Source: an optimization exercise on an open RTL-to-GDS flow (aim: small area, a short achievable clock period and few clock cycles per item). Production flows keep margins and buffers that such runs may drop. In this exercise RTL edits were held to simulation tests only and were not proved equivalent to the original. The series may have gaps, and a smaller design here may also do less where the tests do not look.

[run.sh]
#!/bin/bash
# synth_recipe.tcl (not shown) runs the flow's synth.tcl, then flattens the netlist and writes it again
# the make line also repeats each setting of config.mk as NAME=value (left out here)
make -C /OpenROAD-flow-scripts/flow DESIGN_CONFIG=/design/flow/config.mk WORK_HOME=/design/flow/orfs CLKGATE_MAP_FILE= SYNTH_SCRIPT=/design/flow/synth_recipe.tcl finish
[config.mk]
export PLATFORM = sky130hd
export DESIGN_NAME = JAM
export DESIGN_NICKNAME = JAM
export VERILOG_FILES = /design/flow/design.v
export SDC_FILE = /design/flow/constraint.sdc
export NUM_CORES = 4
export LEC_CHECK = 0
export CAP_MARGIN = 20
export CORE_MARGIN = 2
export CORE_UTILIZATION = 40
export PLACE_DENSITY = 0.6
export SLEW_MARGIN = 20
[constraint.sdc]
create_clock -name core_clock -period 9.0 [get_ports {CLK}]
set_input_delay 1.8000 -clock core_clock [delete_from_list [all_inputs] [get_ports {CLK}]]
set_output_delay 1.8000 -clock core_clock [all_outputs]
set_load 0.01 [all_outputs]
[design.v]
module JAM (
    input CLK,
    input RST,
    output reg [2:0] W,
    output reg [2:0] J,
    input [6:0] Cost,
    output reg [3:0] MatchCount,
    output reg [9:0] MinCost,
    output Valid
);
reg [2:0] state_cs;
reg [2:0] state_ns;
reg [6:0] CostTable[7:0][7:0];  
reg [2:0] JOBS[7:0]; 
reg [3:0] changePoint;
reg [3:0] checkPoint; 
reg [3:0] counter;
reg [3:0] minIndex;
reg match;
localparam READ = 3'd0,WK = 3'd1,WK1 = 3'd2 ,WK2 = 3'd3,WK3 = 3'd4,WK4=3'd5,DONE = 3'd6,MATCHING = 3'd7;  
always @(posedge CLK ) begin
    if(RST)  state_cs <=READ;
    else state_cs <=state_ns;
end
always @(*) begin
    case (state_cs)
        READ:begin
            if(W==3'd7&&J==3'd7)
                state_ns = WK;
            else state_ns =READ;
        end
        WK:begin
            if(JOBS[7] > JOBS[6] ||JOBS[6] > JOBS[5] ||JOBS[5] > JOBS[4] ||JOBS[4] > JOBS[3] ||JOBS[3] > JOBS[2] ||JOBS[2] > JOBS[1] ||JOBS[1] > JOBS[0])
                state_ns = WK1;
            else if(match)state_ns = DONE;
            else state_ns = MATCHING;
        end
        WK1: state_ns = WK2;
        WK2:begin
            if(counter==3'd7)
                state_ns = WK3;
            else state_ns = WK2;
        end
        WK3: state_ns = WK4;
        WK4: state_ns = WK;
        MATCHING: state_ns = WK;
        DONE: state_ns = DONE;
        default: state_ns = READ;
    endcase
end
assign Valid = (state_cs==DONE)?1'b1:1'b0;
always @(posedge CLK) begin
    if (RST) begin
        W <= 3'd0;
        J <= 3'd0;
    end else if(state_cs==READ) begin
        if(J==3'd7)begin
            W <= W + 3'd1;
            J <= 3'd0;
        end   
        else J <= J + 3'd1;  
    end  
end
wire [7:0] tmp1 = CostTable[0][JOBS[0]] + CostTable[1][JOBS[1]];
wire [7:0] tmp2 = CostTable[2][JOBS[2]] + CostTable[3][JOBS[3]];
wire [7:0] tmp3 = CostTable[4][JOBS[4]] + CostTable[5][JOBS[5]];
wire [7:0] tmp4 = CostTable[6][JOBS[6]] + CostTable[7][JOBS[7]];
wire [8:0] tmp2_1 = tmp1 + tmp2;
wire [8:0] tmp2_2 = tmp3 + tmp4;
wire [9:0] sum = tmp2_1 + tmp2_2;
always @(posedge CLK ) begin
    if(RST)begin 
        MinCost <= 10'd1023;
        MatchCount <= 4'd0;
    end
    else if(state_cs==WK)begin
        if(!match)
            MinCost <= (sum < MinCost) ?sum:MinCost;
        else 
            MatchCount <= (sum == MinCost)?MatchCount+4'd1:MatchCount;
    end
end
always @(*) begin
    if(JOBS[7]>JOBS[6])
        changePoint = 3'd6;
    else if(JOBS[6]>JOBS[5])
        changePoint = 3'd5;
    else if(JOBS[5]>JOBS[4])
        changePoint = 3'd4;
    else if(JOBS[4]>JOBS[3])
        changePoint = 3'd3;
    else if(JOBS[3]>JOBS[2])
        changePoint = 3'd2;
    else if(JOBS[2]>JOBS[1])
        changePoint = 3'd1;
    else if(JOBS[1]>JOBS[0])
        changePoint = 3'd0;
    else changePoint = 3'd0;
end
always @(posedge CLK) begin
    if(RST)begin
        match <=1'b0;
        JOBS[0] <= 3'd0;
        JOBS[1] <= 3'd1;
        JOBS[2] <= 3'd2;
        JOBS[3] <= 3'd3;
        JOBS[4] <= 3'd4;
        JOBS[5] <= 3'd5;
        JOBS[6] <= 3'd6;
        JOBS[7] <= 3'd7;
    end
    else begin
        case (state_cs)
            READ:begin
                CostTable[W][J]<=Cost;
            end
            WK1:begin
                checkPoint <= changePoint;
                counter <=  changePoint + 3'd1;
                minIndex <= changePoint + 3'd1;
            end
            WK2:begin
                if(counter<3'd7)begin
                    if(JOBS[counter]>JOBS[counter + 3'd1]&&JOBS[counter + 3'd1]>JOBS[checkPoint])  
                        minIndex <= counter + 3'd1;
                    else minIndex <= minIndex;  
                    counter <= counter + 3'd1;        
                end
            end
            WK3:begin
                JOBS[checkPoint] <= JOBS[minIndex];
                JOBS[minIndex] <= JOBS[checkPoint];
            end
            WK4:begin
                case (checkPoint)
                    3'd0:begin
                        JOBS[1] <= JOBS[7];
                        JOBS[2] <= JOBS[6];
                        JOBS[3] <= JOBS[5];
                        JOBS[4] <= JOBS[4];
                        JOBS[5] <= JOBS[3];
                        JOBS[6] <= JOBS[2];
                        JOBS[7] <= JOBS[1];
                    end
                    3'd1:begin
                        JOBS[2] <= JOBS[7];
                        JOBS[3] <= JOBS[6];
                        JOBS[4] <= JOBS[5];
                        JOBS[5] <= JOBS[4];
                        JOBS[6] <= JOBS[3];
                        JOBS[7] <= JOBS[2];
                    end
                    3'd2:
                    begin
                        JOBS[3] <= JOBS[7];
                        JOBS[4] <= JOBS[6];
                        JOBS[5] <= JOBS[5];
                        JOBS[6] <= JOBS[4];
                        JOBS[7] <= JOBS[3];
                    end
                    3'd3:
                    begin
                        JOBS[4] <= JOBS[7];
                        JOBS[5] <= JOBS[6];
                        JOBS[6] <= JOBS[5];
                        JOBS[7] <= JOBS[4];
                    end
                    3'd4:
                    begin
                        JOBS[5] <= JOBS[7];
                        JOBS[6] <= JOBS[6];
                        JOBS[7] <= JOBS[5];
                    end
                    3'd5:
                    begin
                        JOBS[6] <= JOBS[7];
                        JOBS[7] <= JOBS[6];
                    end
                    3'd6:begin
                        JOBS[7] <= JOBS[7];
                    end
                endcase
            end
            MATCHING:begin
                match <= 1'b1;
                JOBS[0] <= 3'd0;
                JOBS[1] <= 3'd1;
                JOBS[2] <= 3'd2;
                JOBS[3] <= 3'd3;
                JOBS[4] <= 3'd4;
                JOBS[5] <= 3'd5;
                JOBS[6] <= 3'd6;
                JOBS[7] <= 3'd7;
            end
        endcase  
    end
end
endmodule
==> flow_summary.toml, run 1 <==
[clock_network]
numClockSinks = 515
cts_hold_buf = 0
root_buffer = "clkbuf_16"
clk_pin_slew_ns = 0.06
htree_num_levels = 2
postCtsResizedCells = 0
cts_tree = "yes"
cts_buffers = 54
cts_setup_buffers = 0
clk_latency_ns = 0.62
clock_path_buffers = 3

[min_path]
min_from = "MatchCount[3]"
hold_path_end = "MatchCount[3]"
holdPathStages = 2
worstHoldPathType = "flop to flop"

[synth]
syn_nets = 1620
async_flop_share = 0
netlist_area_um2 = 24000
synth_edf_count = 482
synth_top_area_frac = 0.603
yosysSeqAreaShare = 0.631
synth-main-ff-cell = "edfxtp_1"
ys_warn_count = 1
synth.largest_area_cell = "edfxtp_1"
ys_ff_latch = 515
ys_types = 76
yosysMostFrequentCell = "edfxtp_1"
synth_area_leaders = "edfxtp_1 (60%), mux4_2 (12%), fa_1 (3.4%)"
synth.avg_cell_area_um2 = 15.8
synth_commonest_cells = "edfxtp_1 (482), mux4_2 (131), nand2_1 (128)"
syn_inst = 1516

[route]
drt_iter0_drc = 1546
drcViolationCount = 0
dr.pass1.iters = 6
final_antenna_net_count = 0
viasPerCell = 5.76

[die]
die_y_um = 249
chipWidth_um = 249
start_util = 0.406
core_area_um2 = 59100
core.rowCount = 89
die_area_um2 = 62000
num_io_pins = 30

[critical_path]
startpoint_type = "flop"
critPathKind = "flop to flop"
crit_path_end = "MinCost[5]"
r2r_cells = 22
crit_path_start = "JOBS[3][0]"
cp_max_fo = 13
arrival_ns = 7.58
cp.required_ns = 9.48
ff2ff_setup_slack_ns = 1.90
timing.rr.end = "MinCost[5]"
cp-end-kind = "flop"
worstReg2RegStart = "JOBS[3][0]"

[final_layout]
top_register = "CostTable"
stdcell_area_um2 = 26800
drive_gt1_frac = 0.181
largest_reg_flops = 448
area_delta_synth_final_pct = 11.8
antenna_cells = 0
fin_nets = 1660
reg.largest.list = "CostTable (448), JOBS (24), MinCost (10)"

[timing]
fin_skew_ns = 0.0228
clock.fmax_ghz = 0.141
hold_slack_ns = 0.522
slew_headroom = 0.169
tns_ns = 0
rsz0062_at_grt = "false"
final_hold_viol_count = 0
slew_violations = 0
fin_crit_ns = 7.10
worst_pin_slew_ns = 1.24
final.period_utilization = 0.788
setup_viol = 0

[global_routing]
grtUsageTotal = 0.198
grt_max_degree = 65
grt_pass1_wl_um = 91400
gr-total-overflow = 0
first_global_vias = 13800
antenna_found_initial = 2

[place]
gp_congestion = 0.919
port_buffers = 29
hpwlAfterDp_um = 40500
place_area_um2 = 25100

[run_status]
status = "finished clean"

[run]
drv_cap = 0
Testbench counts for the RTL of run 1, summed over its fixed seeds: cycles 5,533,992, jobs 12.
## run 1: cell usage in the layout, fill, tap and decap left out, types with 9 or more instances in the layout
master,Yosys,layout
dfxtp_1,33,33
and3_1,11,11
o21ai_0,31,31
a21oi_1,36,36
buf_4,4,27
nor2b_1,11,11
nand2_1,128,128
nor3_1,9,9
nor2_1,127,127
clkbuf_1,31,13
edfxtp_1,482,482
clkinv_1,1,15
nand3_1,17,17
a31oi_1,11,11
mux4_2,131,131
ha_1,54,54
inv_1,97,97
a211oi_1,9,9
mux2_2,20,20
mux2i_1,49,49
fa_1,41,41
clkdlybuf4s50_1,0,22
o22ai_1,14,14
clkbuf_16,0,55
nand4_1,9,9
## run 1: layout make-up
class                   count  area [um^2]
fillers                  5112        32300
inverters                 105          394
well taps                 773          967
clock inverters            33          268
multi-input cells         821         8110
clock buffers              68         1430
repair buffers             59          524
flip-flops and latches    515        15100
## run 1: metal layers
| metal | GRT usage | wire length, um | up-vias |
|---|---|---|---|
| li1 | - | - | 5905 |
| met1 | 0.280 | 26200 | 7001 |
| met2 | 0.310 | 28300 | 650 |
| met3 | 0.0391 | 4960 | 120 |
| met4 | 0.0656 | 1730 | 0 |
| met5 | 0 | 0 | - |
## run 1: stage by stage
| stage | instances | setup WS, ns | util |
|---|---|---|---|
| finish | 2374 | 1.90 | 0.454 |
| global route | 2374 | 1.47 | 0.454 |
| CTS | 2370 | 1.41 | 0.453 |
| detailed placement | 2269 | 1.47 | 0.424 |
| global placement | 2268 | 1.46 | 0.424 |
| floorplan | 1516 | 2.87 | - |
## run 1: worst max-delay path, cell delays in order (launching register included)
cell,delay [ns]
edfxtp_1,0.71
buf_4,0.32
mux4_2,0.52
mux2i_1,0.44
fa_1,0.50
inv_1,0.09
fa_1,0.42
fa_1,0.49
inv_1,0.05
fa_1,0.49
inv_1,0.07
ha_1,0.30
a211oi_1,0.24
o21bai_1,0.11
a21oi_1,0.23
nor2b_1,0.07
o21ai_0,0.23
nand2_1,0.09
ha_1,0.37
o211ai_1,0.17
o31ai_4,0.69
mux2i_1,0.28
nand2_1,0.07
## run 1: logic make-up after synthesis
group	Yosys count	share of synthesized area
flops	515	0.631
buf+inv	180	0.0313
compound gates	152	0.0420
xor+xnor	11	0.00402
fa+ha+maj	95	0.0624
simple gates	356	0.0697
mux	207	0.160
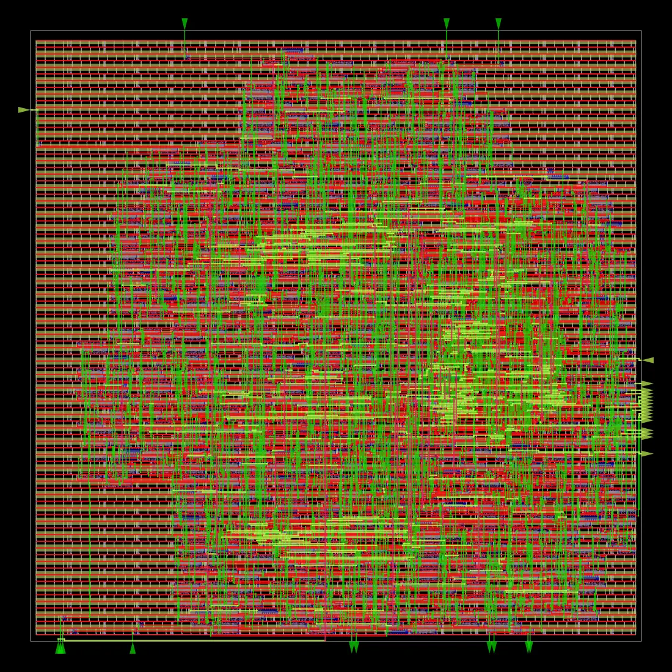
(run_1/final_routing.png)
DR vias: 13700
met1 wire length: 26200 um
wire per inst: 25.8 um
Met3 Wirelength: 4960 um
total length of routed wires: 61200 um

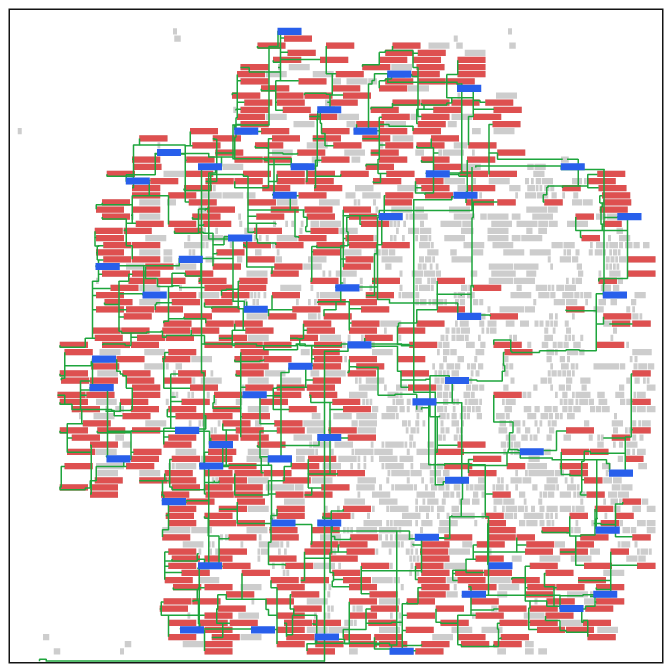
(run_1/clock_map.png)
- red: flip-flops (count 515)
- blue: cells driving clock nets (count 54)
- green: clock wires (length 6510 um)
- flops lie: spread over the die

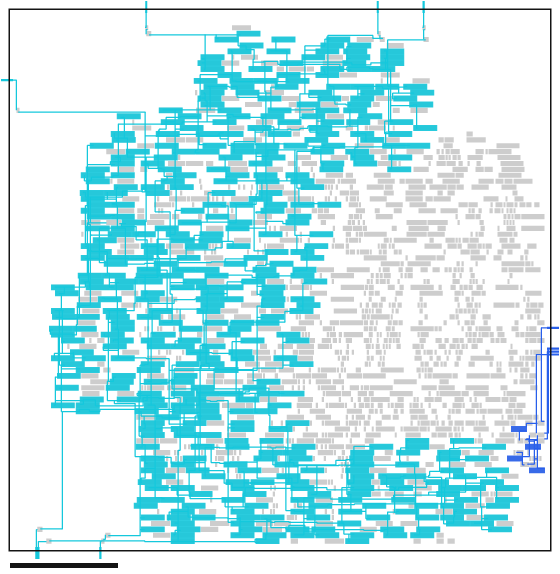
(run_1/port_nets.png)
The bar under the picture is 50 um long.
- cyan: Cost (direction input; edge 3 south, 3 north, 1 west; end cells 448; buffers 12; wire 6730 um)
- blue: MatchCount (direction output; edge east; end cells 4; buffers 4; wire 259 um)

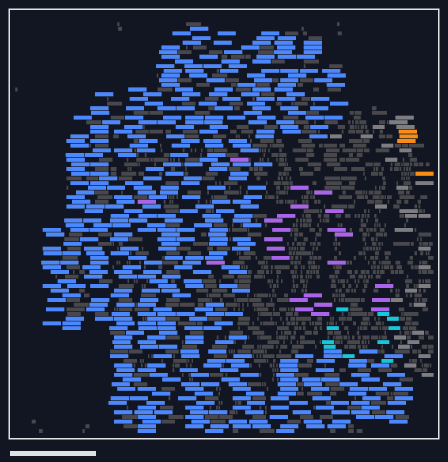
(run_1/registers.png)
The bar under the picture is 50 um long.
- cyan: MinCost (sequential cells 10; where south-east)
- orange: counter (sequential cells 4)
- purple: JOBS (sequential cells 24)
- blue: CostTable (sequential cells 448)
- not colored: 29

==> inputs of run 2 (changes only) <==
==> design.v (replaced) <==
module JAM (
    input CLK,
    input RST,
    output reg [2:0] W,
    output reg [2:0] J,
    input [6:0] Cost,
    output reg [3:0] MatchCount,
    output reg [9:0] MinCost,
    output Valid
);
localparam S_COL = 2'd0, S_ROW = 2'd1, S_SRCH = 2'd2, S_DONE = 2'd3;
reg  [1:0]  st;
reg  [55:0] v;         
reg  [55:0] u;         
reg  [6:0]  rmin;      
reg  [7:0]  used;      
reg  [69:0] P;         
reg  [20:0] jstk;      
reg  [9:0]  best;
reg         found;
reg         popm;      
reg  [1:0]  pass;
assign Valid = (st == S_DONE);
function [3:0] next_free;
    input [7:0] m;
    input [3:0] a;
    integer i;
    begin
        next_free = 4'd8;
        for (i = 7; i >= 0; i = i - 1)
            if (!m[i] && (a == 4'd8 || i > a)) next_free = i[3:0];
    end
endfunction
wire [6:0] vj = v[J*7 +: 7];
wire [6:0] uk = u[W*7 +: 7];
wire [6:0] cv = Cost - vj;
wire [6:0] cmin = (cv < rmin) ? cv : rmin;
wire [6:0] ccol = (Cost < rmin) ? Cost : rmin;
wire [6:0] r = cv - uk;
wire [9:0] pk = (W == 3'd0) ? 10'd0 : P[(W-1)*10 +: 10];
wire [9:0] s = pk + {3'd0, r};
wire [3:0] nsib = next_free(used, {1'b0, J});                
wire [7:0] used_push = used | (8'd1 << J);
wire [3:0] nchild = next_free(used_push, 4'd8);              
wire [2:0] km1 = W - 3'd1;
wire [2:0] pj = jstk[km1*3 +: 3];
wire [3:0] npar = next_free(used, {1'b0, pj});               
wire leaf = (W == 3'd7);
wire take = !popm && !leaf && (s <= best);
wire need_pop = popm || leaf || (!take && nsib[3]);
always @(posedge CLK) begin
    if (RST) begin
        st <= S_COL;
        W <= 3'd0;
        J <= 3'd0;
        MinCost <= 10'd0;
        MatchCount <= 4'd0;
    end else begin
        case (st)
        S_COL: begin
            if (W == 3'd7) begin
                v[J*7 +: 7] <= (W == 3'd0) ? Cost : ccol;
                MinCost <= MinCost + {3'd0, ccol};
                W <= 3'd0;
                J <= J + 3'd1;
                if (J == 3'd7) st <= S_ROW;
            end else begin
                rmin <= (W == 3'd0) ? Cost : ccol;
                W <= W + 3'd1;
            end
        end
        S_ROW: begin
            if (J == 3'd7) begin
                u[W*7 +: 7] <= cmin;
                MinCost <= MinCost + {3'd0, cmin};
                J <= 3'd0;
                W <= W + 3'd1;
                if (W == 3'd7) begin
                    st <= S_SRCH;
                    used <= 8'd0;
                    best <= 10'd15;
                    found <= 1'b0;
                    popm <= 1'b0;
                    pass <= 2'd0;
                    MatchCount <= 4'd0;
                end
            end else begin
                rmin <= (J == 3'd0) ? cv : cmin;
                J <= J + 3'd1;
            end
        end
        S_SRCH: begin
            if (leaf && !popm) begin
                if (s < best) begin
                    best <= s;
                    MatchCount <= 4'd1;
                    found <= 1'b1;
                end else if (s == best) begin
                    MatchCount <= MatchCount + 4'd1;
                    found <= 1'b1;
                end
            end
            if (take) begin
                jstk[W*3 +: 3] <= J;
                used <= used_push;
                P[W*10 +: 10] <= s;
                W <= W + 3'd1;
                J <= nchild[2:0];
            end else if (!need_pop) begin
                J <= nsib[2:0];
            end else if (W != 3'd0) begin
                used[pj] <= 1'b0;
                W <= km1;
                if (!npar[3]) begin
                    J <= npar[2:0];
                    popm <= 1'b0;
                end else begin
                    popm <= 1'b1;
                end
            end else if (found) begin
                MinCost <= MinCost + best;
                st <= S_DONE;
            end else begin
                pass <= pass + 2'd1;
                best <= (pass == 2'd0) ? 10'd31 : (pass == 2'd1) ? 10'd63 : 10'd1023;
                J <= 3'd0;
                used <= 8'd0;
                popm <= 1'b0;
                MatchCount <= 4'd0;
            end
        end
        default: ;
        endcase
    end
end
endmodule
==> run 2 against run 1 <==
Effect of this change:
- first-iteration DRC count increased by 47%
- still clean on timing, DRC and antenna
- clock skew is 0.0025 ns lower
- critical path type unchanged
- fmax fell by 16%
- core utilization down 0.28 points
- cell area shrank 22%
==> flow_summary.toml, run 2 <==
[run_status]
status = "finished clean"

[place]
place_ws_ns = 0.152
port_buffers = 29
hpwlAfterDp_um = 47200
gp_congestion = 0.952

[synth]
ys_types = 86
ys_ff_latch = 254
netlist_area_um2 = 18800
syn_inst = 2046
synth_top_area_frac = 0.371
synth_commonest_cells = "nand2_1 (331), edfxtp_1 (232), o21ai_0 (221)"
async_flop_share = 0
ys_warn_count = 1
synth.avg_cell_area_um2 = 9.18
yosysSeqAreaShare = 0.394
syn_nets = 2150
synth.largest_area_cell = "edfxtp_1"
synth_area_leaders = "edfxtp_1 (37%), nand2_1 (6.6%), ha_1 (6.0%)"
synth-main-ff-cell = "edfxtp_1"
synth_edf_count = 232
yosysMostFrequentCell = "nand2_1"

[timing]
final_hold_viol_count = 0
clock.fmax_ghz = 0.118
fin_skew_ns = 0.0203
final.period_utilization = 0.939
setup_viol = 0
rsz0062_at_grt = "false"
worst_pin_slew_ns = 1.18
fin_ws_ns = 0.545
slew_violations = 0
fin_crit_ns = 8.45
slew_headroom = 0.209

[route]
drt_iter0_drc = 2279
drt-total-wl_um = 65800
wl_per_cell_um = 24.5
viasPerCell = 6.42
final_antenna_net_count = 0
vias = 17200
dr.pass1.iters = 7
drcViolationCount = 0

[die]
core.rowCount = 79
die_area_um2 = 48700
num_io_pins = 30
die_y_um = 221
core_area_um2 = 46500
start_util = 0.404
chipWidth_um = 221

[global_routing]
grt_max_degree = 92
gr-total-overflow = 0
first_global_vias = 16100
grt_pass1_wl_um = 100000
antenna_found_initial = 0

[run]
drv_cap = 0

[clock_network]
root_buffer = "clkbuf_16"
clk_pin_slew_ns = 0.07
htree_num_levels = 1
numClockSinks = 254
cts_tree = "yes"
clock_path_buffers = 3
cts_buffers = 31
clk_latency_ns = 0.59

[min_path]
worstHoldPathType = "flop to flop"

[critical_path]
cp.required_ns = 9.52
cpPeakStageDelay_ns = 0.50
cpMaxStageDelayCell = "mux4_2"
ff2ff_setup_slack_ns = 0.55
startpoint_type = "flop"
cp-end-kind = "flop"
cp_max_fo = 23
critPathKind = "flop to flop"
crit_family = "simple AND/OR/NAND/NOR gates"
cpMostUsedCell = "inv_1"
crit_buf_inv = 5
arrival_ns = 8.98

[final_layout]
area_delta_synth_final_pct = 11.5
multi_input_area_um2 = 10700
reg.largest.list = "P (70), u (56), v (56)"
final_common_cell = "nand2_1"
drive_gt1_frac = 0.104
antenna_cells = 0
final_cell_mix = "nand2_1 (330), edfxtp_1 (232), o21ai_0 (217)"
largest_reg_flops = 70
post-route-util = 0.451
fillers = 4507
layout.area.seq_um2 = 7410
fin_nets = 2152
top_register = "P"
Testbench counts for the RTL of run 2, summed over its fixed seeds: cycles 6,124, jobs 12.
run 2: cells by family after synthesis:
| kind of cell | Yosys count | share of synthesized area |
|---|---|---|
| AOI/OAI and AO/OA | 652 | 0.224 |
| xor gates and xnor gates | 33 | 0.0178 |
| adders and majority gates | 95 | 0.0653 |
| buffers and inverters | 204 | 0.0443 |
| DFF | 254 | 0.394 |
| muxes | 125 | 0.0923 |
| and+or+nand+nor | 683 | 0.162 |
run 2: routing by layer:
layer	GRT usage	wire, um	vias up
met5	0	0	-
met4	0.0664	1630	0
met3	0.0551	7060	124
met2	0.386	27500	991
met1	0.406	29600	8313
li1	-	-	7762
run 2: per-stage QoR:
stage,area [um^2],setup TNS (ns),hold WS (ns),cells
floorplan,19100,-6.68,0.486,2046
global placement,20000,0,0.476,2619
detailed placement,20000,0,0.485,2619
CTS,20900,0,0.496,2676
global route,20900,0,0.520,2679
finish,20900,0,0.493,2679
run 2: layout make-up:
| type | count | share of cell area |
|---|---|---|
| multi-input combinational | 1588 | 0.513 |
| sequential | 254 | 0.354 |
| clock buffer | 43 | 0.0401 |
| timing repair buffer | 92 | 0.0382 |
| tap | 607 | 0.0363 |
| inverter | 81 | 0.0148 |
| clock inverter | 14 | 0.00370 |
run 2: worst paths after layout:
check / startpoint / to / cells after the start
setup / recovery: W[1] / MatchCount[2] / 36
hold / removal: MinCost[9] / MinCost[9] / 2
hold reg to reg: MinCost[9] / MinCost[9] / 2
setup reg to reg: W[1] / MatchCount[2] / 36
run 2: tightest hold or removal path, stage by stage, from the launching register on:
cell and delay (ns):
dfxtp_1 0.32, o21ai_0 0.07, a21oi_1 0.06
run 2: repair_timing:
item / CTS / global route
gates resized for setup: 0 / 3
endpoints found under the setup margin: 0 / 69
hold buffers: 0 / 0
buffers inserted: 0 / 3
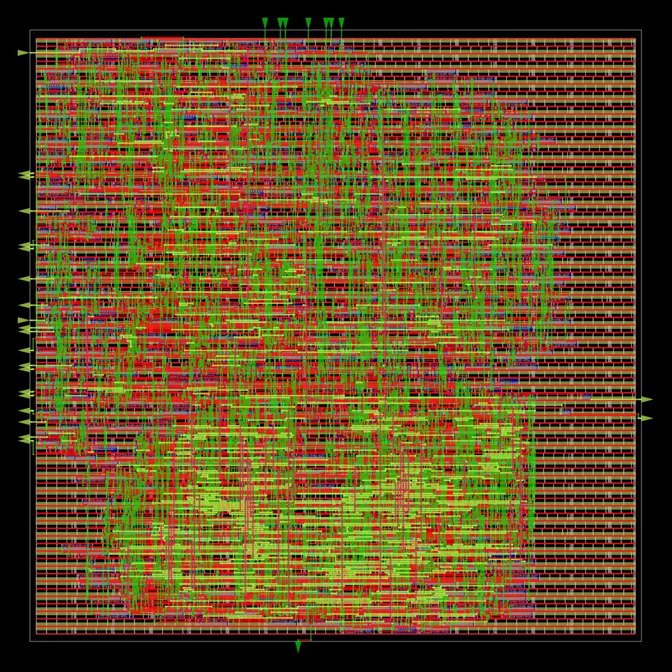
(run_2/final_routing.png)
Tot GR Track Use: 0.268
met1 wire length: 29600 um

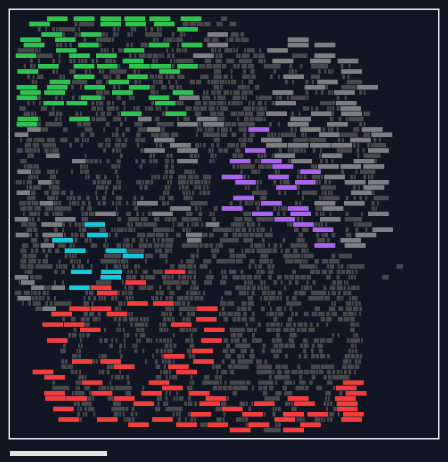
(run_2/registers.png)
The bar under the picture is 50 um long.
- purple: jstk (sequential cells 21)
- green: v (sequential cells 56; where north-west)
- red: P (sequential cells 70)
- cyan: best (sequential cells 10; where west)

==> run 3: a larger rewrite; changed files in full <==
==> design.v <==
module JAM (
    input CLK,
    input RST,
    output reg [2:0] W,
    output reg [2:0] J,
    input [6:0] Cost,
    output reg [3:0] MatchCount,
    output reg [9:0] MinCost,
    output Valid
);
localparam S_COL = 3'd0, S_ROW = 3'd1, S_RANK = 3'd2, S_INIT = 3'd3,
           S_SRCH = 3'd4, S_DONE = 3'd5;
reg  [2:0]  st;
reg  [6:0]  v [0:7];      
reg  [6:0]  u [0:7];      
reg  [6:0]  key [0:6];    
reg  [2:0]  rank [0:7];   
reg  [6:0]  m1, m2;       
reg  [6:0]  lastkey;
reg         rk;           
reg  [2:0]  k;            
reg  [7:0]  used;         
reg  [2:0]  jstk [0:6];   
reg  [9:0]  P;            
reg  [9:0]  best;
reg         found;
reg         popm;         
reg  [1:0]  pass;
integer i;
assign Valid = (st == S_DONE);
function [3:0] next_free;
    input [7:0] m;
    input [2:0] a;
    input       all;
    integer n;
    begin
        next_free = 4'd8;
        for (n = 7; n >= 0; n = n - 1)
            if (!m[n] && (all || n > a)) next_free = n;
    end
endfunction
function [2:0] row_at;
    input [2:0] x;
    input [23:0] rk;
    integer n;
    begin
        row_at = 3'd0;
        for (n = 0; n < 8; n = n + 1)
            if (rk[3*n +: 3] == x) row_at = n;
    end
endfunction
wire [23:0] rkv = {rank[7], rank[6], rank[5], rank[4], rank[3], rank[2], rank[1], rank[0]};
wire [6:0] vj = v[J];
wire [6:0] uw = u[W];
wire [6:0] cv = Cost - vj;            
wire       lt1 = cv < m1;
wire       lt2 = cv < m2;
wire [6:0] f1 = (J == 3'd0 || lt1) ? cv : m1;
wire [6:0] f2 = (J == 3'd0) ? 7'd127 : lt1 ? m1 : lt2 ? cv : m2;
wire [7:0]  uv = {1'b0, uw} + {1'b0, vj};
wire [10:0] d = {1'b0, best} - {1'b0, P} + {3'd0, uv};    
wire        c_le = {4'd0, Cost} <= d;
wire        c_eq = {4'd0, Cost} == d;
wire [6:0]  r = cv - uw;
wire [9:0]  s = P + {3'd0, r};
wire [9:0]  pback = P - {3'd0, r};
wire [3:0] nsib = next_free(used, J, 1'b0);
wire [7:0] used_push = used | (8'd1 << J);
wire [3:0] nchild = next_free(used_push, 3'd0, 1'b1);
wire [2:0] kup = k + 3'd1;
wire [2:0] kdn = k - 3'd1;
wire [2:0] row_up = row_at(kup, rkv);
wire [2:0] row_dn = row_at(kdn, rkv);
wire [2:0] row_0 = row_at(3'd0, rkv);
wire [2:0] jdn = jstk[kdn];
wire       leaf = (k == 3'd7);
wire [2:0] rn = W - 3'd1;
reg  [7:0] gt;
reg  [2:0] nge;
always @(*) begin
    nge = 3'd0;
    for (i = 0; i < 8; i = i + 1) begin
        gt[i] = (i < 7) && (i < rn) && (lastkey > key[i < 7 ? i : 0]);
        if (i < rn && !gt[i]) nge = nge + 3'd1;
    end
end
always @(posedge CLK) begin
    if (RST) begin
        st <= S_COL;
        W <= 3'd0;
        J <= 3'd0;
        MinCost <= 10'd0;
        MatchCount <= 4'd0;
        rk <= 1'b0;
    end else begin
        if (rk) begin
            rk <= 1'b0;
            for (i = 0; i < 8; i = i + 1)
                if (gt[i]) rank[i] <= rank[i] + 3'd1;
            rank[rn] <= nge;
            if (rn != 3'd7) key[rn] <= lastkey;
        end
        case (st)
        S_COL: begin
            if (W == 3'd0 || Cost < m1) m1 <= Cost;
            W <= W + 3'd1;
            if (W == 3'd7) begin
                v[J] <= (Cost < m1) ? Cost : m1;
                MinCost <= MinCost + ((Cost < m1) ? Cost : m1);
                J <= J + 3'd1;
                if (J == 3'd7) st <= S_ROW;
            end
        end
        S_ROW: begin
            m1 <= f1;
            m2 <= f2;
            J <= J + 3'd1;
            if (J == 3'd7) begin
                u[W] <= f1;
                MinCost <= MinCost + f1;
                lastkey <= f2 - f1;
                rk <= 1'b1;
                W <= W + 3'd1;
                if (W == 3'd7) st <= S_RANK;
            end
        end
        S_RANK: begin
            st <= S_INIT;
        end
        S_INIT: begin
            st <= S_SRCH;
            W <= row_0;
            J <= 3'd0;
            k <= 3'd0;
            used <= 8'd0;
            P <= 10'd0;
            best <= 10'd11;
            found <= 1'b0;
            popm <= 1'b0;
            pass <= 2'd0;
            MatchCount <= 4'd0;
        end
        S_SRCH: begin
            if (popm) begin
                P <= pback;
                used[J] <= 1'b0;
                if (!nsib[3]) begin
                    J <= nsib[2:0];
                    popm <= 1'b0;
                end else if (k != 3'd0) begin
                    k <= kdn;
                    W <= row_dn;
                    J <= jdn;
                end
            end else if (leaf) begin
                if (c_le) begin
                    found <= 1'b1;
                    if (c_eq) MatchCount <= MatchCount + 4'd1;
                    else begin
                        best <= s;
                        MatchCount <= 4'd1;
                    end
                end
                k <= kdn;
                W <= row_dn;
                J <= jdn;
                popm <= 1'b1;
            end else if (c_le) begin
                jstk[k] <= J;
                used <= used_push;
                P <= s;
                k <= kup;
                W <= row_up;
                J <= nchild[2:0];
            end else if (!nsib[3]) begin
                J <= nsib[2:0];
            end else if (k != 3'd0) begin
                k <= kdn;
                W <= row_dn;
                J <= jdn;
                popm <= 1'b1;
            end
            if (k == 3'd0 && nsib[3] && (popm || !c_le)) begin
                if (found) begin
                    MinCost <= MinCost + best;
                    st <= S_DONE;
                end else begin
                    pass <= pass + 2'd1;
                    best <= (pass == 2'd0) ? 10'd23 : (pass == 2'd1) ? 10'd47 : 10'd1023;
                    J <= 3'd0;
                    popm <= 1'b0;
                    MatchCount <= 4'd0;
                end
            end
        end
        default: ;
        endcase
    end
end
endmodule
==> run 3 against run 2 <==
Effect of this change:
- worst setup slack better by 1.2 ns
- first-iteration DRC count decreased by 57%
- final cell count down 12%
- sequential share of layout area rose by 5.3 points
- via count down 24%
==> flow_summary.toml, run 3 <==
[critical_path]
cp_max_fo = 14
critPathKind = "flop to flop"
crit_buf_inv = 3
crit_family = "compound AO/OA/AOI/OAI gates"
cpMaxStageDelayCell = "dfxtp_1"
cp.required_ns = 9.52

[timing]
final.period_utilization = 0.809
fin_crit_ns = 7.28
fin_skew_ns = 0.00942
slew_violations = 0
final_hold_viol_count = 0
clock.fmax_ghz = 0.137
rsz0062_at_grt = "false"
tns_ns = 0
slew_headroom = 0.282
setup_viol = 0
worst_pin_slew_ns = 1.07

[route]
dr.pass1.iters = 5
drt_iter0_drc = 975
drcViolationCount = 0
viasPerCell = 5.52
vias = 13000
drt-total-wl_um = 46600

[synth]
async_flop_share = 0
yosysSeqAreaShare = 0.452
netlist_area_um2 = 18500
ys_warn_count = 1
synth.avg_cell_area_um2 = 10.9
synth_commonest_cells = "edfxtp_1 (259), inv_1 (178), ha_1 (169)"
synth-main-ff-cell = "edfxtp_1"
synth_area_leaders = "edfxtp_1 (42%), ha_1 (11%), mux4_2 (3.8%)"
syn_inst = 1695
synth_top_area_frac = 0.420
synth_edf_count = 259
ys_types = 92
syn_nets = 1894
synth.largest_area_cell = "edfxtp_1"

[global_routing]
antenna_found_initial = 1
first_global_vias = 12800
grtUsageTotal = 0.195
grt_busiest_layer = "met2"
gr-total-overflow = 0
grt_max_degree = 35
grt_pass1_wl_um = 72600

[place]
hpwlAfterDp_um = 34400
place_area_um2 = 19600
place_ws_ns = 1.35
port_buffers = 29
gp_congestion = 0.930

[die]
core_area_um2 = 45600
die_y_um = 219
core.rowCount = 78
die_area_um2 = 48000
num_io_pins = 30
chipWidth_um = 219
start_util = 0.406

[clock_network]
clk_pin_slew_ns = 0.06
cts_hold_buf = 0
postCtsResizedCells = 0
root_buffer = "clkbuf_16"
cts_buffers = 31
numClockSinks = 289
clock_path_buffers = 3
htree_num_levels = 1
clk_latency_ns = 0.58
cts_tree = "yes"

[final_layout]
final_cell_mix = "edfxtp_1 (259), inv_1 (178), ha_1 (169)"
stdcell_area_um2 = 20600
reg.largest.list = "u (56), v (56), key (49)"
antenna_cells = 0
final_common_cell = "edfxtp_1"
drive_gt1_frac = 0.0867
area_delta_synth_final_pct = 11.2
final_cell_count_no_fill = 2354
fin_nets = 1930

[min_path]
worstHoldPathType = "flop to flop"

[run]
drv_cap = 0

[run_status]
status = "finished clean"
Testbench counts for the RTL of run 3, summed over its fixed seeds: cycles 3,634, jobs 12.
## run 3: changes by cell type after synthesis, sizes merged, moves of 22 or more
cell	delta
nand4	-22
edfxtp	+27
mux2i	-30
buf	-28
nand2	-237
inv	+100
o21ai	-169
a22oi	-36
a21o	+23
xnor2	+24
clkbuf	-37
ha	+79
## run 3: layout make-up
| type | count | area (um^2) |
|---|---|---|
| repair buffers | 61 | 531 |
| inverters | 182 | 683 |
| flip-flops and latches | 289 | 8380 |
| multi-input cells | 1166 | 9250 |
| fillers | 4203 | 25000 |
| clock inverters | 10 | 105 |
| clock buffers | 46 | 905 |
| well taps | 600 | 751 |
## run 3: worst paths after layout
path                                    start       endpoint  slack, ns  cells past startpoint
worst min register to register  MatchCount[0]  MatchCount[0]       0.54                      1
worst max-delay path                     flop     MinCost[9]       1.72                     27
worst max register to register           flop     MinCost[9]       1.72                     27
worst min-delay path            MatchCount[0]  MatchCount[0]       0.54                      1
## run 3: logic make-up (layout without fill, tap and decap cells)
kind of cell             count (synthesis)  in the layout  share of synthesized area
buffers and inverters                  240            299                     0.0495
AO/OA/AOI/OAI                          368            368                      0.132
multiplexers                            92             92                     0.0719
flip-flops                             289            289                      0.452
AND/OR/NAND/NOR                        433            433                      0.112
XOR/XNOR                                83             83                     0.0454
adder cells (fa/ha/maj)                190            190                      0.137
## run 3: routing by layer
metal  vias to the layer above  part of all wire
met1                      6319              0.44
li1                       6217                 -
met3                        76             0.054
met4                         2             0.027
met2                       380              0.47
met5                         -           0.00017
## run 3: through the flow
step	util	hold slack, ns
after floorplan	-	0.505
after global placement	0.429	0.515
after detailed placement	0.429	0.520
after CTS	0.452	0.528
after global routing	0.452	0.567
final	0.452	0.541
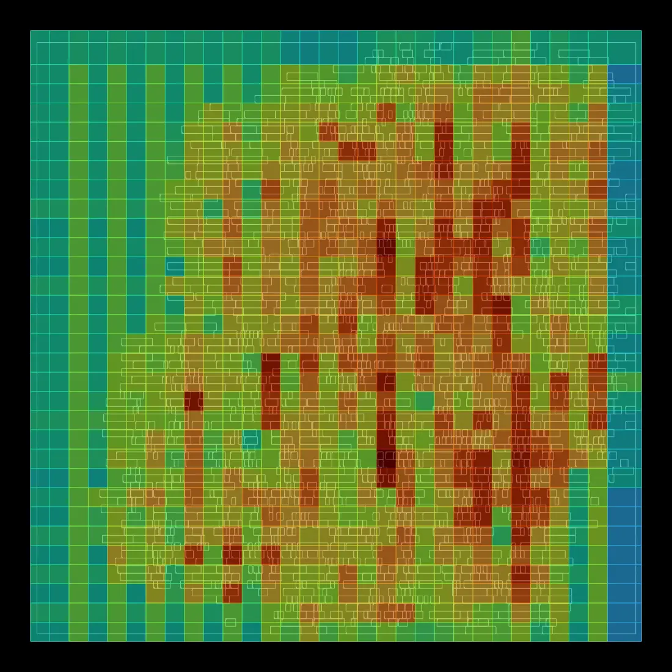
(run_3/final_congestion.png)
wire per inst: 19.8 um
met3 Usage GRT: 0.0249
met2 Use GR: 0.330
met1 usage: 0.261

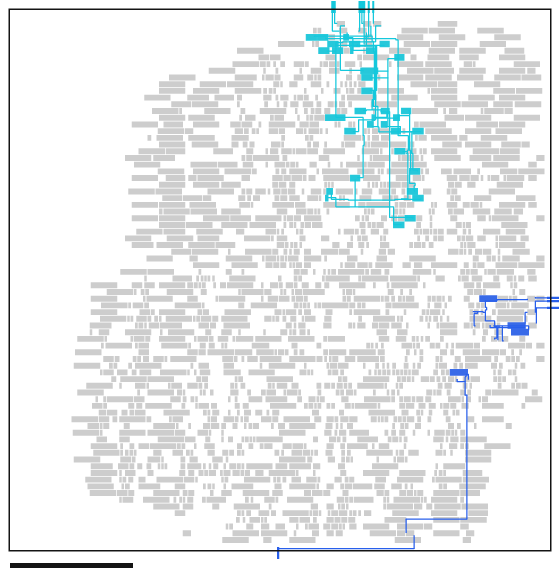
(run_3/port_nets.png)
The bar under the picture is 50 um long.
- cyan: Cost (direction input; edge north; end cells 34; buffers 7; wire 799 um)
- blue: MatchCount (direction output; edge 3 east, 1 south; end cells 4; buffers 4; wire 287 um)

## Run 4: files that changed since run 3, shown whole
==> design.v <==
module JAM (
    input CLK,
    input RST,
    output reg [2:0] W,
    output reg [2:0] J,
    input [6:0] Cost,
    output reg [3:0] MatchCount,
    output reg [9:0] MinCost,
    output Valid
);
localparam S_COL = 3'd0, S_ROW = 3'd1, S_RANK = 3'd2, S_INIT = 3'd3,
           S_SRCH = 3'd4, S_DONE = 3'd5;
reg  [2:0]  st;
reg  [6:0]  v [0:7];      
reg  [6:0]  u [0:7];      
reg  [2:0]  z [0:7];      
reg  [3:0]  key [0:6];    
reg  [2:0]  rank [0:7];   
reg  [6:0]  m1, m2;       
reg  [2:0]  z1;           
reg         rk;           
reg         cf;           
reg  [2:0]  k;            
reg  [7:0]  used;         
reg  [2:0]  jstk [0:6];   
reg  [9:0]  bud;          
reg         popm;         
integer i;
assign Valid = (st == S_DONE);
function [3:0] next_free;
    input [7:0] m;
    input [2:0] s;
    input [2:0] a;
    input       all;
    reg   [15:0] mm;
    reg   [7:0]  rot;
    reg   [2:0]  pos;
    integer n;
    begin
        mm = {m, m} >> s;
        rot = mm[7:0];
        pos = a - s;
        next_free = 4'd8;
        for (n = 7; n >= 0; n = n - 1)
            if (!rot[n] && (all || n > pos)) next_free = {1'b0, s + n[2:0]};
    end
endfunction
function [2:0] row_at;
    input [2:0] x;
    input [23:0] rv;
    integer n;
    begin
        row_at = 3'd0;
        for (n = 0; n < 8; n = n + 1)
            if (rv[3*n +: 3] == x) row_at = n;
    end
endfunction
wire [23:0] rkv = {rank[7], rank[6], rank[5], rank[4], rank[3], rank[2], rank[1], rank[0]};
wire [6:0] vj = v[J];
wire [6:0] uw = u[W];
wire [6:0] cv = Cost - vj;            
wire       lt1 = cv < m1;
wire       lt2 = cv < m2;
wire       new1 = (J == 3'd0) || lt1;
wire [7:0]  uv = {1'b0, uw} + {1'b0, vj};
wire [10:0] d = {1'b0, bud} + {3'd0, uv};       
wire        c_le = {4'd0, Cost} <= d;
wire        c_eq = {4'd0, Cost} == d;
wire [6:0]  r = cv - uw;
wire [2:0] kup = k + 3'd1;
wire [2:0] kdn = k - 3'd1;
wire [2:0] row_up = row_at(kup, rkv);
wire [2:0] row_dn = row_at(kdn, rkv);
wire [2:0] row_0 = row_at(3'd0, rkv);
wire [2:0] jdn = jstk[kdn];
wire       leaf = (k == 3'd7);
wire [3:0] nsib = next_free(used, z[W], J, 1'b0);
wire [7:0] used_push = used | (8'd1 << J);
wire [3:0] nchild = next_free(used_push, z[row_up], 3'd0, 1'b1);
wire [2:0] rn = W - 3'd1;
wire [6:0] gap = m2 - m1;
wire [3:0] nkey = (gap > 7'd15) ? 4'd15 : gap[3:0];
reg  [7:0] gt;
reg  [2:0] nge;
always @(*) begin
    nge = 3'd0;
    for (i = 0; i < 8; i = i + 1) begin
        gt[i] = (i < 7) && (i < rn) && (nkey > key[i < 7 ? i : 0]);
        if (i < rn && !gt[i]) nge = nge + 3'd1;
    end
end
always @(posedge CLK) begin
    if (RST) begin
        st <= S_COL;
        W <= 3'd0;
        J <= 3'd0;
        MinCost <= 10'd0;
        MatchCount <= 4'd0;
        rk <= 1'b0;
        cf <= 1'b0;
    end else begin
        if (cf) begin
            cf <= 1'b0;
            v[J - 3'd1] <= m1;
            MinCost <= MinCost + m1;
        end
        if (rk) begin
            rk <= 1'b0;
            u[rn] <= m1;
            z[rn] <= z1;
            MinCost <= MinCost + m1;
            for (i = 0; i < 8; i = i + 1)
                if (gt[i]) rank[i] <= rank[i] + 3'd1;
            rank[rn] <= nge;
            if (rn != 3'd7) key[rn] <= nkey;
        end
        case (st)
        S_COL: begin
            if (W == 3'd0 || Cost < m1) m1 <= Cost;
            W <= W + 3'd1;
            if (W == 3'd7) begin
                cf <= 1'b1;
                J <= J + 3'd1;
                if (J == 3'd7) st <= S_ROW;
            end
        end
        S_ROW: begin
            if (new1) begin
                m1 <= cv;
                z1 <= J;
            end
            m2 <= (J == 3'd0) ? 7'd127 : lt1 ? m1 : lt2 ? cv : m2;
            J <= J + 3'd1;
            if (J == 3'd7) begin
                rk <= 1'b1;
                W <= W + 3'd1;
                if (W == 3'd7) st <= S_RANK;
            end
        end
        S_RANK: begin
            st <= S_INIT;
        end
        S_INIT: begin
            st <= S_SRCH;
            W <= row_0;
            J <= z[row_0];
            k <= 3'd0;
            used <= 8'd0;
            bud <= 10'd1023;
            popm <= 1'b0;
            MatchCount <= 4'd0;
        end
        S_SRCH: begin
            if (popm) begin
                bud <= bud + r;
                used[J] <= 1'b0;
                if (!nsib[3]) begin
                    J <= nsib[2:0];
                    popm <= 1'b0;
                end else if (k != 3'd0) begin
                    k <= kdn;
                    W <= row_dn;
                    J <= jdn;
                end
            end else if (leaf) begin
                if (c_le) begin
                    if (c_eq) MatchCount <= MatchCount + 4'd1;
                    else begin
                        bud <= {3'd0, r};
                        MatchCount <= 4'd1;
                    end
                end
                k <= kdn;
                W <= row_dn;
                J <= jdn;
                popm <= 1'b1;
            end else if (c_le) begin
                jstk[k] <= J;
                used <= used_push;
                bud <= bud - r;
                k <= kup;
                W <= row_up;
                J <= nchild[2:0];
            end else if (!nsib[3]) begin
                J <= nsib[2:0];
            end else if (k != 3'd0) begin
                k <= kdn;
                W <= row_dn;
                J <= jdn;
                popm <= 1'b1;
            end
            if (k == 3'd0 && nsib[3] && (popm || !c_le)) begin
                MinCost <= MinCost + (popm ? bud + r : bud);
                st <= S_DONE;
            end
        end
        default: ;
        endcase
    end
end
endmodule
==> run 4 against run 3 <==
Effect of this change:
- largest cell class unchanged
- highest routed layer is now met4
- critical path depth increased by 4
- worst hold slack got worse by 0.0097 ns
- core utilization fell by 0.77 points
- critical endpoint is now rank[4][1]
- synthesized area rose by 0.63%
- register-to-register slack got worse by 0.31 ns
- cell area is 0.22% lower
- final cell count is 0.25% higher
- still clean
- first-iteration DRC count increased by 24%
- global-route usage increased by 0.34 points
==> flow_summary.toml, run 4 <==
[timing]
worst_pin_slew_ns = 0.970
slew_violations = 0
setup_viol = 0
fin_skew_ns = 0.0208
tns_ns = 0
final_hold_viol_count = 0
slew_headroom = 0.347
fin_crit_ns = 7.59
final.period_utilization = 0.843

[clock_network]
htree_num_levels = 1
cts_hold_buf = 0
clock_path_buffers = 3
cts_tree = "yes"
root_buffer = "clkbuf_16"
clk_latency_ns = 0.58
clk_pin_slew_ns = 0.06
postCtsResizedCells = 0

[synth]
synth.avg_cell_area_um2 = 10.9
ys_warn_count = 1
ys_ff_latch = 276
synth-simple-area-share = 0.110
synth-main-ff-cell = "edfxtp_1"
syn_inst = 1709
synth_commonest_cells = "edfxtp_1 (245), ha_1 (153), nor2_1 (138)"
netlist_area_um2 = 18600
syn_nets = 1887
synthMuxAreaShare = 0.110
synth_edf_count = 245
synth_area_leaders = "edfxtp_1 (39%), ha_1 (10%), mux4_2 (4.6%)"

[min_path]
worstHoldPathType = "flop to flop"
min_from = "MatchCount[3]"

[route]
drt-total-wl_um = 47600
wl_per_cell_um = 20.2
drt_iter0_drc = 1207

[critical_path]
crit_path_start = "m1[1]"
cp-end-kind = "flop"
ff2ff_setup_slack_ns = 1.41
crit_buf_inv = 4
arrival_ns = 7.91
cpMaxStageDelayCell = "edfxtp_1"
timing.rr.end = "rank[4][1]"
critPathKind = "flop to flop"
cpPeakStageDelay_ns = 0.68
startpoint_type = "flop"
r2r_cells = 31
cpMostUsedCell = "ha_1"

[place]
gp_congestion = 0.896
port_buffers = 29
hpwlAfterDp_um = 35600

[global_routing]
grt_max_degree = 34
global_route.usage.met2 = 0.333
grt_pass1_wl_um = 74600
gr-total-overflow = 0

[die]
die_y_um = 220
core_area_um2 = 46300
num_io_pins = 30
die_area_um2 = 48300
chipWidth_um = 220
start_util = 0.403

[final_layout]
drive_gt1_frac = 0.102
reg.largest.list = "u (56), v (56), key (28)"

[run]
drv_cap = 0

[run_status]
status = "finished clean"
Testbench counts for the RTL of run 4, summed over its fixed seeds: cycles 3,052, jobs 12.
-- run 4: changes by cell type after synthesis, sizes merged, moves of 16 or more --
cell	before	now
a21oi	117	100
ha	169	153
mux2i	43	77
inv	178	133
xnor2	46	68
nand2	94	112
-- run 4: logic make-up (layout without fill, tap and decap cells) --
logic type | count (synthesis) | after routing
and+or+nand+nor | 430 | 430
buffers and inverters | 197 | 241
xor gates and xnor gates | 99 | 99
adders and majority gates | 169 | 169
AOI/OAI and AO/OA | 391 | 391
DFF | 276 | 276
muxes | 147 | 147
-- run 4: layout make-up --
cell class / instances / area (um^2)
Clock inverter: 14 / 100
Timing Repair Buffer: 52 / 463
Clock buffer: 41 / 876
Sequential cell: 276 / 7980
Inverter: 134 / 503
Tap cell: 607 / 759
Multi-Input combinational cell: 1236 / 9870
Fill cell: 4314 / 25700
-- run 4: worst min path at each step --
stage / end / slack (ns) / depth (start not counted)
floorplan: z[0][0] / 0.53 / 0
global placement: MatchCount[3] / 0.50 / 2
detailed placement: MatchCount[3] / 0.52 / 2
CTS: MatchCount[3] / 0.54 / 2
global route: MatchCount[3] / 0.57 / 2
finish: MatchCount[3] / 0.53 / 2
-- run 4: per-layer routing --
layer | up-vias | wire length (um)
met5 | - | 0
met4 | 0 | 1150
met3 | 70 | 2230
met2 | 378 | 22200
met1 | 6619 | 22000
li1 | 6377 | -
-- run 4: through the flow --
stage | instance area, um^2 | hold slack (ns) | util | setup WS, ns | cells
floorplan | 18600 | 0.528 | - | 2.41 | 1709
global placement | 19600 | 0.500 | 0.423 | 1.63 | 2305
detailed placement | 19600 | 0.523 | 0.423 | 1.39 | 2305
CTS | 20500 | 0.541 | 0.444 | 1.36 | 2360
global route | 20600 | 0.569 | 0.444 | 0.791 | 2360
finish | 20600 | 0.531 | 0.444 | 1.41 | 2360
-- run 4: worst register-to-register path, delay by kind of cell (launching register included) --
kind	cells	cell delay, ns
AO/OA/AOI/OAI	8	1.17
multiplexers	5	1.45
adder cells (fa/ha/maj)	7	2.19
flip-flops	1	0.68
AND/OR/NAND/NOR	6	0.88
buffers and inverters	4	0.69
XOR/XNOR	1	0.27
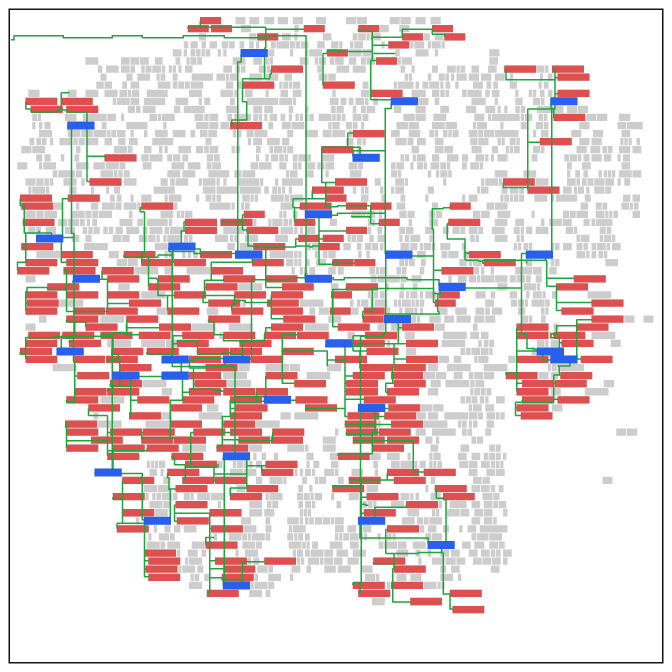
(run_4/clock_map.png)
- red: flip-flops (count 276)
- green: clock wires (length 3600 um)
- blue: cells driving clock nets (count 31)
- routed clock nets: 32

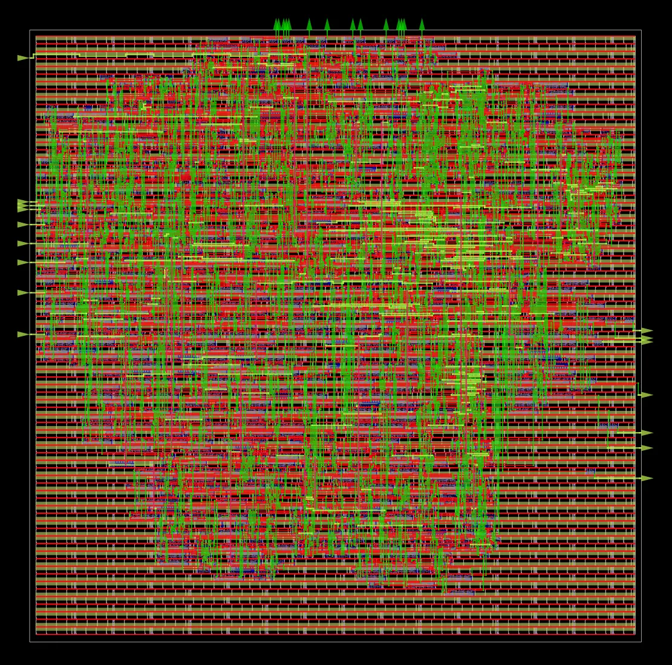
(run_4/final_routing.png)
DR vias: 13400
Tot GR Track Use: 0.199

==> inputs of run 5 (changes only) <==
--- a/config.mk
+++ b/config.mk
@@ -5,8 +5,10 @@
 export SDC_FILE = /design/flow/constraint.sdc
 export NUM_CORES = 4
 export LEC_CHECK = 0
+export ABC_CLOCK_PERIOD_IN_PS = 4500
 export CAP_MARGIN = 20
 export CORE_MARGIN = 2
 export CORE_UTILIZATION = 40
 export PLACE_DENSITY = 0.6
+export SETUP_SLACK_MARGIN = 4
 export SLEW_MARGIN = 20
==> run 5 against run 4 <==
Effect of this change:
- via count up 4.7%
- first-iteration DRC count is 1.1% higher
- wire length rose by 8.7%
- worst setup slack improved by 1.3 ns
- critical path type unchanged
==> flow_summary.toml, run 5 <==
[run_status]
status = "finished clean"

[critical_path]
cp-end-kind = "flop"
r2r_cells = 31
cpPeakStageDelay_ns = 0.40
arrival_ns = 6.58
cp_max_fo = 7
startpoint_type = "flop"
cp.required_ns = 9.33
critPathKind = "flop to flop"
cpMaxStageDelayCell = "edfxtp_1"

[clock_network]
cts_tree = "yes"
clk_pin_slew_ns = 0.06
htree_num_levels = 1
clock_path_buffers = 3
cts_buffers = 31
root_buffer = "clkbuf_16"
clk_latency_ns = 0.59
numClockSinks = 276

[timing]
worst_pin_slew_ns = 1.07
slew_headroom = 0.287
clock.fmax_ghz = 0.160
slew_violations = 0
setup_viol = 0
final.period_utilization = 0.695
rsz0062_at_grt = "true"
final_hold_viol_count = 0
tns_ns = 0
fin_skew_ns = 0.0154
fin_ws_ns = 2.75
fin_crit_ns = 6.25

[synth]
async_flop_share = 0
synth.avg_cell_area_um2 = 10.9
yosysSeqAreaShare = 0.428
synth_commonest_cells = "edfxtp_1 (245), ha_1 (153), nor2_1 (138)"
synth_top_area_frac = 0.395
synth-main-ff-cell = "edfxtp_1"
syn_nets = 1887
ys_warn_count = 1
synth_edf_count = 245
yosysMostFrequentCell = "edfxtp_1"
synth.largest_area_cell = "edfxtp_1"
ys_types = 90
syn_inst = 1709
netlist_area_um2 = 18600
ys_ff_latch = 276
synth_area_leaders = "edfxtp_1 (39%), ha_1 (10%), mux4_2 (4.6%)"

[final_layout]
area_delta_synth_final_pct = 23.3
layout.area.seq_um2 = 7990
antenna_cells = 0
final_common_cell = "edfxtp_1"
multi_input_area_um2 = 11200
fillers = 4087
reg.largest.list = "u (56), v (56), key (28)"
final_cell_mix = "edfxtp_1 (245), ha_1 (128), nor2_1 (120)"
drive_gt1_frac = 0.251
fin_nets = 2010

[global_routing]
first_global_vias = 13800
grt_max_degree = 34
antenna_found_initial = 0
grt_pass1_wl_um = 79200
grtUsageTotal = 0.211
gr-total-overflow = 0

[route]
drt_iter0_drc = 1220
drt-total-wl_um = 51700
wl_per_cell_um = 21.0
viasPerCell = 5.71
drcViolationCount = 0
vias = 14100
dr.pass1.iters = 5
final_antenna_net_count = 0

[min_path]
worstHoldPathType = "flop to flop"
holdPathStages = 2

[run]
drv_cap = 0

[die]
core.rowCount = 79
chipWidth_um = 220
core_area_um2 = 46300
die_area_um2 = 48300
die_y_um = 220
num_io_pins = 30
start_util = 0.403

[place]
gp_congestion = 0.918
port_buffers = 29
place_ws_ns = 1.82
hpwlAfterDp_um = 35800
## run 5: cell counts after synthesis
Identical to the previous run, type by type.
## run 5: cells by family (layout without fill, tap and decap cells)
family                     after synthesis  in the layout  share of synthesized area
buffers and inverters                  197            345                     0.0433
DFF                                    276            276                      0.428
adders and majority gates              169            169                      0.120
xor gates and xnor gates                99             99                     0.0477
and+or+nand+nor                        430            430                      0.110
AOI/OAI and AO/OA                      391            391                      0.141
muxes                                  147            147                      0.110
## run 5: layer usage
metal  vias to the layer above  share of wire
met1                      6988           0.45
met5                         -              0
met4                         0          0.028
met3                        83          0.044
li1                       6596              -
met2                       410           0.48
## run 5: path summary, 6_finish.rpt
path	from	end	slack [ns]
setup / recovery	m2[0]	rank[5][1]	2.75
hold / removal	MatchCount[3]	MatchCount[3]	0.52
setup reg to reg	m2[0]	rank[5][1]	2.75
hold reg to reg	MatchCount[3]	MatchCount[3]	0.52
## run 5: metrics by stage
step                hold WS [ns]  instances  instance area (um^2)  utilization
global route               0.586       2464                 23000        0.497
finish                     0.523       2464                 23000        0.497
global placement           0.503       2301                 19900        0.429
CTS                        0.533       2435                 22300        0.481
floorplan                  0.528       1709                 19000            -
detailed placement         0.515       2301                 19900        0.429
## run 5: final cells by class
cell class / instances / share of cell area
Inverter: 134 / 0.0230
Tap cell: 607 / 0.0330
Sequential cell: 276 / 0.348
Clock buffer: 44 / 0.0376
Timing Repair Buffer: 153 / 0.0622
Clock inverter: 14 / 0.0108
Multi-Input combinational cell: 1236 / 0.485
## run 5: critical path, delay by kind of cell, from the launching register on
kind / cells / cell delay (ns)
AOI/OAI and AO/OA: 8 / 0.96
xor gates and xnor gates: 1 / 0.13
adders and majority gates: 8 / 2.00
buffers and inverters: 3 / 0.17
DFF: 1 / 0.40
muxes: 5 / 1.43
and+or+nand+nor: 6 / 0.88
## run 5: timing repair
action / CTS / global route
resized for setup: 136 / 111
endpoints found under the setup margin: 113 / 107
buffers inserted: 76 / 26
pin swaps: 73 / 93
gates cloned: 0 / 3
hold buffers: 0 / 0
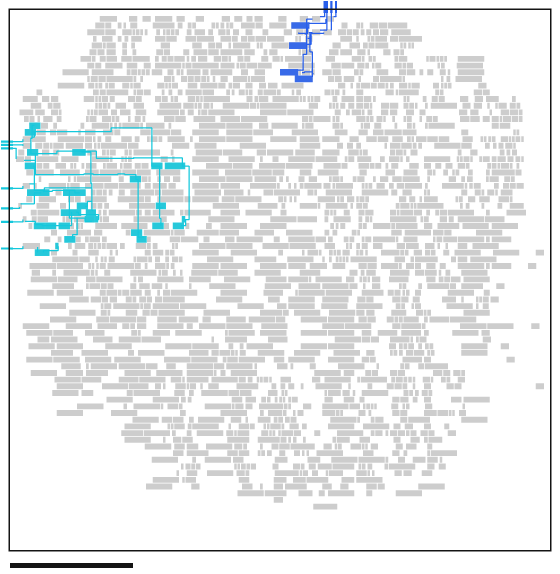
(run_5/port_nets.png)
The bar under the picture is 50 um long.
- blue: MatchCount (direction output; edge north; end cells 4; buffers 4; wire 107 um)
- cyan: Cost (direction input; edge west; end cells 27; buffers 7; wire 514 um)

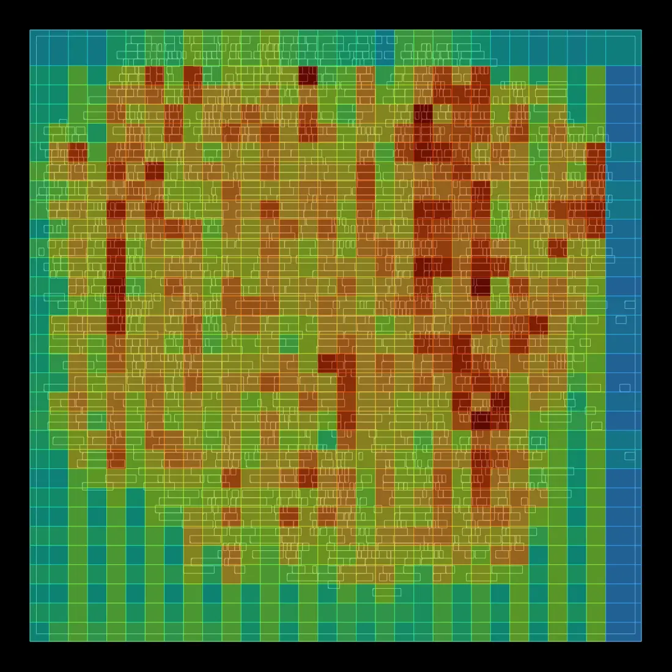
(run_5/final_congestion.png)
met2 Use GR: 0.352
grt peak-use layer: met2
Finished Core Util: 0.497
met3 Usage GRT: 0.0207
met1 usage: 0.293

## Run 6: files that changed since run 5, shown whole
==> design.v <==
module JAM (
    input CLK,
    input RST,
    output reg [2:0] W,
    output reg [2:0] J,
    input [6:0] Cost,
    output reg [3:0] MatchCount,
    output reg [9:0] MinCost,
    output Valid
);
localparam S_COL = 4'd0, S_ROW = 4'd1, S_RK1 = 4'd2, S_RK2 = 4'd3,
           S_RK3 = 4'd4, S_INIT = 4'd5, S_SRCH = 4'd6, S_DRAIN = 4'd7,
           S_FIN = 4'd8, S_DONE = 4'd9;
localparam K_TRY = 2'd0, K_LEAF = 2'd1, K_RR = 2'd2;
reg  [3:0]  st;
reg  [3:0]  pst;          
reg  [6:0]  v [0:7];      
reg  [6:0]  u [0:7];      
reg  [2:0]  z [0:7];      
reg  [3:0]  key [0:6];    
reg  [2:0]  rank [0:7];   
reg  [6:0]  m1, m2;       
reg  [2:0]  z1;           
reg         rk;           
reg         rk2;          
reg  [2:0]  rrow;         
reg  [3:0]  nkey;         
reg  [2:0]  k;            
reg  [7:0]  used;         
reg  [1:0]  kind;
reg  [2:0]  jstk [0:6];   
reg  [6:0]  creg;
reg  [7:0]  uvreg;        
reg  [2:0]  pw, pj, pk;
reg  [7:0]  pused;
reg  [1:0]  pkind;
reg         pvld;
reg  [9:0]  bud;          
integer i;
assign Valid = (st == S_DONE);
function [3:0] next_job;
    input [7:0] m;        
    input [2:0] zr;
    input [2:0] a;        
    input       first;    
    reg   [7:0] mz;
    integer n;
    begin
        mz = m | (8'd1 << zr);
        next_job = 4'd8;
        if (first && !m[zr]) next_job = {1'b0, zr};
        else
            for (n = 7; n >= 0; n = n - 1)
                if (!mz[n] && (first || a == zr || n > a)) next_job = n;
    end
endfunction
function [2:0] row_at;
    input [2:0] x;
    input [23:0] rv;
    integer n;
    begin
        row_at = 3'd0;
        for (n = 0; n < 8; n = n + 1)
            if (rv[3*n +: 3] == x) row_at = n;
    end
endfunction
wire [23:0] rkv = {rank[7], rank[6], rank[5], rank[4], rank[3], rank[2], rank[1], rank[0]};
wire [6:0] cmin = (pw == 3'd0 || creg < m1) ? creg : m1;
wire [6:0] cv = creg - uvreg[6:0];      
wire       lt1 = cv < m1;
wire       lt2 = cv < m2;
wire       new1 = (pj == 3'd0) || lt1;
wire [6:0] gap = m2 - m1;
reg  [7:0] gt, ge;
always @(*) begin
    for (i = 0; i < 8; i = i + 1) begin
        gt[i] = (i < 7) && (i < rrow) && (nkey > key[i < 7 ? i : 0]);
        ge[i] = (i < 7) && (i < rrow) && !(nkey > key[i < 7 ? i : 0]);
    end
end
wire [2:0] nge = ge[0] + ge[1] + ge[2] + ge[3] + ge[4] + ge[5] + ge[6];
wire [6:0] r = creg - uvreg[6:0];       
wire       le = {3'd0, r} <= bud;
wire       lt = {3'd0, r} < bud;
wire       eq = {3'd0, r} == bud;
wire       push = pvld && (pkind == K_TRY) && le;
wire [2:0] kdn = k - 3'd1;
wire [2:0] row_dn = row_at(kdn, rkv);
wire [2:0] jdn = jstk[kdn];
wire [3:0] nsib = next_job(used, z[W], J, 1'b0);
wire       has_sib = (kind != K_LEAF) && !nsib[3];
wire [2:0] kup = pk + 3'd1;
wire [2:0] row_up = row_at(kup, rkv);
wire [7:0] used_up = pused | (8'd1 << pj);
wire [3:0] nchild = next_job(used_up, z[row_up], 3'd0, 1'b1);
wire [2:0] row_0 = row_at(3'd0, rkv);
always @(posedge CLK) begin
    creg <= Cost;
    uvreg <= ((st == S_ROW) ? 8'd0 : {1'b0, u[W]}) + {1'b0, v[J]};
    pw <= W;
    pj <= J;
    pk <= k;
    pused <= used;
    pkind <= kind;
    pst <= st;
    if (RST) begin
        st <= S_COL;
        pst <= S_DONE;
        W <= 3'd0;
        J <= 3'd0;
        MinCost <= 10'd0;
        MatchCount <= 4'd0;
        rk <= 1'b0;
        rk2 <= 1'b0;
        pvld <= 1'b0;
    end else begin
        rk <= 1'b0;
        if (pst == S_COL) begin
            m1 <= cmin;
            if (pw == 3'd7) begin
                v[pj] <= cmin;
                MinCost <= MinCost + cmin;
            end
        end
        if (pst == S_ROW) begin
            if (new1) begin
                m1 <= cv;
                z1 <= pj;
            end
            m2 <= (pj == 3'd0) ? 7'd127 : lt1 ? m1 : lt2 ? cv : m2;
            if (pj == 3'd7) begin
                rk <= 1'b1;
                rrow <= pw;
            end
        end
        if (rk) begin
            u[rrow] <= m1;
            z[rrow] <= z1;
            MinCost <= MinCost + m1;
            nkey <= (gap > 7'd15) ? 4'd15 : gap[3:0];
        end
        rk2 <= rk;
        if (rk2) begin
            for (i = 0; i < 8; i = i + 1)
                if (gt[i]) rank[i] <= rank[i] + 3'd1;
            rank[rrow] <= nge;
            if (rrow != 3'd7) key[rrow] <= nkey;
        end
        if ((st == S_SRCH || st == S_DRAIN) && pvld) begin
            case (pkind)
            K_TRY:  if (le) bud <= bud - r;
            K_LEAF: if (lt) begin
                        bud <= {3'd0, r};
                        MatchCount <= 4'd1;
                    end else if (eq)
                        MatchCount <= MatchCount + 4'd1;
            default: bud <= bud + r;
            endcase
        end
        if (push) jstk[pk] <= pj;
        case (st)
        S_COL: begin
            W <= W + 3'd1;
            if (W == 3'd7) begin
                J <= J + 3'd1;
                if (J == 3'd7) st <= S_ROW;
            end
        end
        S_ROW: begin
            J <= J + 3'd1;
            if (J == 3'd7) begin
                W <= W + 3'd1;
                if (W == 3'd7) st <= S_RK1;
            end
        end
        S_RK1: st <= S_RK2;
        S_RK2: st <= S_RK3;
        S_RK3: st <= S_INIT;
        S_INIT: begin
            st <= S_SRCH;
            W <= row_0;
            J <= z[row_0];
            k <= 3'd0;
            used <= 8'd0;
            kind <= K_TRY;
            bud <= 10'd1023;
            MatchCount <= 4'd0;
            pvld <= 1'b0;
        end
        S_SRCH, S_DRAIN: begin
            if (push) begin
                k <= kup;
                used <= used_up;
                W <= row_up;
                J <= nchild[2:0];
                kind <= (kup == 3'd7) ? K_LEAF : K_TRY;
                pvld <= 1'b0;
                st <= S_SRCH;
            end else if (st == S_DRAIN) begin
                st <= S_FIN;
            end else if (has_sib) begin
                J <= nsib[2:0];
                kind <= K_TRY;
                pvld <= 1'b1;
            end else if (k != 3'd0) begin
                k <= kdn;
                used <= used & ~(8'd1 << jdn);
                W <= row_dn;
                J <= jdn;
                kind <= K_RR;
                pvld <= 1'b1;
            end else begin
                st <= S_DRAIN;
                pvld <= 1'b1;
            end
        end
        S_FIN: begin
            MinCost <= MinCost + bud;
            st <= S_DONE;
        end
        default: ;
        endcase
    end
end
endmodule
==> config.mk <==
export PLATFORM = sky130hd
export DESIGN_NAME = JAM
export DESIGN_NICKNAME = JAM
export VERILOG_FILES = /design/flow/design.v
export SDC_FILE = /design/flow/constraint.sdc
export NUM_CORES = 4
export LEC_CHECK = 0
export ABC_CLOCK_PERIOD_IN_PS = 3500
export CAP_MARGIN = 20
export CORE_MARGIN = 2
export CORE_UTILIZATION = 40
export PLACE_DENSITY = 0.6
export SETUP_SLACK_MARGIN = 5
export SLEW_MARGIN = 20
==> run 6 against run 5 <==
Effect of this change:
- critical path depth down 5
- wire length down 8.8%
- clock skew up 0.0065 ns
- die area down 3.3%
- sequential share of layout area up 6.7 points
- critical endpoint is now MinCost[8]
- synthesized cell count down 8.1%
- largest cell class unchanged
- synthesized area down 3.3%
==> flow_summary.toml, run 6 <==
[critical_path]
cpMaxStageDelayCell = "edfxtp_1"
cp.required_ns = 9.41
crit_family = "compound AO/OA/AOI/OAI gates"
crit_cells = 26
critPathKind = "flop to flop"
crit_buf_inv = 3
arrival_ns = 4.65
cpPeakStageDelay_ns = 0.41
cp_max_fo = 6

[die]
num_io_pins = 30
chipWidth_um = 216
die_area_um2 = 46700
core_area_um2 = 44300
die_y_um = 216

[synth]
synth_top_area_frac = 0.422
synth-main-ff-cell = "edfxtp_1"
ys_types = 83
async_flop_share = 0
synth_commonest_cells = "edfxtp_1 (253), nor2_1 (134), inv_1 (111)"
synth.largest_area_cell = "edfxtp_1"
synth_edf_count = 253
yosysSeqAreaShare = 0.500
synth.avg_cell_area_um2 = 11.5
yosysMostFrequentCell = "edfxtp_1"
syn_inst = 1571
synth_area_leaders = "edfxtp_1 (42%), dfxtp_1 (7.8%), ha_1 (7.6%)"
syn_nets = 1700

[timing]
final_hold_viol_count = 0
clock.fmax_ghz = 0.236
rsz0062_at_grt = "true"
fin_skew_ns = 0.0219
slew_headroom = 0.349
final.period_utilization = 0.471
tns_ns = 0
fin_ws_ns = 4.76
setup_viol = 0
worst_pin_slew_ns = 0.969
hold_slack_ns = 0.364

[route]
drt-total-wl_um = 47200
dr.pass1.iters = 5
final_antenna_net_count = 0
drt_iter0_drc = 871

[final_layout]
final_common_cell = "edfxtp_1"
fin_nets = 1805
final_cell_mix = "edfxtp_1 (253), nor2_1 (116), inv_1 (105)"
area_delta_synth_final_pct = 20.5
antenna_cells = 0

[clock_network]
numClockSinks = 323
cts_hold_buf = 0
root_buffer = "clkbuf_16"
clk_latency_ns = 0.55
htree_num_levels = 2
clock_path_buffers = 3
clk_pin_slew_ns = 0.06

[place]
place_ws_ns = 4.03
gp_congestion = 0.888

[min_path]
holdPathStages = 0

[global_routing]
grtUsageTotal = 0.200
grt_max_degree = 25
first_global_vias = 12500

[run_status]
status = "finished clean"

[run]
drv_cap = 0
Testbench counts for the RTL of run 6, summed over its fixed seeds: cycles 3,785, jobs 12.
-- run 6: area by class of cell --
| cell class | count | area [um^2] |
|---|---|---|
| fillers | 3947 | 22600 |
| flip-flops and latches | 323 | 9010 |
| well taps | 592 | 741 |
| multi-input cells | 1081 | 9130 |
| clock inverters | 22 | 297 |
| repair buffers | 121 | 1100 |
| inverters | 112 | 425 |
| clock buffers | 46 | 1000 |
-- run 6: cell families after synthesis --
kind of cell               synth area share
AOI/OAI and AO/OA                     0.130
DFF                                   0.500
buffers and inverters                0.0370
xor gates and xnor gates             0.0482
muxes                                0.0897
adders and majority gates            0.0875
and+or+nand+nor                       0.108
-- run 6: per-stage QoR --
stage           util  std cells  area (um^2)
2_1_floorplan      -       1571        18100
3_3_place_gp   0.430       2154        19100
3_5_place_dp   0.430       2154        19100
4_1_cts        0.477       2276        21200
5_1_grt        0.490       2297        21700
6_report       0.490       2297        21700
-- run 6: repair_timing --
item	4_1_cts	5_1_grt
pin swaps	41	46
gates resized for setup	80	75
setup endpoints to repair	186	177
cloned	1	0
buffers inserted	53	21
-- run 6: final timing paths --
check,end,startpoint
worst max-delay path,MinCost[8],m1[1]
worst max register to register,MinCost[8],m1[1]
worst min-delay path,pk[1],k[1]
worst min register to register,pk[1],k[1]
-- run 6: per-layer routing --
metal / vias to the layer above / track usage / wire, um
li1: 6042 / - / -
met1: 6280 / 0.271 / 20500
met2: 419 / 0.326 / 22300
met3: 77 / 0.0279 / 2860
met4: 0 / 0.0742 / 1540
met5: - / 0 / 0
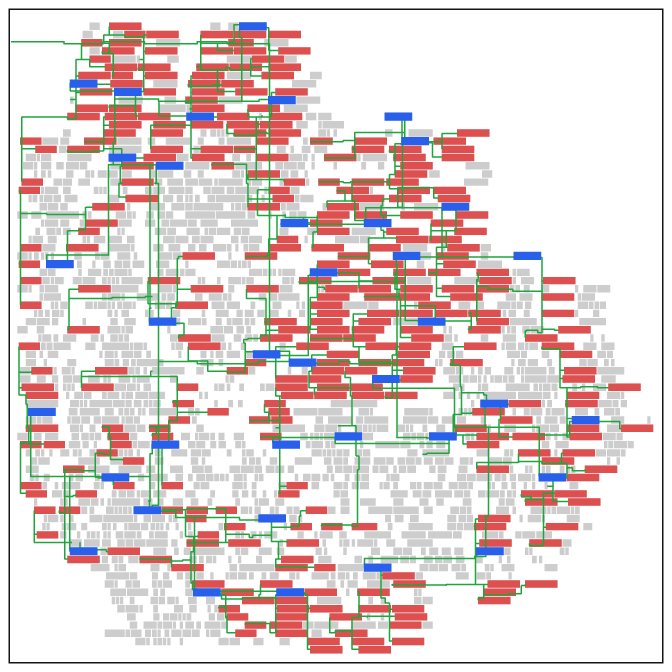
(run_6/clock_map.png)
- blue: cells driving clock nets (count 37)
- red: flip-flops (count 323)
- green: clock wires (length 4210 um)
- flops lie: spread over the die

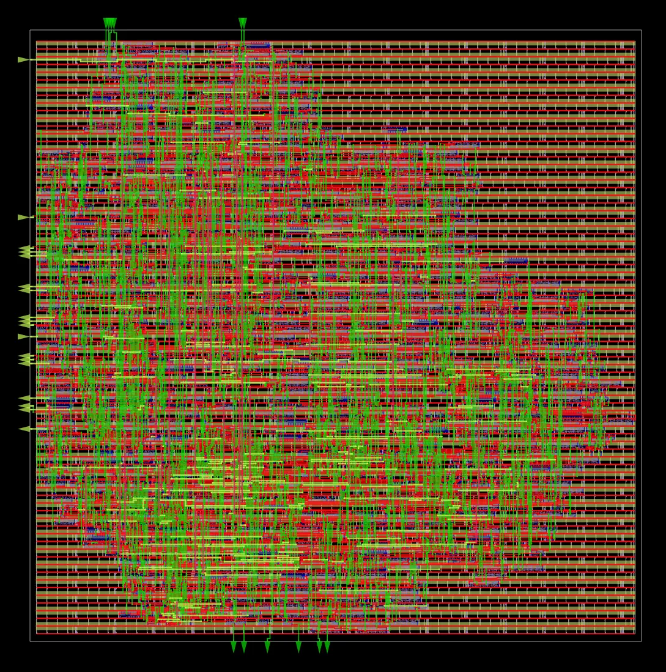
(run_6/final_routing.png)
wire per inst: 20.5 um
routed length on met2: 22300 um

==> inputs of run 7 (changes only) <==
--- a/config.mk
+++ b/config.mk
@@ -8,7 +8,9 @@
 export ABC_CLOCK_PERIOD_IN_PS = 3500
 export CAP_MARGIN = 20
 export CORE_MARGIN = 2
-export CORE_UTILIZATION = 40
-export PLACE_DENSITY = 0.6
+export CORE_UTILIZATION = 60
+export GPL_TIMING_DRIVEN = 1
+export PLACE_DENSITY = 0.75
 export SETUP_SLACK_MARGIN = 5
 export SLEW_MARGIN = 20
+export TNS_END_PERCENT = 100
==> run 7 against run 6 <==
Effect of this change:
- still clean on timing, DRC and antenna
- global-route usage rose by 10 points
- sequential share of layout area rose by 0.74 points
- non-clock buffer count rose by 12
- critical path type unchanged
==> flow_summary.toml, run 7 <==
[timing]
final.period_utilization = 0.483
tns_ns = 0
fin_crit_ns = 4.35
clock.fmax_ghz = 0.230
rsz0062_at_grt = "true"
slew_headroom = 0.280
fin_ws_ns = 4.65
fin_skew_ns = 0.0213
final_hold_viol_count = 0
worst_pin_slew_ns = 1.08

[synth]
netlist_area_um2 = 18000
synth_area_leaders = "edfxtp_1 (42%), dfxtp_1 (7.8%), ha_1 (7.6%)"
synth.largest_area_cell = "edfxtp_1"
ys_warn_count = 1
synth-main-ff-cell = "edfxtp_1"
syn_nets = 1700
synth_commonest_cells = "edfxtp_1 (253), nor2_1 (134), inv_1 (111)"

[critical_path]
cp-end-kind = "flop"
arrival_ns = 4.74
startpoint_type = "flop"
cp_max_fo = 6
cp.required_ns = 9.39
worstReg2RegStart = "m1[1]"
r2r_cells = 25
ff2ff_setup_slack_ns = 4.65
critPathKind = "flop to flop"

[route]
route.met3.wl_um = 3810
final_antenna_net_count = 0
drt_iter0_drc = 1298
dr.pass1.iters = 6
vias = 13300
viasPerCell = 6.34
wirelength_met1_um = 19600
drcViolationCount = 0

[final_layout]
antenna_cells = 0
area_delta_synth_final_pct = 18.4
final_cell_mix = "edfxtp_1 (253), nor2_1 (122), nand2_1 (104)"
fin_nets = 1814
final_common_cell = "edfxtp_1"

[clock_network]
htree_num_levels = 2
cts_hold_buf = 0
root_buffer = "clkbuf_16"
clk_pin_slew_ns = 0.06
clk_latency_ns = 0.54
cts_buffers = 34

[run_status]
status = "finished clean"

[min_path]
min_from = "k[1]"
hold_path_end = "pk[1]"
worstHoldPathType = "flop to flop"
holdPathStages = 0

[global_routing]
use_met3 = 0.0526
grtUsageTotal = 0.300
first_global_vias = 13000
grt_use_met1 = 0.418
grt_pass1_wl_um = 72900
gr-total-overflow = 0

[place]
place_area_um2 = 18800
dpl.cell_count = 1953
port_buffers = 29
hpwlAfterDp_um = 30800
gp_congestion = 0.939

[die]
start_util = 0.608
core_area_um2 = 29600
core.rowCount = 63

[run]
drv_cap = 0
[run 7: cell count changes in the layout (fill, tap and decap cells not counted), moves of 5 or more]
| cell | before | now |
|---|---|---|
| clkinv_1 | 7 | 1 |
| buf_4 | 76 | 92 |
| buf_6 | 11 | 4 |
| nor2_4 | 12 | 2 |
| nor2_1 | 116 | 122 |
| bufinv_16 | 7 | 2 |
[run 7: final cells by class]
class / count / area [um^2]
tap: 390 / 488
inverter: 112 / 420
clock inverter: 18 / 181
fill: 2020 / 8320
timing repair buffer: 133 / 1180
multi-input combinational: 1081 / 9100
clock buffer: 44 / 940
sequential: 323 / 9010
[run 7: critical path: stages (launching register included)]
cell and delay [ns]:
edfxtp_1 0.42, inv_2 0.11, ha_4 0.20, a21o_1 0.15, a21o_1 0.16, a21o_1 0.15, a21o_1 0.16, a21o_1 0.16
a21oi_2 0.17, nor2_4 0.10, mux2_4 0.37, mux2i_4 0.16, o21ai_1 0.09, ha_2 0.22, fa_2 0.36, a21oi_2 0.14
o21bai_1 0.09, a21oi_1 0.16, nor2_1 0.07, nor2_2 0.13, o21bai_1 0.11, a21oi_2 0.17, xor2_1 0.16, nor2_1 0.05
a21oi_1 0.11, nor2_1 0.05
[run 7: cells by family (layout without fill, tap and decap cells)]
family                     after synthesis  in the layout  synth area share
xor gates and xnor gates                91             91            0.0482
and+or+nand+nor                        410            410             0.108
adders and majority gates              120            120            0.0875
AOI/OAI and AO/OA                      352            352             0.130
buffers and inverters                  167            307            0.0370
muxes                                  108            108            0.0897
DFF                                    323            323             0.500
[run 7: worst max path at each step]
| stage | end | slack [ns] | from |
|---|---|---|---|
| 3_3_place_gp | k[1] | 3.85 | creg[0] |
| 6_report | MinCost[8] | 4.65 | m1[1] |
| 3_5_place_dp | k[2] | 3.77 | creg[0] |
| 4_1_cts | MinCost[8] | 4.64 | m1[1] |
| 2_1_floorplan | MinCost[9] | 4.74 | m1[1] |
| 5_1_grt | MinCost[8] | 4.42 | m1[1] |
[run 7: repair_timing]
item                                    in CTS  in global routing
endpoints found under the setup margin     147                146
cloned                                       2                  0
resized for setup                           88                 64
pin swaps                                   44                 35
buffers inserted                            55                 28
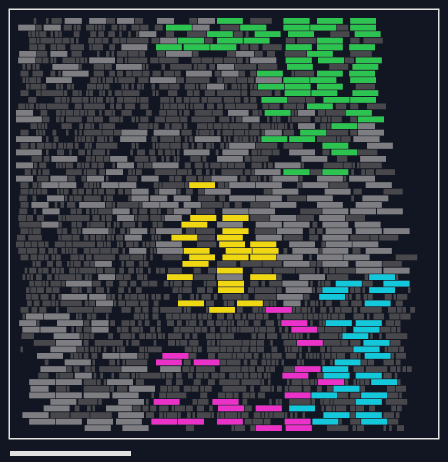
(run_7/registers.png)
The bar under the picture is 50 um long.
- cyan: key (sequential cells 28; where south-east)
- yellow: z (sequential cells 24; where center)
- magenta: rank (sequential cells 21)
- green: v (sequential cells 56)
- not colored: 194

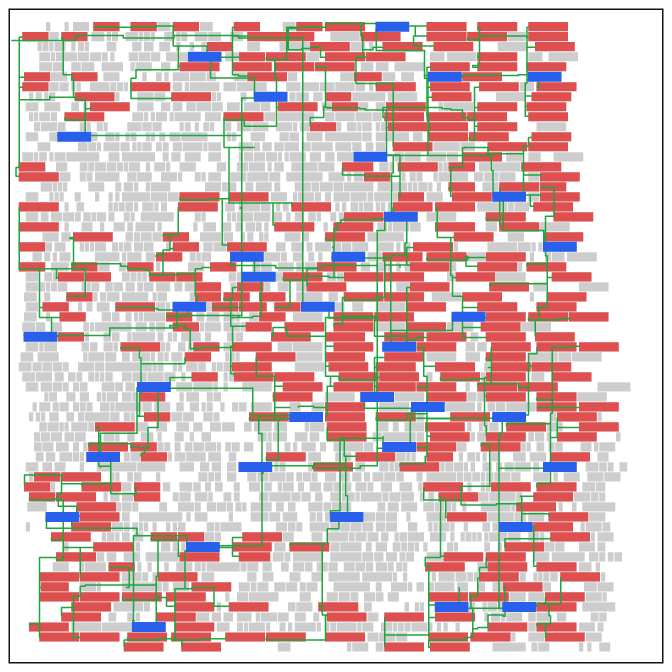
(run_7/clock_map.png)
- green: clock wires (length 3930 um)
- blue: cells driving clock nets (count 34)
- red: flip-flops (count 323)
- flops lie: spread over the die

==> inputs of run 8 (changes only) <==
--- a/design.v
+++ b/design.v
@@ -39,19 +39,21 @@
 integer i;
 assign Valid = (st == S_DONE);
 function [3:0] next_job;
-    input [7:0] m;        
-    input [2:0] zr;
-    input [2:0] a;        
-    input       first;    
-    reg   [7:0] mz;
+    input [7:0] m;
+    input [2:0] s;
+    input [2:0] a;
+    input       first;
+    reg   [15:0] mm;
+    reg   [7:0]  rot;
+    reg   [2:0]  pos;
     integer n;
     begin
-        mz = m | (8'd1 << zr);
+        mm = {m, m} >> s;
+        rot = mm[7:0];
+        pos = a - s;
         next_job = 4'd8;
-        if (first && !m[zr]) next_job = {1'b0, zr};
-        else
-            for (n = 7; n >= 0; n = n - 1)
-                if (!mz[n] && (first || a == zr || n > a)) next_job = n;
+        for (n = 7; n >= 0; n = n - 1)
+            if (!rot[n] && (first || n > pos)) next_job = {1'b0, s + n[2:0]};
     end
 endfunction
 function [2:0] row_at;
--- a/config.mk
+++ b/config.mk
@@ -8,9 +8,7 @@
 export ABC_CLOCK_PERIOD_IN_PS = 3500
 export CAP_MARGIN = 20
 export CORE_MARGIN = 2
-export CORE_UTILIZATION = 60
-export GPL_TIMING_DRIVEN = 1
-export PLACE_DENSITY = 0.75
+export CORE_UTILIZATION = 40
+export PLACE_DENSITY = 0.6
 export SETUP_SLACK_MARGIN = 5
 export SLEW_MARGIN = 20
-export TNS_END_PERCENT = 100
==> run 8 against run 7 <==
Effect of this change:
- sequential cell count unchanged
- synthesized area increased by 5.8%
- worst setup slack got worse by 0.048 ns
- largest cell class unchanged
- global-route usage decreased by 8.2 points
- clock skew decreased by 0.00096 ns
- synthesized cell count increased by 10%
- first-iteration DRC count decreased by 23%
==> flow_summary.toml, run 8 <==
[synth]
syn_inst = 1729
synth.largest_area_cell = "edfxtp_1"
synth_area_leaders = "edfxtp_1 (40%), ha_1 (7.5%), dfxtp_1 (7.4%)"
ys_warn_count = 1
syn_nets = 1863
synth-main-ff-cell = "edfxtp_1"
synth_commonest_cells = "edfxtp_1 (253), nor2_1 (155), nand2_1 (122)"
yosysMostFrequentCell = "edfxtp_1"
netlist_area_um2 = 19100
yosysSeqAreaShare = 0.472
ys_types = 84
synth_top_area_frac = 0.399
synth.avg_cell_area_um2 = 11.0
synth_edf_count = 253
ys_ff_latch = 323
async_flop_share = 0

[critical_path]
critPathKind = "flop to flop"
startpoint_type = "flop"
arrival_ns = 4.87
cp-end-kind = "flop"
cp_max_fo = 4
cp.required_ns = 9.47

[timing]
hold_slack_ns = 0.412
fin_ws_ns = 4.60
fin_skew_ns = 0.0203
slew_violations = 0
final.period_utilization = 0.489
rsz0062_at_grt = "true"
worst_pin_slew_ns = 1.09
tns_ns = 0
clock.fmax_ghz = 0.227
setup_viol = 0
slew_headroom = 0.270
fin_crit_ns = 4.40
final_hold_viol_count = 0

[place]
port_buffers = 29
gp_congestion = 0.876
hpwlAfterDp_um = 36700
dpl.cell_count = 2322
place_area_um2 = 20200
place_ws_ns = 3.32

[final_layout]
final_common_cell = "edfxtp_1"
final_cell_count_no_fill = 2548
antenna_cells = 0
stdcell_area_um2 = 23600
final_cell_mix = "edfxtp_1 (253), buf_4 (164), nor2_1 (139)"
reg.largest.list = "u (56), v (56), key (28)"
fillers = 4149
area_delta_synth_final_pct = 23.7
drive_gt1_frac = 0.250
fin_nets = 2045

[die]
start_util = 0.408
core_area_um2 = 46800
num_io_pins = 30
die_y_um = 222
core.rowCount = 79
die_area_um2 = 49400
chipWidth_um = 222

[min_path]
worstHoldPathType = "flop to flop"

[clock_network]
root_buffer = "clkbuf_16"
cts_tree = "yes"
cts_buffers = 38
numClockSinks = 323
htree_num_levels = 2
clock_path_buffers = 3
clk_latency_ns = 0.56
clk_pin_slew_ns = 0.06

[global_routing]
grtUsageTotal = 0.218
grt_max_degree = 36
gr-total-overflow = 0
antenna_found_initial = 1
grt_pass1_wl_um = 84500
first_global_vias = 14700

[route]
dr.pass1.iters = 5
final_antenna_net_count = 0
vias = 14700
drcViolationCount = 0
drt-total-wl_um = 54500
drt_iter0_drc = 1003
viasPerCell = 5.75

[run_status]
status = "finished clean"

[run]
drv_cap = 0
Testbench counts for the RTL of run 8, summed over its fixed seeds: cycles 3,440, jobs 12.
[run 8: repair_timing]
action                                  CTS  global route
endpoints found under the setup margin  114            99
resized for setup                       132            58
setup buffers                           116            35
hold buffers                              0             0
gates cloned                              4             1
pin swaps                                75            36
[run 8: worst paths after layout]
| check | endpoint | start | depth (start not counted) | slack (ns) |
|---|---|---|---|---|
| max reg2reg | J[1] | creg[0] | 21 | 4.60 |
| max | J[1] | creg[0] | 21 | 4.60 |
| min | pk[1] | k[1] | 0 | 0.41 |
| min reg2reg | pk[1] | k[1] | 0 | 0.41 |
[run 8: cell families (layout without fill, tap and decap cells)]
family	after synthesis	in the layout	synth area share
AOI/OAI and AO/OA	390	393	0.139
buffers and inverters	182	391	0.0381
adders and majority gates	125	125	0.0864
DFF	323	323	0.472
and+or+nand+nor	475	475	0.116
xor gates and xnor gates	93	93	0.0465
muxes	141	141	0.102
[run 8: metal layers]
| metal | track usage | part of all wire | up-vias |
|---|---|---|---|
| met5 | 0 | 0 | - |
| met4 | 0.0804 | 0.033 | 0 |
| met2 | 0.372 | 0.49 | 435 |
| met3 | 0.0302 | 0.052 | 113 |
| met1 | 0.283 | 0.43 | 7287 |
| li1 | - | - | 6816 |
[run 8: cell type report]
cell class / instances / area [um^2] / share of cell area
Timing Repair Buffer: 214 / 1770 / 0.0752
Inverter: 107 / 420 / 0.0178
Sequential cell: 323 / 9020 / 0.382
Clock buffer: 51 / 1030 / 0.0437
Tap cell: 607 / 759 / 0.0322
Clock inverter: 19 / 166 / 0.00706
Multi-Input combinational cell: 1227 / 10400 / 0.442
[run 8: worst max-delay path: stages, from the launching register on]
cell	delay, ns
dfxtp_2	0.33
inv_2	0.06
ha_4	0.13
inv_4	0.03
fa_2	0.40
a21o_1	0.19
a21oi_2	0.14
o21bai_1	0.11
a21oi_2	0.20
xnor2_2	0.17
buf_6	0.16
ha_4	0.21
nor2_4	0.06
nand4_1	0.18
nor2_2	0.22
o311ai_4	0.13
buf_6	0.17
o211a_1	0.26
or4_4	0.51
mux2i_2	0.19
a211oi_2	0.25
a31o_1	0.20
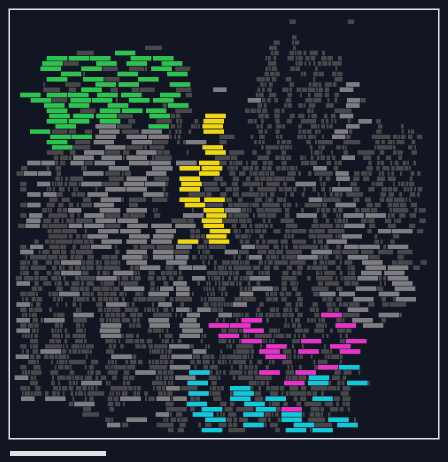
(run_8/registers.png)
The bar under the picture is 50 um long.
- green: v (sequential cells 56; where north-west)
- yellow: z (sequential cells 24; where center)
- magenta: rank (sequential cells 21)
- cyan: key (sequential cells 28)

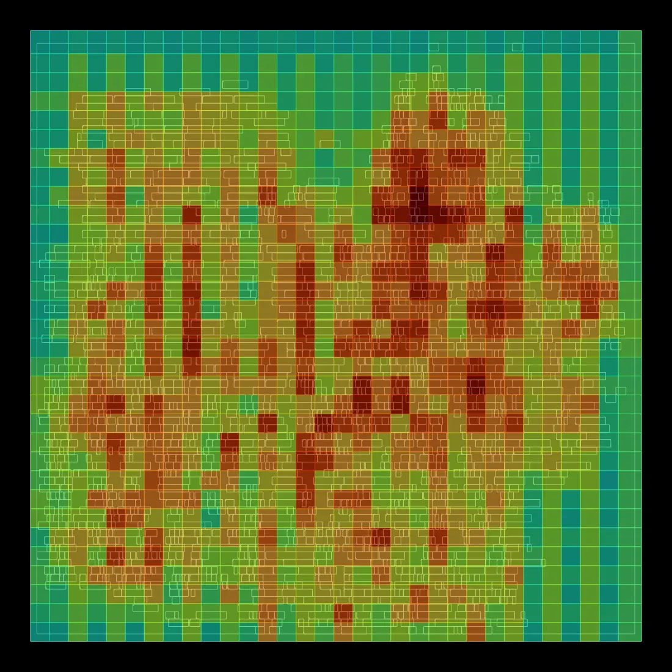
(run_8/final_congestion.png)
wire per inst: 21.4 um
met1 usage: 0.283
Finished Core Util: 0.504
met2 Use GR: 0.372
met3 Usage GRT: 0.0302

==> inputs of run 9 (changes only) <==
--- a/design.v
+++ b/design.v
@@ -21,6 +21,7 @@
 reg  [2:0]  rank [0:7];   
 reg  [6:0]  m1, m2;       
 reg  [2:0]  z1;           
+reg         cf;           
 reg         rk;           
 reg         rk2;          
 reg  [2:0]  rrow;         
@@ -31,29 +32,28 @@
 reg  [2:0]  jstk [0:6];   
 reg  [6:0]  creg;
 reg  [7:0]  uvreg;        
-reg  [2:0]  pw, pj, pk;
-reg  [7:0]  pused;
+reg  [2:0]  pw, pj;
+reg  [2:0]  pkup, prow_up, pnchild;
+reg  [7:0]  pused_up;
 reg  [1:0]  pkind;
 reg         pvld;
 reg  [9:0]  bud;          
 integer i;
 assign Valid = (st == S_DONE);
 function [3:0] next_job;
-    input [7:0] m;
-    input [2:0] s;
-    input [2:0] a;
-    input       first;
-    reg   [15:0] mm;
-    reg   [7:0]  rot;
-    reg   [2:0]  pos;
+    input [7:0] m;        
+    input [2:0] zr;
+    input [2:0] a;        
+    input       first;    
+    reg   [7:0] mz;
     integer n;
     begin
-        mm = {m, m} >> s;
-        rot = mm[7:0];
-        pos = a - s;
+        mz = m | (8'd1 << zr);
         next_job = 4'd8;
-        for (n = 7; n >= 0; n = n - 1)
-            if (!rot[n] && (first || n > pos)) next_job = {1'b0, s + n[2:0]};
+        if (first && !m[zr]) next_job = {1'b0, zr};
+        else
+            for (n = 7; n >= 0; n = n - 1)
+                if (!mz[n] && (first || a == zr || n > a)) next_job = n;
     end
 endfunction
 function [2:0] row_at;
@@ -91,18 +91,41 @@
 wire [2:0] jdn = jstk[kdn];
 wire [3:0] nsib = next_job(used, z[W], J, 1'b0);
 wire       has_sib = (kind != K_LEAF) && !nsib[3];
-wire [2:0] kup = pk + 3'd1;
+wire [2:0] kup = k + 3'd1;
 wire [2:0] row_up = row_at(kup, rkv);
-wire [7:0] used_up = pused | (8'd1 << pj);
+wire [7:0] used_up = used | (8'd1 << J);
 wire [3:0] nchild = next_job(used_up, z[row_up], 3'd0, 1'b1);
 wire [2:0] row_0 = row_at(3'd0, rkv);
+reg [2:0] sk, sW, sJ;
+reg [7:0] sused;
+reg [1:0] skind;
+reg [3:0] sst;
+always @(*) begin
+    sk = k; sused = used; sW = W; sJ = J; skind = kind; sst = st;
+    if (st == S_DRAIN) begin
+        sst = S_FIN;
+    end else if (has_sib) begin
+        sJ = nsib[2:0];
+        skind = K_TRY;
+    end else if (k != 3'd0) begin
+        sk = kdn;
+        sused = used & ~(8'd1 << jdn);
+        sW = row_dn;
+        sJ = jdn;
+        skind = K_RR;
+    end else begin
+        sst = S_DRAIN;
+    end
+end
 always @(posedge CLK) begin
     creg <= Cost;
     uvreg <= ((st == S_ROW) ? 8'd0 : {1'b0, u[W]}) + {1'b0, v[J]};
     pw <= W;
     pj <= J;
-    pk <= k;
-    pused <= used;
+    pkup <= kup;
+    prow_up <= row_up;
+    pnchild <= nchild[2:0];
+    pused_up <= used_up;
     pkind <= kind;
     pst <= st;
     if (RST) begin
@@ -114,16 +137,19 @@
         MatchCount <= 4'd0;
         rk <= 1'b0;
         rk2 <= 1'b0;
+        cf <= 1'b0;
         pvld <= 1'b0;
     end else begin
         rk <= 1'b0;
+        cf <= 1'b0;
         if (pst == S_COL) begin
             m1 <= cmin;
             if (pw == 3'd7) begin
                 v[pj] <= cmin;
-                MinCost <= MinCost + cmin;
-            end
-        end
+                cf <= 1'b1;
+            end
+        end
+        if (cf) MinCost <= MinCost + m1;
         if (pst == S_ROW) begin
             if (new1) begin
                 m1 <= cv;
@@ -159,7 +185,7 @@
             default: bud <= bud + r;
             endcase
         end
-        if (push) jstk[pk] <= pj;
+        if (push) jstk[pkup - 3'd1] <= pj;
         case (st)
         S_COL: begin
             W <= W + 3'd1;
@@ -191,29 +217,21 @@
         end
         S_SRCH, S_DRAIN: begin
             if (push) begin
-                k <= kup;
-                used <= used_up;
-                W <= row_up;
-                J <= nchild[2:0];
-                kind <= (kup == 3'd7) ? K_LEAF : K_TRY;
+                k <= pkup;
+                used <= pused_up;
+                W <= prow_up;
+                J <= pnchild;
+                kind <= (pkup == 3'd7) ? K_LEAF : K_TRY;
                 pvld <= 1'b0;
                 st <= S_SRCH;
-            end else if (st == S_DRAIN) begin
-                st <= S_FIN;
-            end else if (has_sib) begin
-                J <= nsib[2:0];
-                kind <= K_TRY;
+            end else begin
+                k <= sk;
+                used <= sused;
+                W <= sW;
+                J <= sJ;
+                kind <= skind;
                 pvld <= 1'b1;
-            end else if (k != 3'd0) begin
-                k <= kdn;
-                used <= used & ~(8'd1 << jdn);
-                W <= row_dn;
-                J <= jdn;
-                kind <= K_RR;
-                pvld <= 1'b1;
-            end else begin
-                st <= S_DRAIN;
-                pvld <= 1'b1;
+                st <= sst;
             end
         end
         S_FIN: begin
==> run 9 against run 8 <==
Effect of this change:
- count of clock-buffer cells in the layout fell by 1
- synthesized cell count fell by 10%
- largest cell class is now flip-flops and latches
- final cell count fell by 12%
- clock skew rose by 0.0017 ns
- core utilization fell by 2.8 points
==> flow_summary.toml, run 9 <==
[die]
die_area_um2 = 46500
core_area_um2 = 44200
start_util = 0.405
num_io_pins = 30
chipWidth_um = 216
die_y_um = 216
core.rowCount = 77

[route]
vias = 12500
dr.pass1.iters = 6
drt_iter0_drc = 1108
final_antenna_net_count = 0
drcViolationCount = 0
viasPerCell = 5.56
wl_per_cell_um = 20.5
drt-total-wl_um = 46300

[global_routing]
antenna_found_initial = 1
gr-total-overflow = 0
first_global_vias = 12100
grtUsageTotal = 0.195
grt_pass1_wl_um = 70900
grt_max_degree = 37

[timing]
worst_pin_slew_ns = 0.997
slew_violations = 0
final.period_utilization = 0.478
fin_skew_ns = 0.0221
hold_slack_ns = 0.477
setup_viol = 0
rsz0062_at_grt = "true"
slew_headroom = 0.329
clock.fmax_ghz = 0.232
fin_crit_ns = 4.30
tns_ns = 0
final_hold_viol_count = 0

[final_layout]
final_cell_mix = "edfxtp_1 (253), nand2_1 (110), inv_1 (106)"
fin_nets = 1766
antenna_cells = 0
area_delta_synth_final_pct = 17.6
final_common_cell = "edfxtp_1"
reg.largest.list = "u (56), v (56), key (28)"
drive_gt1_frac = 0.190

[critical_path]
crit_chain = "inv_2 -> ha_4 -> inv_4 -> fa_2 -> a21o_1 -> a21oi_2 -> o21bai_1 -> a21oi_2 -> xnor2_4 -> ha_4 -> or4_4 -> o2111ai_4 -> nor2_4 -> or2_4 -> nand2_4 -> buf_6 -> buf_6 -> buf_4 -> buf_6 -> a211oi_1 -> a2111oi_0"
arrival_ns = 4.68
cp.required_ns = 9.37
cpMaxStageDelayCell = "or4_4"
cp-end-kind = "flop"
crit_path_start = "creg[0]"
crit_cells = 21
crit_buf_inv = 6
cp_max_fo = 6
cpMostUsedCell = "buf_6"
ff2ff_setup_slack_ns = 4.70
critPathKind = "flop to flop"
startpoint_type = "flop"
r2r_cells = 21
crit_family = "compound AO/OA/AOI/OAI gates"
cpPeakStageDelay_ns = 0.56
worstReg2RegStart = "creg[0]"

[clock_network]
htree_num_levels = 2
numClockSinks = 330
clk_pin_slew_ns = 0.06
cts_tree = "yes"
cts_buffers = 37
root_buffer = "clkbuf_16"
cts_hold_buf = 0
clk_latency_ns = 0.54
clock_path_buffers = 3

[synth]
syn_nets = 1682
synth.largest_area_cell = "edfxtp_1"
yosysSeqAreaShare = 0.510
async_flop_share = 0
yosysMostFrequentCell = "edfxtp_1"
ys_ff_latch = 330
ys_types = 88
synth_top_area_frac = 0.424
syn_inst = 1550
synth_commonest_cells = "edfxtp_1 (253), nor2_1 (118), nand2_1 (115)"
synth-main-ff-cell = "edfxtp_1"
ys_warn_count = 1
netlist_area_um2 = 17900
synth.avg_cell_area_um2 = 11.6
synth_area_leaders = "edfxtp_1 (42%), dfxtp_1 (8.6%), ha_1 (7.9%)"
synth_edf_count = 253

[min_path]
holdPathStages = 0
worstHoldPathType = "flop to flop"
min_from = "W[0]"

[place]
hpwlAfterDp_um = 32500
port_buffers = 29
gp_congestion = 0.924

[run_status]
status = "finished clean"

[run]
drv_cap = 0
Testbench counts for the RTL of run 9, summed over its fixed seeds: cycles 3,785, jobs 12.
==> run 9: changes by cell type after synthesis, moves of 8 or more <==
cell     before  now
mux2i_1      74   37
nor2_1      155  118
nor3_1       49   33
xor2_1       31   17
a21oi_1     109   96
nand3_1      27   17
a22o_1        8    0
==> run 9: worst paths after layout <==
kind                              end
worst min register to register  pw[0]
worst max register to register  st[0]
worst min-delay path            pw[0]
worst max-delay path            st[0]
==> run 9: stage by stage <==
| stage | area (um^2) | utilization | worst slack (ns) | cells |
|---|---|---|---|---|
| 2_1_floorplan | 18000 | - | 4.81 | 1550 |
| 3_3_place_gp | 19000 | 0.429 | 4.36 | 2132 |
| 3_5_place_dp | 19000 | 0.429 | 4.21 | 2132 |
| 4_1_cts | 20600 | 0.466 | 4.66 | 2228 |
| 5_1_grt | 21100 | 0.476 | 4.55 | 2254 |
| 6_report | 21100 | 0.476 | 4.70 | 2254 |
==> run 9: layer usage <==
layer	wire length [um]	part of all wire	global-route usage
met4	1260	0.027	0.0568
met3	2430	0.053	0.0288
met5	0	0	0
met1	20300	0.44	0.265
met2	22300	0.48	0.326
==> run 9: logic make-up after synthesis <==
logic type | count (synthesis) | share of synthesized area
fa+ha+maj | 123 | 0.0901
simple gates | 398 | 0.106
buf+inv | 172 | 0.0374
xor+xnor | 74 | 0.0389
compound gates | 347 | 0.129
flops | 330 | 0.510
mux | 106 | 0.0889
==> run 9: what timing repair did <==
| item | CTS | global route |
|---|---|---|
| gates cloned | 1 | 0 |
| endpoints found under the setup margin | 98 | 111 |
| pin swaps | 37 | 43 |
| resized for setup | 62 | 68 |
| buffers inserted | 28 | 26 |
==> run 9: final cells by class <==
class	instances	area [um^2]
Clock buffer	50	975
Clock inverter	17	164
Fill cell	3919	23200
Inverter	112	427
Multi-Input combinational cell	1049	8730
Sequential cell	330	9150
Tap cell	592	741
Timing Repair Buffer	104	875
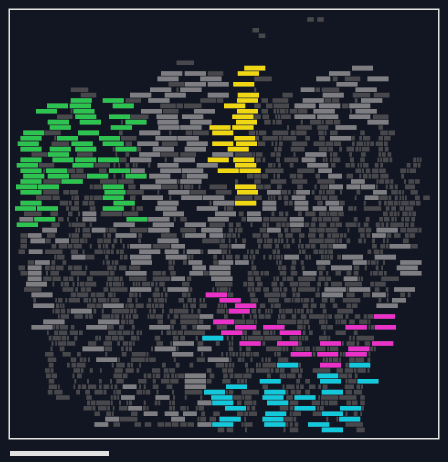
(run_9/registers.png)
The bar under the picture is 50 um long.
- magenta: rank (sequential cells 21)
- yellow: z (sequential cells 24)
- green: v (sequential cells 56)
- cyan: key (sequential cells 28)
- not colored: 201

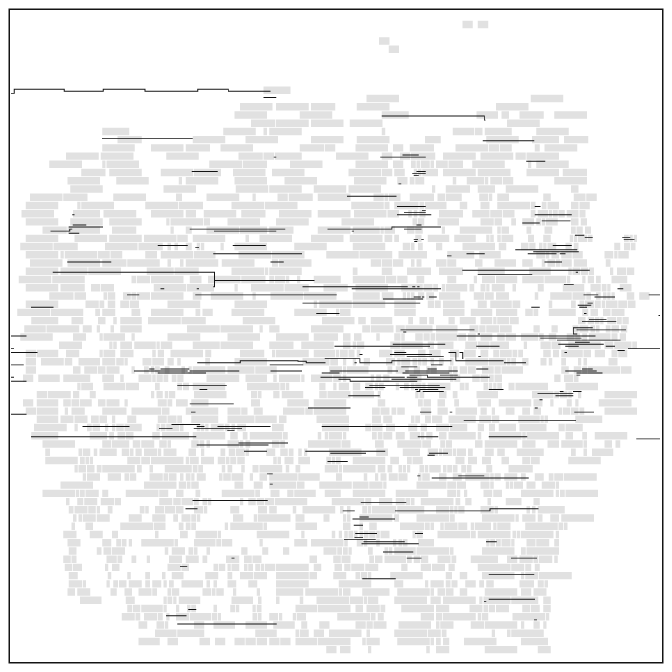
(run_9/met3.png)
Cells faint in the background.
- nets with wire on the layer: 152
- wire length on this layer: 2430 um
- longest straight run: 54.3 um
- share of all routed wire: 5.3%

==> inputs of run 10 (changes only) <==
--- a/config.mk
+++ b/config.mk
@@ -5,7 +5,7 @@
 export SDC_FILE = /design/flow/constraint.sdc
 export NUM_CORES = 4
 export LEC_CHECK = 0
-export ABC_CLOCK_PERIOD_IN_PS = 3500
+export ABC_AREA = 1
 export CAP_MARGIN = 20
 export CORE_MARGIN = 2
 export CORE_UTILIZATION = 40
==> run 10 against run 9 <==
Effect of this change:
- critical endpoint is now Valid
- critical path type is now flop to output pin
- still clean
- count of clock-buffer cells in the layout shrank 3
- register-to-register slack better by 0.35 ns
- fmax grew 6.5%
==> flow_summary.toml, run 10 <==
[timing]
slew_headroom = 0.282
fin_crit_ns = 4.04
slew_violations = 0
hold_slack_ns = 0.446
fin_skew_ns = 0.0219
final_hold_viol_count = 0
clock.fmax_ghz = 0.247
tns_ns = 0
rsz0062_at_grt = "true"
worst_pin_slew_ns = 1.07
fin_ws_ns = 4.96
setup_viol = 0
final.period_utilization = 0.449

[critical_path]
worstReg2RegStart = "creg[0]"
cp-end-kind = "output pin"
arrival_ns = 2.24
startpoint_type = "flop"
timing.rr.end = "k[0]"
r2r_cells = 22
critPathKind = "flop to output pin"
cp_max_fo = 7
ff2ff_setup_slack_ns = 5.05
cp.required_ns = 7.20

[synth]
synth_top_area_frac = 0.428
ys_ff_latch = 330
synth_commonest_cells = "nand2_1 (354), edfxtp_1 (253), inv_1 (234)"
async_flop_share = 0
ys_types = 57
netlist_area_um2 = 17700
syn_nets = 2069
yosysMostFrequentCell = "nand2_1"
synth.largest_area_cell = "edfxtp_1"
synth_area_leaders = "edfxtp_1 (43%), dfxtp_1 (8.7%), ha_1 (8.0%)"
synth.avg_cell_area_um2 = 9.16
synth_edf_count = 253
syn_inst = 1937
ys_warn_count = 1
yosysSeqAreaShare = 0.515
synth-main-ff-cell = "edfxtp_1"

[min_path]
worstHoldPathType = "flop to flop"
min_from = "kind[0]"
hold_path_end = "pkind[0]"
holdPathStages = 0

[clock_network]
cts_buffers = 37
clk_pin_slew_ns = 0.05
root_buffer = "clkbuf_16"
clock_path_buffers = 3
cts_hold_buf = 0
htree_num_levels = 2
numClockSinks = 330
cts_tree = "yes"
clk_latency_ns = 0.56

[final_layout]
antenna_cells = 0
fin_nets = 2157
post-route-util = 0.472
drive_gt1_frac = 0.126
final_cell_count_no_fill = 2645
final_cell_mix = "nand2_1 (352), edfxtp_1 (253), inv_1 (219)"
area_delta_synth_final_pct = 17.1
final_common_cell = "nand2_1"
reg.largest.list = "u (56), v (56), key (28)"

[global_routing]
antenna_found_initial = 0
grt_max_degree = 44
grtUsageTotal = 0.199
first_global_vias = 13000
grt_pass1_wl_um = 72100
gr-total-overflow = 0

[place]
dpl.cell_count = 2531
port_buffers = 29
place_ws_ns = 4.12
hpwlAfterDp_um = 33300
gp_congestion = 0.884

[route]
vias = 14000
final_antenna_net_count = 0
drcViolationCount = 0
viasPerCell = 5.28
drt-total-wl_um = 46800
dr.pass1.iters = 7
wl_per_cell_um = 17.7
drt_iter0_drc = 1337

[die]
chipWidth_um = 215
core.rowCount = 77
die_y_um = 215
die_area_um2 = 46000
num_io_pins = 30
start_util = 0.403
core_area_um2 = 44000

[run]
drv_cap = 0

[run_status]
status = "finished clean"
## run 10: metal layers
metal  vias up  part of all wire  GRT usage
li1       6801                 -          -
met5         -                 0          0
met2       410              0.48      0.330
met3        84             0.046     0.0250
met4         0             0.028     0.0676
met1      6682              0.45      0.269
## run 10: worst max-delay path, cell delays in order (launching register included)
cell and delay (ns):
dfxtp_1 0.46, inv_2 0.16, nor2_1 0.15, inv_1 0.12
nor3_4 0.22, clkdlybuf4s50_1 0.58
## run 10: cells by family after synthesis
group	after synthesis	share of synthesized area
AND/OR/NAND/NOR	704	0.164
multiplexers	1	0.000564
buffers and inverters	301	0.0657
AO/OA/AOI/OAI	432	0.140
adder cells (fa/ha/maj)	123	0.0910
XOR/XNOR	46	0.0231
flip-flops	330	0.515
## run 10: cell type report
class                           instances  area [um^2]
Clock buffer                           47          995
Clock inverter                         20          229
Fill cell                            4151        23300
Inverter                              255          982
Multi-Input combinational cell       1306         7860
Sequential cell                       330         9140
Tap cell                              592          741
Timing Repair Buffer                   94          820
Timing Repair inverter                  1         7.51
## run 10: worst max-delay path by stage
stage / start / end / slack [ns] / depth (start not counted)
after floorplan: creg[0] / k[0] / 5.07 / 22
after global placement: RST / u[4][2] / 4.31 / 6
final: st[0] / Valid / 4.96 / 5
after global routing: creg[0] / st[0] / 4.81 / 27
after detailed placement: creg[0] / kind[0] / 4.12 / 22
after CTS: RST / z[3][0] / 4.75 / 8
## run 10: repair_timing
| action | 4_1_cts | 5_1_grt |
|---|---|---|
| gates resized for setup | 51 | 80 |
| buffers inserted | 22 | 24 |
| pin swaps | 8 | 33 |
| endpoints found under the setup margin | 149 | 153 |
| cloned | 1 | 0 |
## run 10: metrics by stage
stage / instance area (um^2)
3_5_place_dp: 18700
3_3_place_gp: 18700
4_1_cts: 20300
5_1_grt: 20800
2_1_floorplan: 17700
6_report: 20800
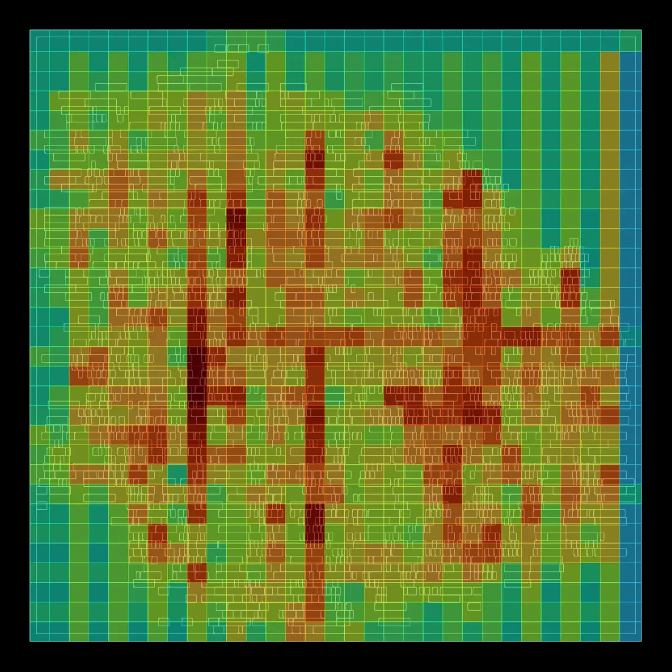
(run_10/final_congestion.png)
met3 Usage GRT: 0.0250
met1 usage: 0.269

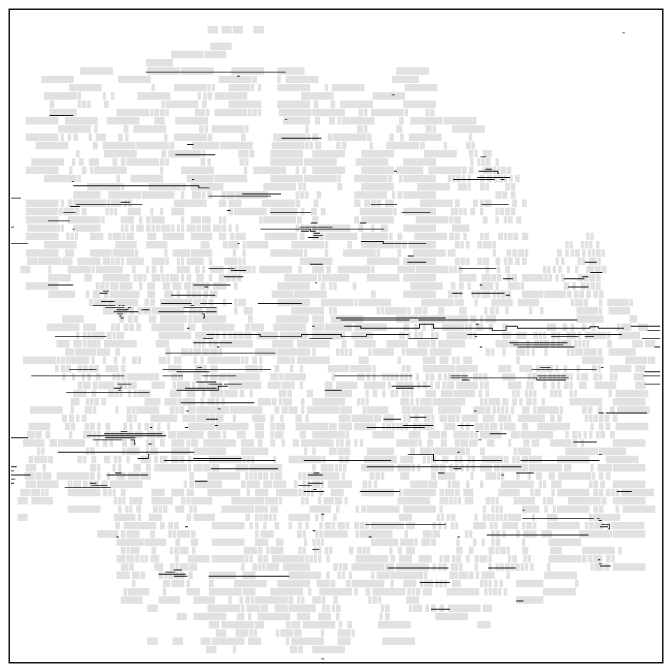
(run_10/met3.png)
Cells faint in the background.
- longest straight run: 52.0 um
- main direction: horizontal

==> inputs of run 11 (changes only) <==
--- a/config.mk
+++ b/config.mk
@@ -5,10 +5,10 @@
 export SDC_FILE = /design/flow/constraint.sdc
 export NUM_CORES = 4
 export LEC_CHECK = 0
-export ABC_AREA = 1
+export ABC_CLOCK_PERIOD_IN_PS = 4500
 export CAP_MARGIN = 20
 export CORE_MARGIN = 2
 export CORE_UTILIZATION = 40
 export PLACE_DENSITY = 0.6
-export SETUP_SLACK_MARGIN = 5
+export SETUP_SLACK_MARGIN = 4
 export SLEW_MARGIN = 20
==> run 11 against run 10 <==
Effect of this change:
- sequential cell count unchanged
- clock skew down 0.010 ns
- cell area decreased by 3.1%
- sequential share of layout area rose by 1.4 points
- wire length down 4.4%
- fmax down 16%
- worst hold slack gained 0.021 ns
- die area is 0.93% higher
- register-to-register slack worse by 0.84 ns
- core utilization is 1.6 points lower
==> flow_summary.toml, run 11 <==
[timing]
setup_viol = 0
rsz0062_at_grt = "true"
slew_violations = 0
hold_slack_ns = 0.467
slew_headroom = 0.346
fin_crit_ns = 4.79
final_hold_viol_count = 0
worst_pin_slew_ns = 0.954
final.period_utilization = 0.532
clock.fmax_ghz = 0.209
tns_ns = 0
fin_skew_ns = 0.0120

[synth]
yosysMostFrequentCell = "edfxtp_1"
synth.largest_area_cell = "edfxtp_1"
ys_warn_count = 1
ys_types = 88
synth_area_leaders = "edfxtp_1 (42%), dfxtp_1 (8.6%), ha_1 (7.9%)"
synth.avg_cell_area_um2 = 11.6
synth_edf_count = 253
syn_inst = 1550
synth_commonest_cells = "edfxtp_1 (253), nor2_1 (118), nand2_1 (115)"
async_flop_share = 0
syn_nets = 1682
ys_ff_latch = 330
yosysSeqAreaShare = 0.510
netlist_area_um2 = 17900
synth-main-ff-cell = "edfxtp_1"
synth_top_area_frac = 0.424

[die]
num_io_pins = 30
start_util = 0.405
core.rowCount = 77
core_area_um2 = 44200
chipWidth_um = 216
die_area_um2 = 46500
die_y_um = 216

[place]
place_area_um2 = 18900
port_buffers = 29
hpwlAfterDp_um = 32200
dpl.cell_count = 2131
gp_congestion = 0.867

[min_path]
worstHoldPathType = "flop to flop"
min_from = "kind[1]"
holdPathStages = 0
hold_path_end = "pkind[1]"

[run_status]
status = "finished clean"

[final_layout]
drive_gt1_frac = 0.115
post-route-util = 0.455
area_delta_synth_final_pct = 12.5
stdcell_area_um2 = 20100
antenna_cells = 0
fin_nets = 1712
final_cell_count_no_fill = 2199
final_cell_mix = "edfxtp_1 (253), nor2_1 (114), nand2_1 (114)"
fillers = 4009
reg.largest.list = "u (56), v (56), key (28)"
final_common_cell = "edfxtp_1"

[clock_network]
htree_num_levels = 2
cts_buffers = 35
numClockSinks = 330
clk_latency_ns = 0.54
clk_pin_slew_ns = 0.06
clock_path_buffers = 3
cts_tree = "yes"
root_buffer = "clkbuf_16"

[global_routing]
first_global_vias = 12400
gr-total-overflow = 0
grt_max_degree = 37
grt_pass1_wl_um = 69900
antenna_found_initial = 1

[critical_path]
cpMaxStageDelayCell = "mux2i_1"
crit_buf_inv = 2
cp_max_fo = 18
worstReg2RegStart = "k[0]"
cp.required_ns = 9.43
crit_family = "multiplexers"
critPathKind = "flop to flop"
arrival_ns = 5.22
r2r_cells = 13
crit_cells = 13
startpoint_type = "flop"
cp-end-kind = "flop"
ff2ff_setup_slack_ns = 4.21
cpPeakStageDelay_ns = 0.78
timing.rr.end = "pnchild[2]"
crit_chain = "buf_4 -> inv_1 -> ha_2 -> xor2_1 -> nor3_1 -> or3_1 -> a211oi_2 -> a221oi_1 -> mux2i_1 -> mux2_2 -> a22oi_1 -> nor2b_1 -> o21ai_0"

[route]
drt-total-wl_um = 44800
vias = 12200
dr.pass1.iters = 5
drt_iter0_drc = 968
drcViolationCount = 0
final_antenna_net_count = 0
viasPerCell = 5.56

[run]
drv_cap = 0
## run 11: cell type report
cell class	instances	area [um^2]	share of cell area
Tap cell	592	741	0.0368
Sequential cell	330	9140	0.454
Clock inverter	15	161	0.00801
Clock buffer	49	991	0.0492
Inverter	112	420	0.0209
Multi-Input combinational cell	1049	8220	0.408
Timing Repair Buffer	52	463	0.0230
## run 11: worst max-delay path by stage
stage,slack (ns),to,startpoint
floorplan,4.12,W[1],creg[0]
global placement,3.45,W[0],creg[0]
detailed placement,3.29,used[6],creg[0]
CTS,4.01,W[1],creg[0]
global route,3.89,pnchild[2],k[0]
finish,4.21,pnchild[2],k[0]
## run 11: layer usage
layer | wire, um | track usage | share of wire
met4 | 1170 | 0.0589 | 0.026
met1 | 20100 | 0.255 | 0.45
met3 | 1970 | 0.0271 | 0.044
met2 | 21500 | 0.326 | 0.48
met5 | 0 | 0 | 0
## run 11: logic make-up after synthesis
logic type / share of synthesized area
mux: 0.0889
xor+xnor: 0.0389
simple gates: 0.106
buf+inv: 0.0374
flops: 0.510
fa+ha+maj: 0.0901
compound gates: 0.129
## run 11: what timing repair did
| item | CTS | global route |
|---|---|---|
| gates resized for setup | 10 | 7 |
| setup buffers | 0 | 3 |
| pin swaps | 1 | 2 |
| endpoints found under the setup margin | 51 | 42 |
| hold buffers | 0 | 0 |
| cloned | 1 | 0 |
## run 11: per-stage QoR
step	setup slack, ns
2_1_floorplan	4.12
3_3_place_gp	3.45
3_5_place_dp	3.29
4_1_cts	4.01
5_1_grt	3.89
6_report	4.21
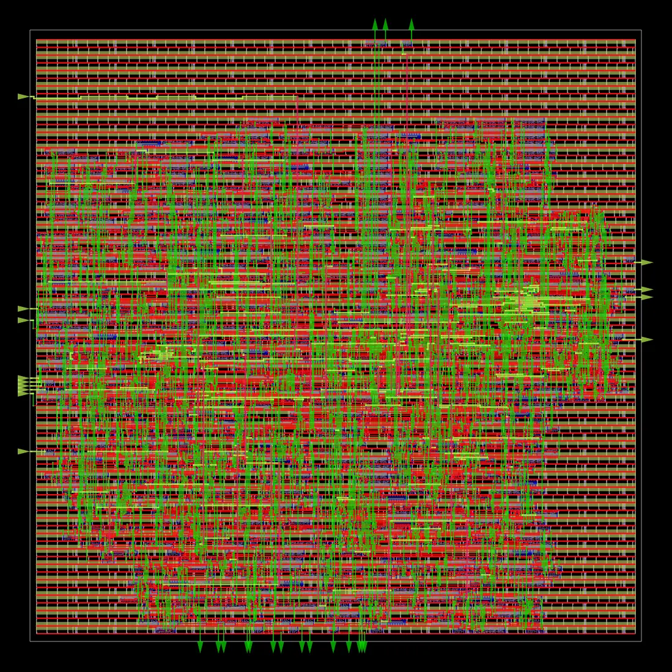
(run_11/final_routing.png)
wire per inst: 20.4 um
Tot GR Track Use: 0.192
routed length on met2: 21500 um
top sig layer: met4

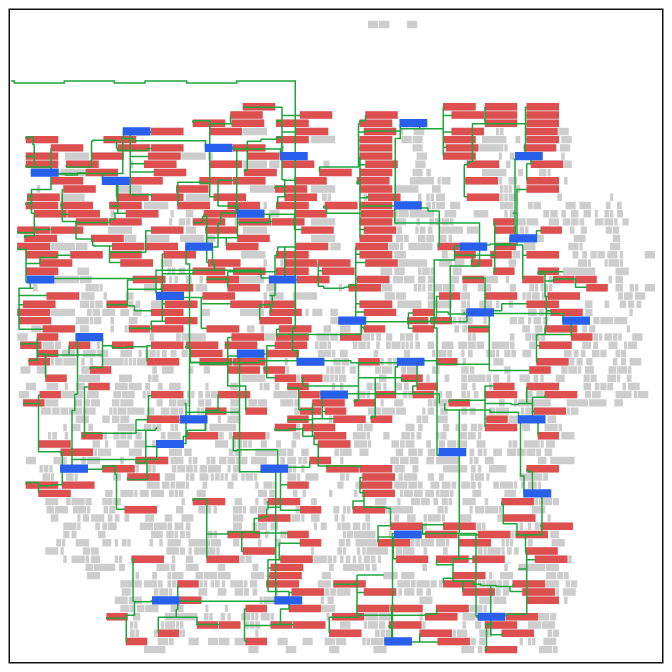
(run_11/clock_map.png)
- red: flip-flops (count 330)
- green: clock wires (length 4230 um)
- blue: cells driving clock nets (count 35)
- flops lie: spread over the die

==> inputs of run 12 (changes only) <==
==> config.mk (replaced) <==
export PLATFORM = sky130hd
export DESIGN_NAME = JAM
export DESIGN_NICKNAME = JAM
export VERILOG_FILES = /design/flow/design.v
export SDC_FILE = /design/flow/constraint.sdc
export NUM_CORES = 4
export LEC_CHECK = 0
export ABC_AREA = 1
export CAP_MARGIN = 5
export CORE_MARGIN = 2
export CORE_UTILIZATION = 40
export PLACE_DENSITY = 0.6
export SETUP_SLACK_MARGIN = 5
export SLEW_MARGIN = 5
==> run 12 against run 11 <==
Effect of this change:
- still clean
- core utilization is 1.1 points higher
- synthesized area is 0.94% lower
- worst hold slack worse by 0.037 ns
- first-iteration DRC count is 30% higher
- highest routed layer unchanged
==> flow_summary.toml, run 12 <==
[run_status]
status = "finished clean"

[die]
chipWidth_um = 215
core.rowCount = 77
die_y_um = 215
core_area_um2 = 44000
start_util = 0.403
die_area_um2 = 46000

[synth]
synth_top_area_frac = 0.428
yosysSeqAreaShare = 0.515
ys_warn_count = 1
yosysMostFrequentCell = "nand2_1"
async_flop_share = 0
ys_ff_latch = 330
netlist_area_um2 = 17700
syn_inst = 1937
syn_nets = 2069
ys_types = 57
synth.largest_area_cell = "edfxtp_1"
synth.avg_cell_area_um2 = 9.16
synth-main-ff-cell = "edfxtp_1"
synth_commonest_cells = "nand2_1 (354), edfxtp_1 (253), inv_1 (234)"
synth_edf_count = 253
synth_area_leaders = "edfxtp_1 (43%), dfxtp_1 (8.7%), ha_1 (8.0%)"

[global_routing]
grtUsageTotal = 0.199
antenna_found_initial = 0
use_met3 = 0.0330
gr-total-overflow = 0
grt_pass1_wl_um = 72700
grt_busiest_layer = "met2"
global_route.usage.met2 = 0.322
first_global_vias = 13200
grt_use_met1 = 0.268
grt_max_degree = 44

[critical_path]
crit_chain = "clkdlybuf4s50_1 -> buf_4 -> inv_1 -> buf_4 -> nand2_1 -> inv_1 -> nand2_1 -> nor2_2"
crit_buf_inv = 5
cp_max_fo = 18
cpPeakStageDelay_ns = 0.48
arrival_ns = 4.21
worstReg2RegStart = "creg[0]"
cpMaxStageDelayCell = "nor2_2"
crit_path_end = "z[5][2]"
startpoint_type = "input pin"
ff2ff_setup_slack_ns = 5.10
crit_cells = 8
cp-end-kind = "flop"
crit_family = "buffers and inverters"
cp.required_ns = 9.18
timing.rr.end = "J[2]"
critPathKind = "input pin to flop"
crit_path_start = "RST"
r2r_cells = 25

[route]
dr.pass1.iters = 5
drcViolationCount = 0
wl_per_cell_um = 17.8
final_antenna_net_count = 0
viasPerCell = 5.34
drt_iter0_drc = 1263
vias = 14100
drt-total-wl_um = 46800

[place]
place_area_um2 = 18700
hpwlAfterDp_um = 33300
gp_congestion = 0.884
dpl.cell_count = 2531

[timing]
clock.fmax_ghz = 0.248
tns_ns = 0
slew_violations = 0
setup_viol = 0
rsz0062_at_grt = "true"
final.period_utilization = 0.447
slew_headroom = 0.157
fin_skew_ns = 0.0259
final_hold_viol_count = 0
fin_crit_ns = 4.03
worst_pin_slew_ns = 1.25

[final_layout]
drive_gt1_frac = 0.116
stdcell_area_um2 = 20500
area_delta_synth_final_pct = 15.8
antenna_cells = 0
fin_nets = 2144
final_common_cell = "nand2_1"
final_cell_mix = "nand2_1 (353), edfxtp_1 (253), inv_1 (221)"
reg.largest.list = "u (56), v (56), key (28)"
final_cell_count_no_fill = 2633

[clock_network]
numClockSinks = 330
clock_path_buffers = 3
clk_pin_slew_ns = 0.06
htree_num_levels = 2
cts_tree = "yes"
root_buffer = "clkbuf_16"
clk_latency_ns = 0.56
cts_buffers = 38

[min_path]
worstHoldPathType = "flop to flop"
holdPathStages = 0
min_from = "kind[1]"

[run]
drv_cap = 0
## run 12: cells by family (layout without fill, tap and decap cells)
family                   count (synthesis)  in the layout  synth area share
XOR/XNOR                                46             46            0.0231
buffers and inverters                  301            405            0.0657
AO/OA/AOI/OAI                          432            432             0.140
flip-flops                             330            330             0.515
AND/OR/NAND/NOR                        704            704             0.164
multiplexers                             1              1          0.000564
adder cells (fa/ha/maj)                123            123            0.0910
## run 12: what timing repair did
| item | in CTS | in global routing |
|---|---|---|
| hold buffers | 0 | 0 |
| resized for setup | 43 | 64 |
| endpoints found under the setup margin | 174 | 176 |
| endpoints found under the hold margin | 0 | 0 |
| buffers inserted | 14 | 19 |
| pin swaps | 4 | 26 |
## run 12: layout make-up
type / count / area [um^2]
inverters: 255 / 970
clock inverters: 19 / 149
repair buffers: 81 / 696
well taps: 592 / 741
fillers: 4211 / 23500
flip-flops and latches: 330 / 9140
multi-input cells: 1306 / 7790
clock buffers: 50 / 1060
## run 12: worst min-delay path by stage
stage | to | slack (ns)
after CTS | pkind[1] | 0.42
after floorplan | pkind[0] | 0.35
final | pkind[1] | 0.43
after global routing | pkind[1] | 0.44
after detailed placement | pkind[1] | 0.40
after global placement | pkind[0] | 0.41
## run 12: stage by stage
| step | util | hold slack (ns) | setup WS [ns] |
|---|---|---|---|
| after CTS | 0.459 | 0.424 | 4.87 |
| after floorplan | - | 0.348 | 5.07 |
| after global routing | 0.467 | 0.443 | 4.81 |
| after global placement | 0.425 | 0.405 | 4.31 |
| after detailed placement | 0.425 | 0.401 | 4.08 |
| final | 0.467 | 0.430 | 4.97 |
## run 12: per-layer routing
| metal | up-vias | share of wire | routed length [um] |
|---|---|---|---|
| met5 | - | 0 | 0 |
| met4 | 0 | 0.032 | 1510 |
| met3 | 93 | 0.057 | 2660 |
| met2 | 451 | 0.47 | 21800 |
| met1 | 6738 | 0.45 | 20800 |
| li1 | 6788 | - | - |
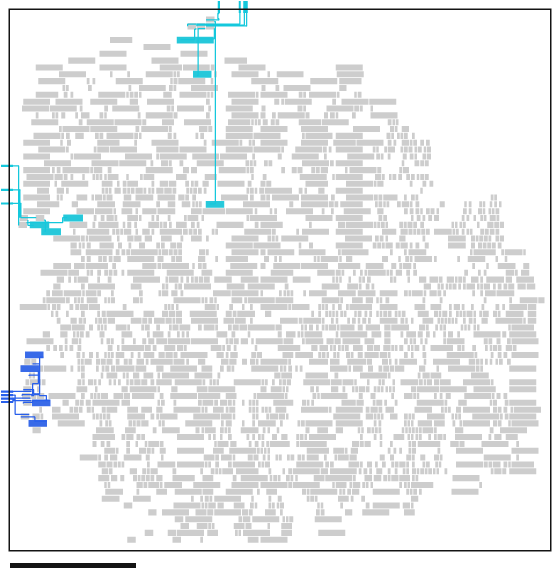
(run_12/port_nets.png)
The bar under the picture is 50 um long.
IO Pins: 30
I/O Buffers: 29

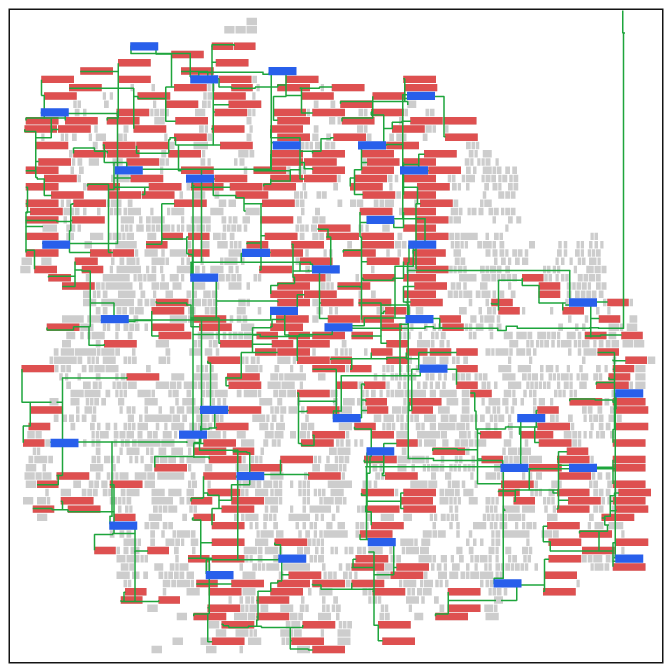
(run_12/clock_map.png)

## port drivers added, routing unchanged
In the flow no input, the clock included, has a driving cell. The finished layouts below were timed again as built, in two steps. Step 1, drivers: a clkbuf_16 drives CLK and a buf_2 each remaining input, both assumed. Step 2 also shifts input and output timing later by t, the mid clock arrival at the registers, as if the neighbouring blocks saw the same clock. Three values: no drivers, after step 1, after step 2; two values: the first two.
run | t, ns | setup slack, ns | worst slew at a driven data input, ns
run 1 | 0.663 | 1.904 / 1.904 / 1.904 | 0.03
run 2 | 0.638 | 0.545 / 0.545 / 0.497 | 0.03
run 3 | 0.635 | 1.719 / 1.719 / 1.265 | 0.03
run 4 | 0.619 | 1.409 / 1.409 / 1.409 | 0.04
run 5 | 0.631 | 2.747 / 2.747 / 2.747 | 0.06
run 6 | 0.591 | 4.757 / 4.757 / 4.306 | 0.03
run 7 | 0.578 | 4.650 / 4.650 / 4.328 | 0.04
run 8 | 0.603 | 4.601 / 4.601 / 4.417 | 0.03
run 9 | 0.584 | 4.697 / 4.697 / 4.697 | 0.04
run 10 | 0.609 | 4.959 / 4.903 / 4.525 | 0.06
run 11 | 0.583 | 4.208 / 4.208 / 4.208 | 0.03
run 12 | 0.601 | 4.974 / 4.980 / 4.379 | 0.06
After both steps every run listed still meets setup and hold. The setup slack of run 12, which loses most, moves by +0.006 ns with the drivers and by -0.595 ns with both steps.
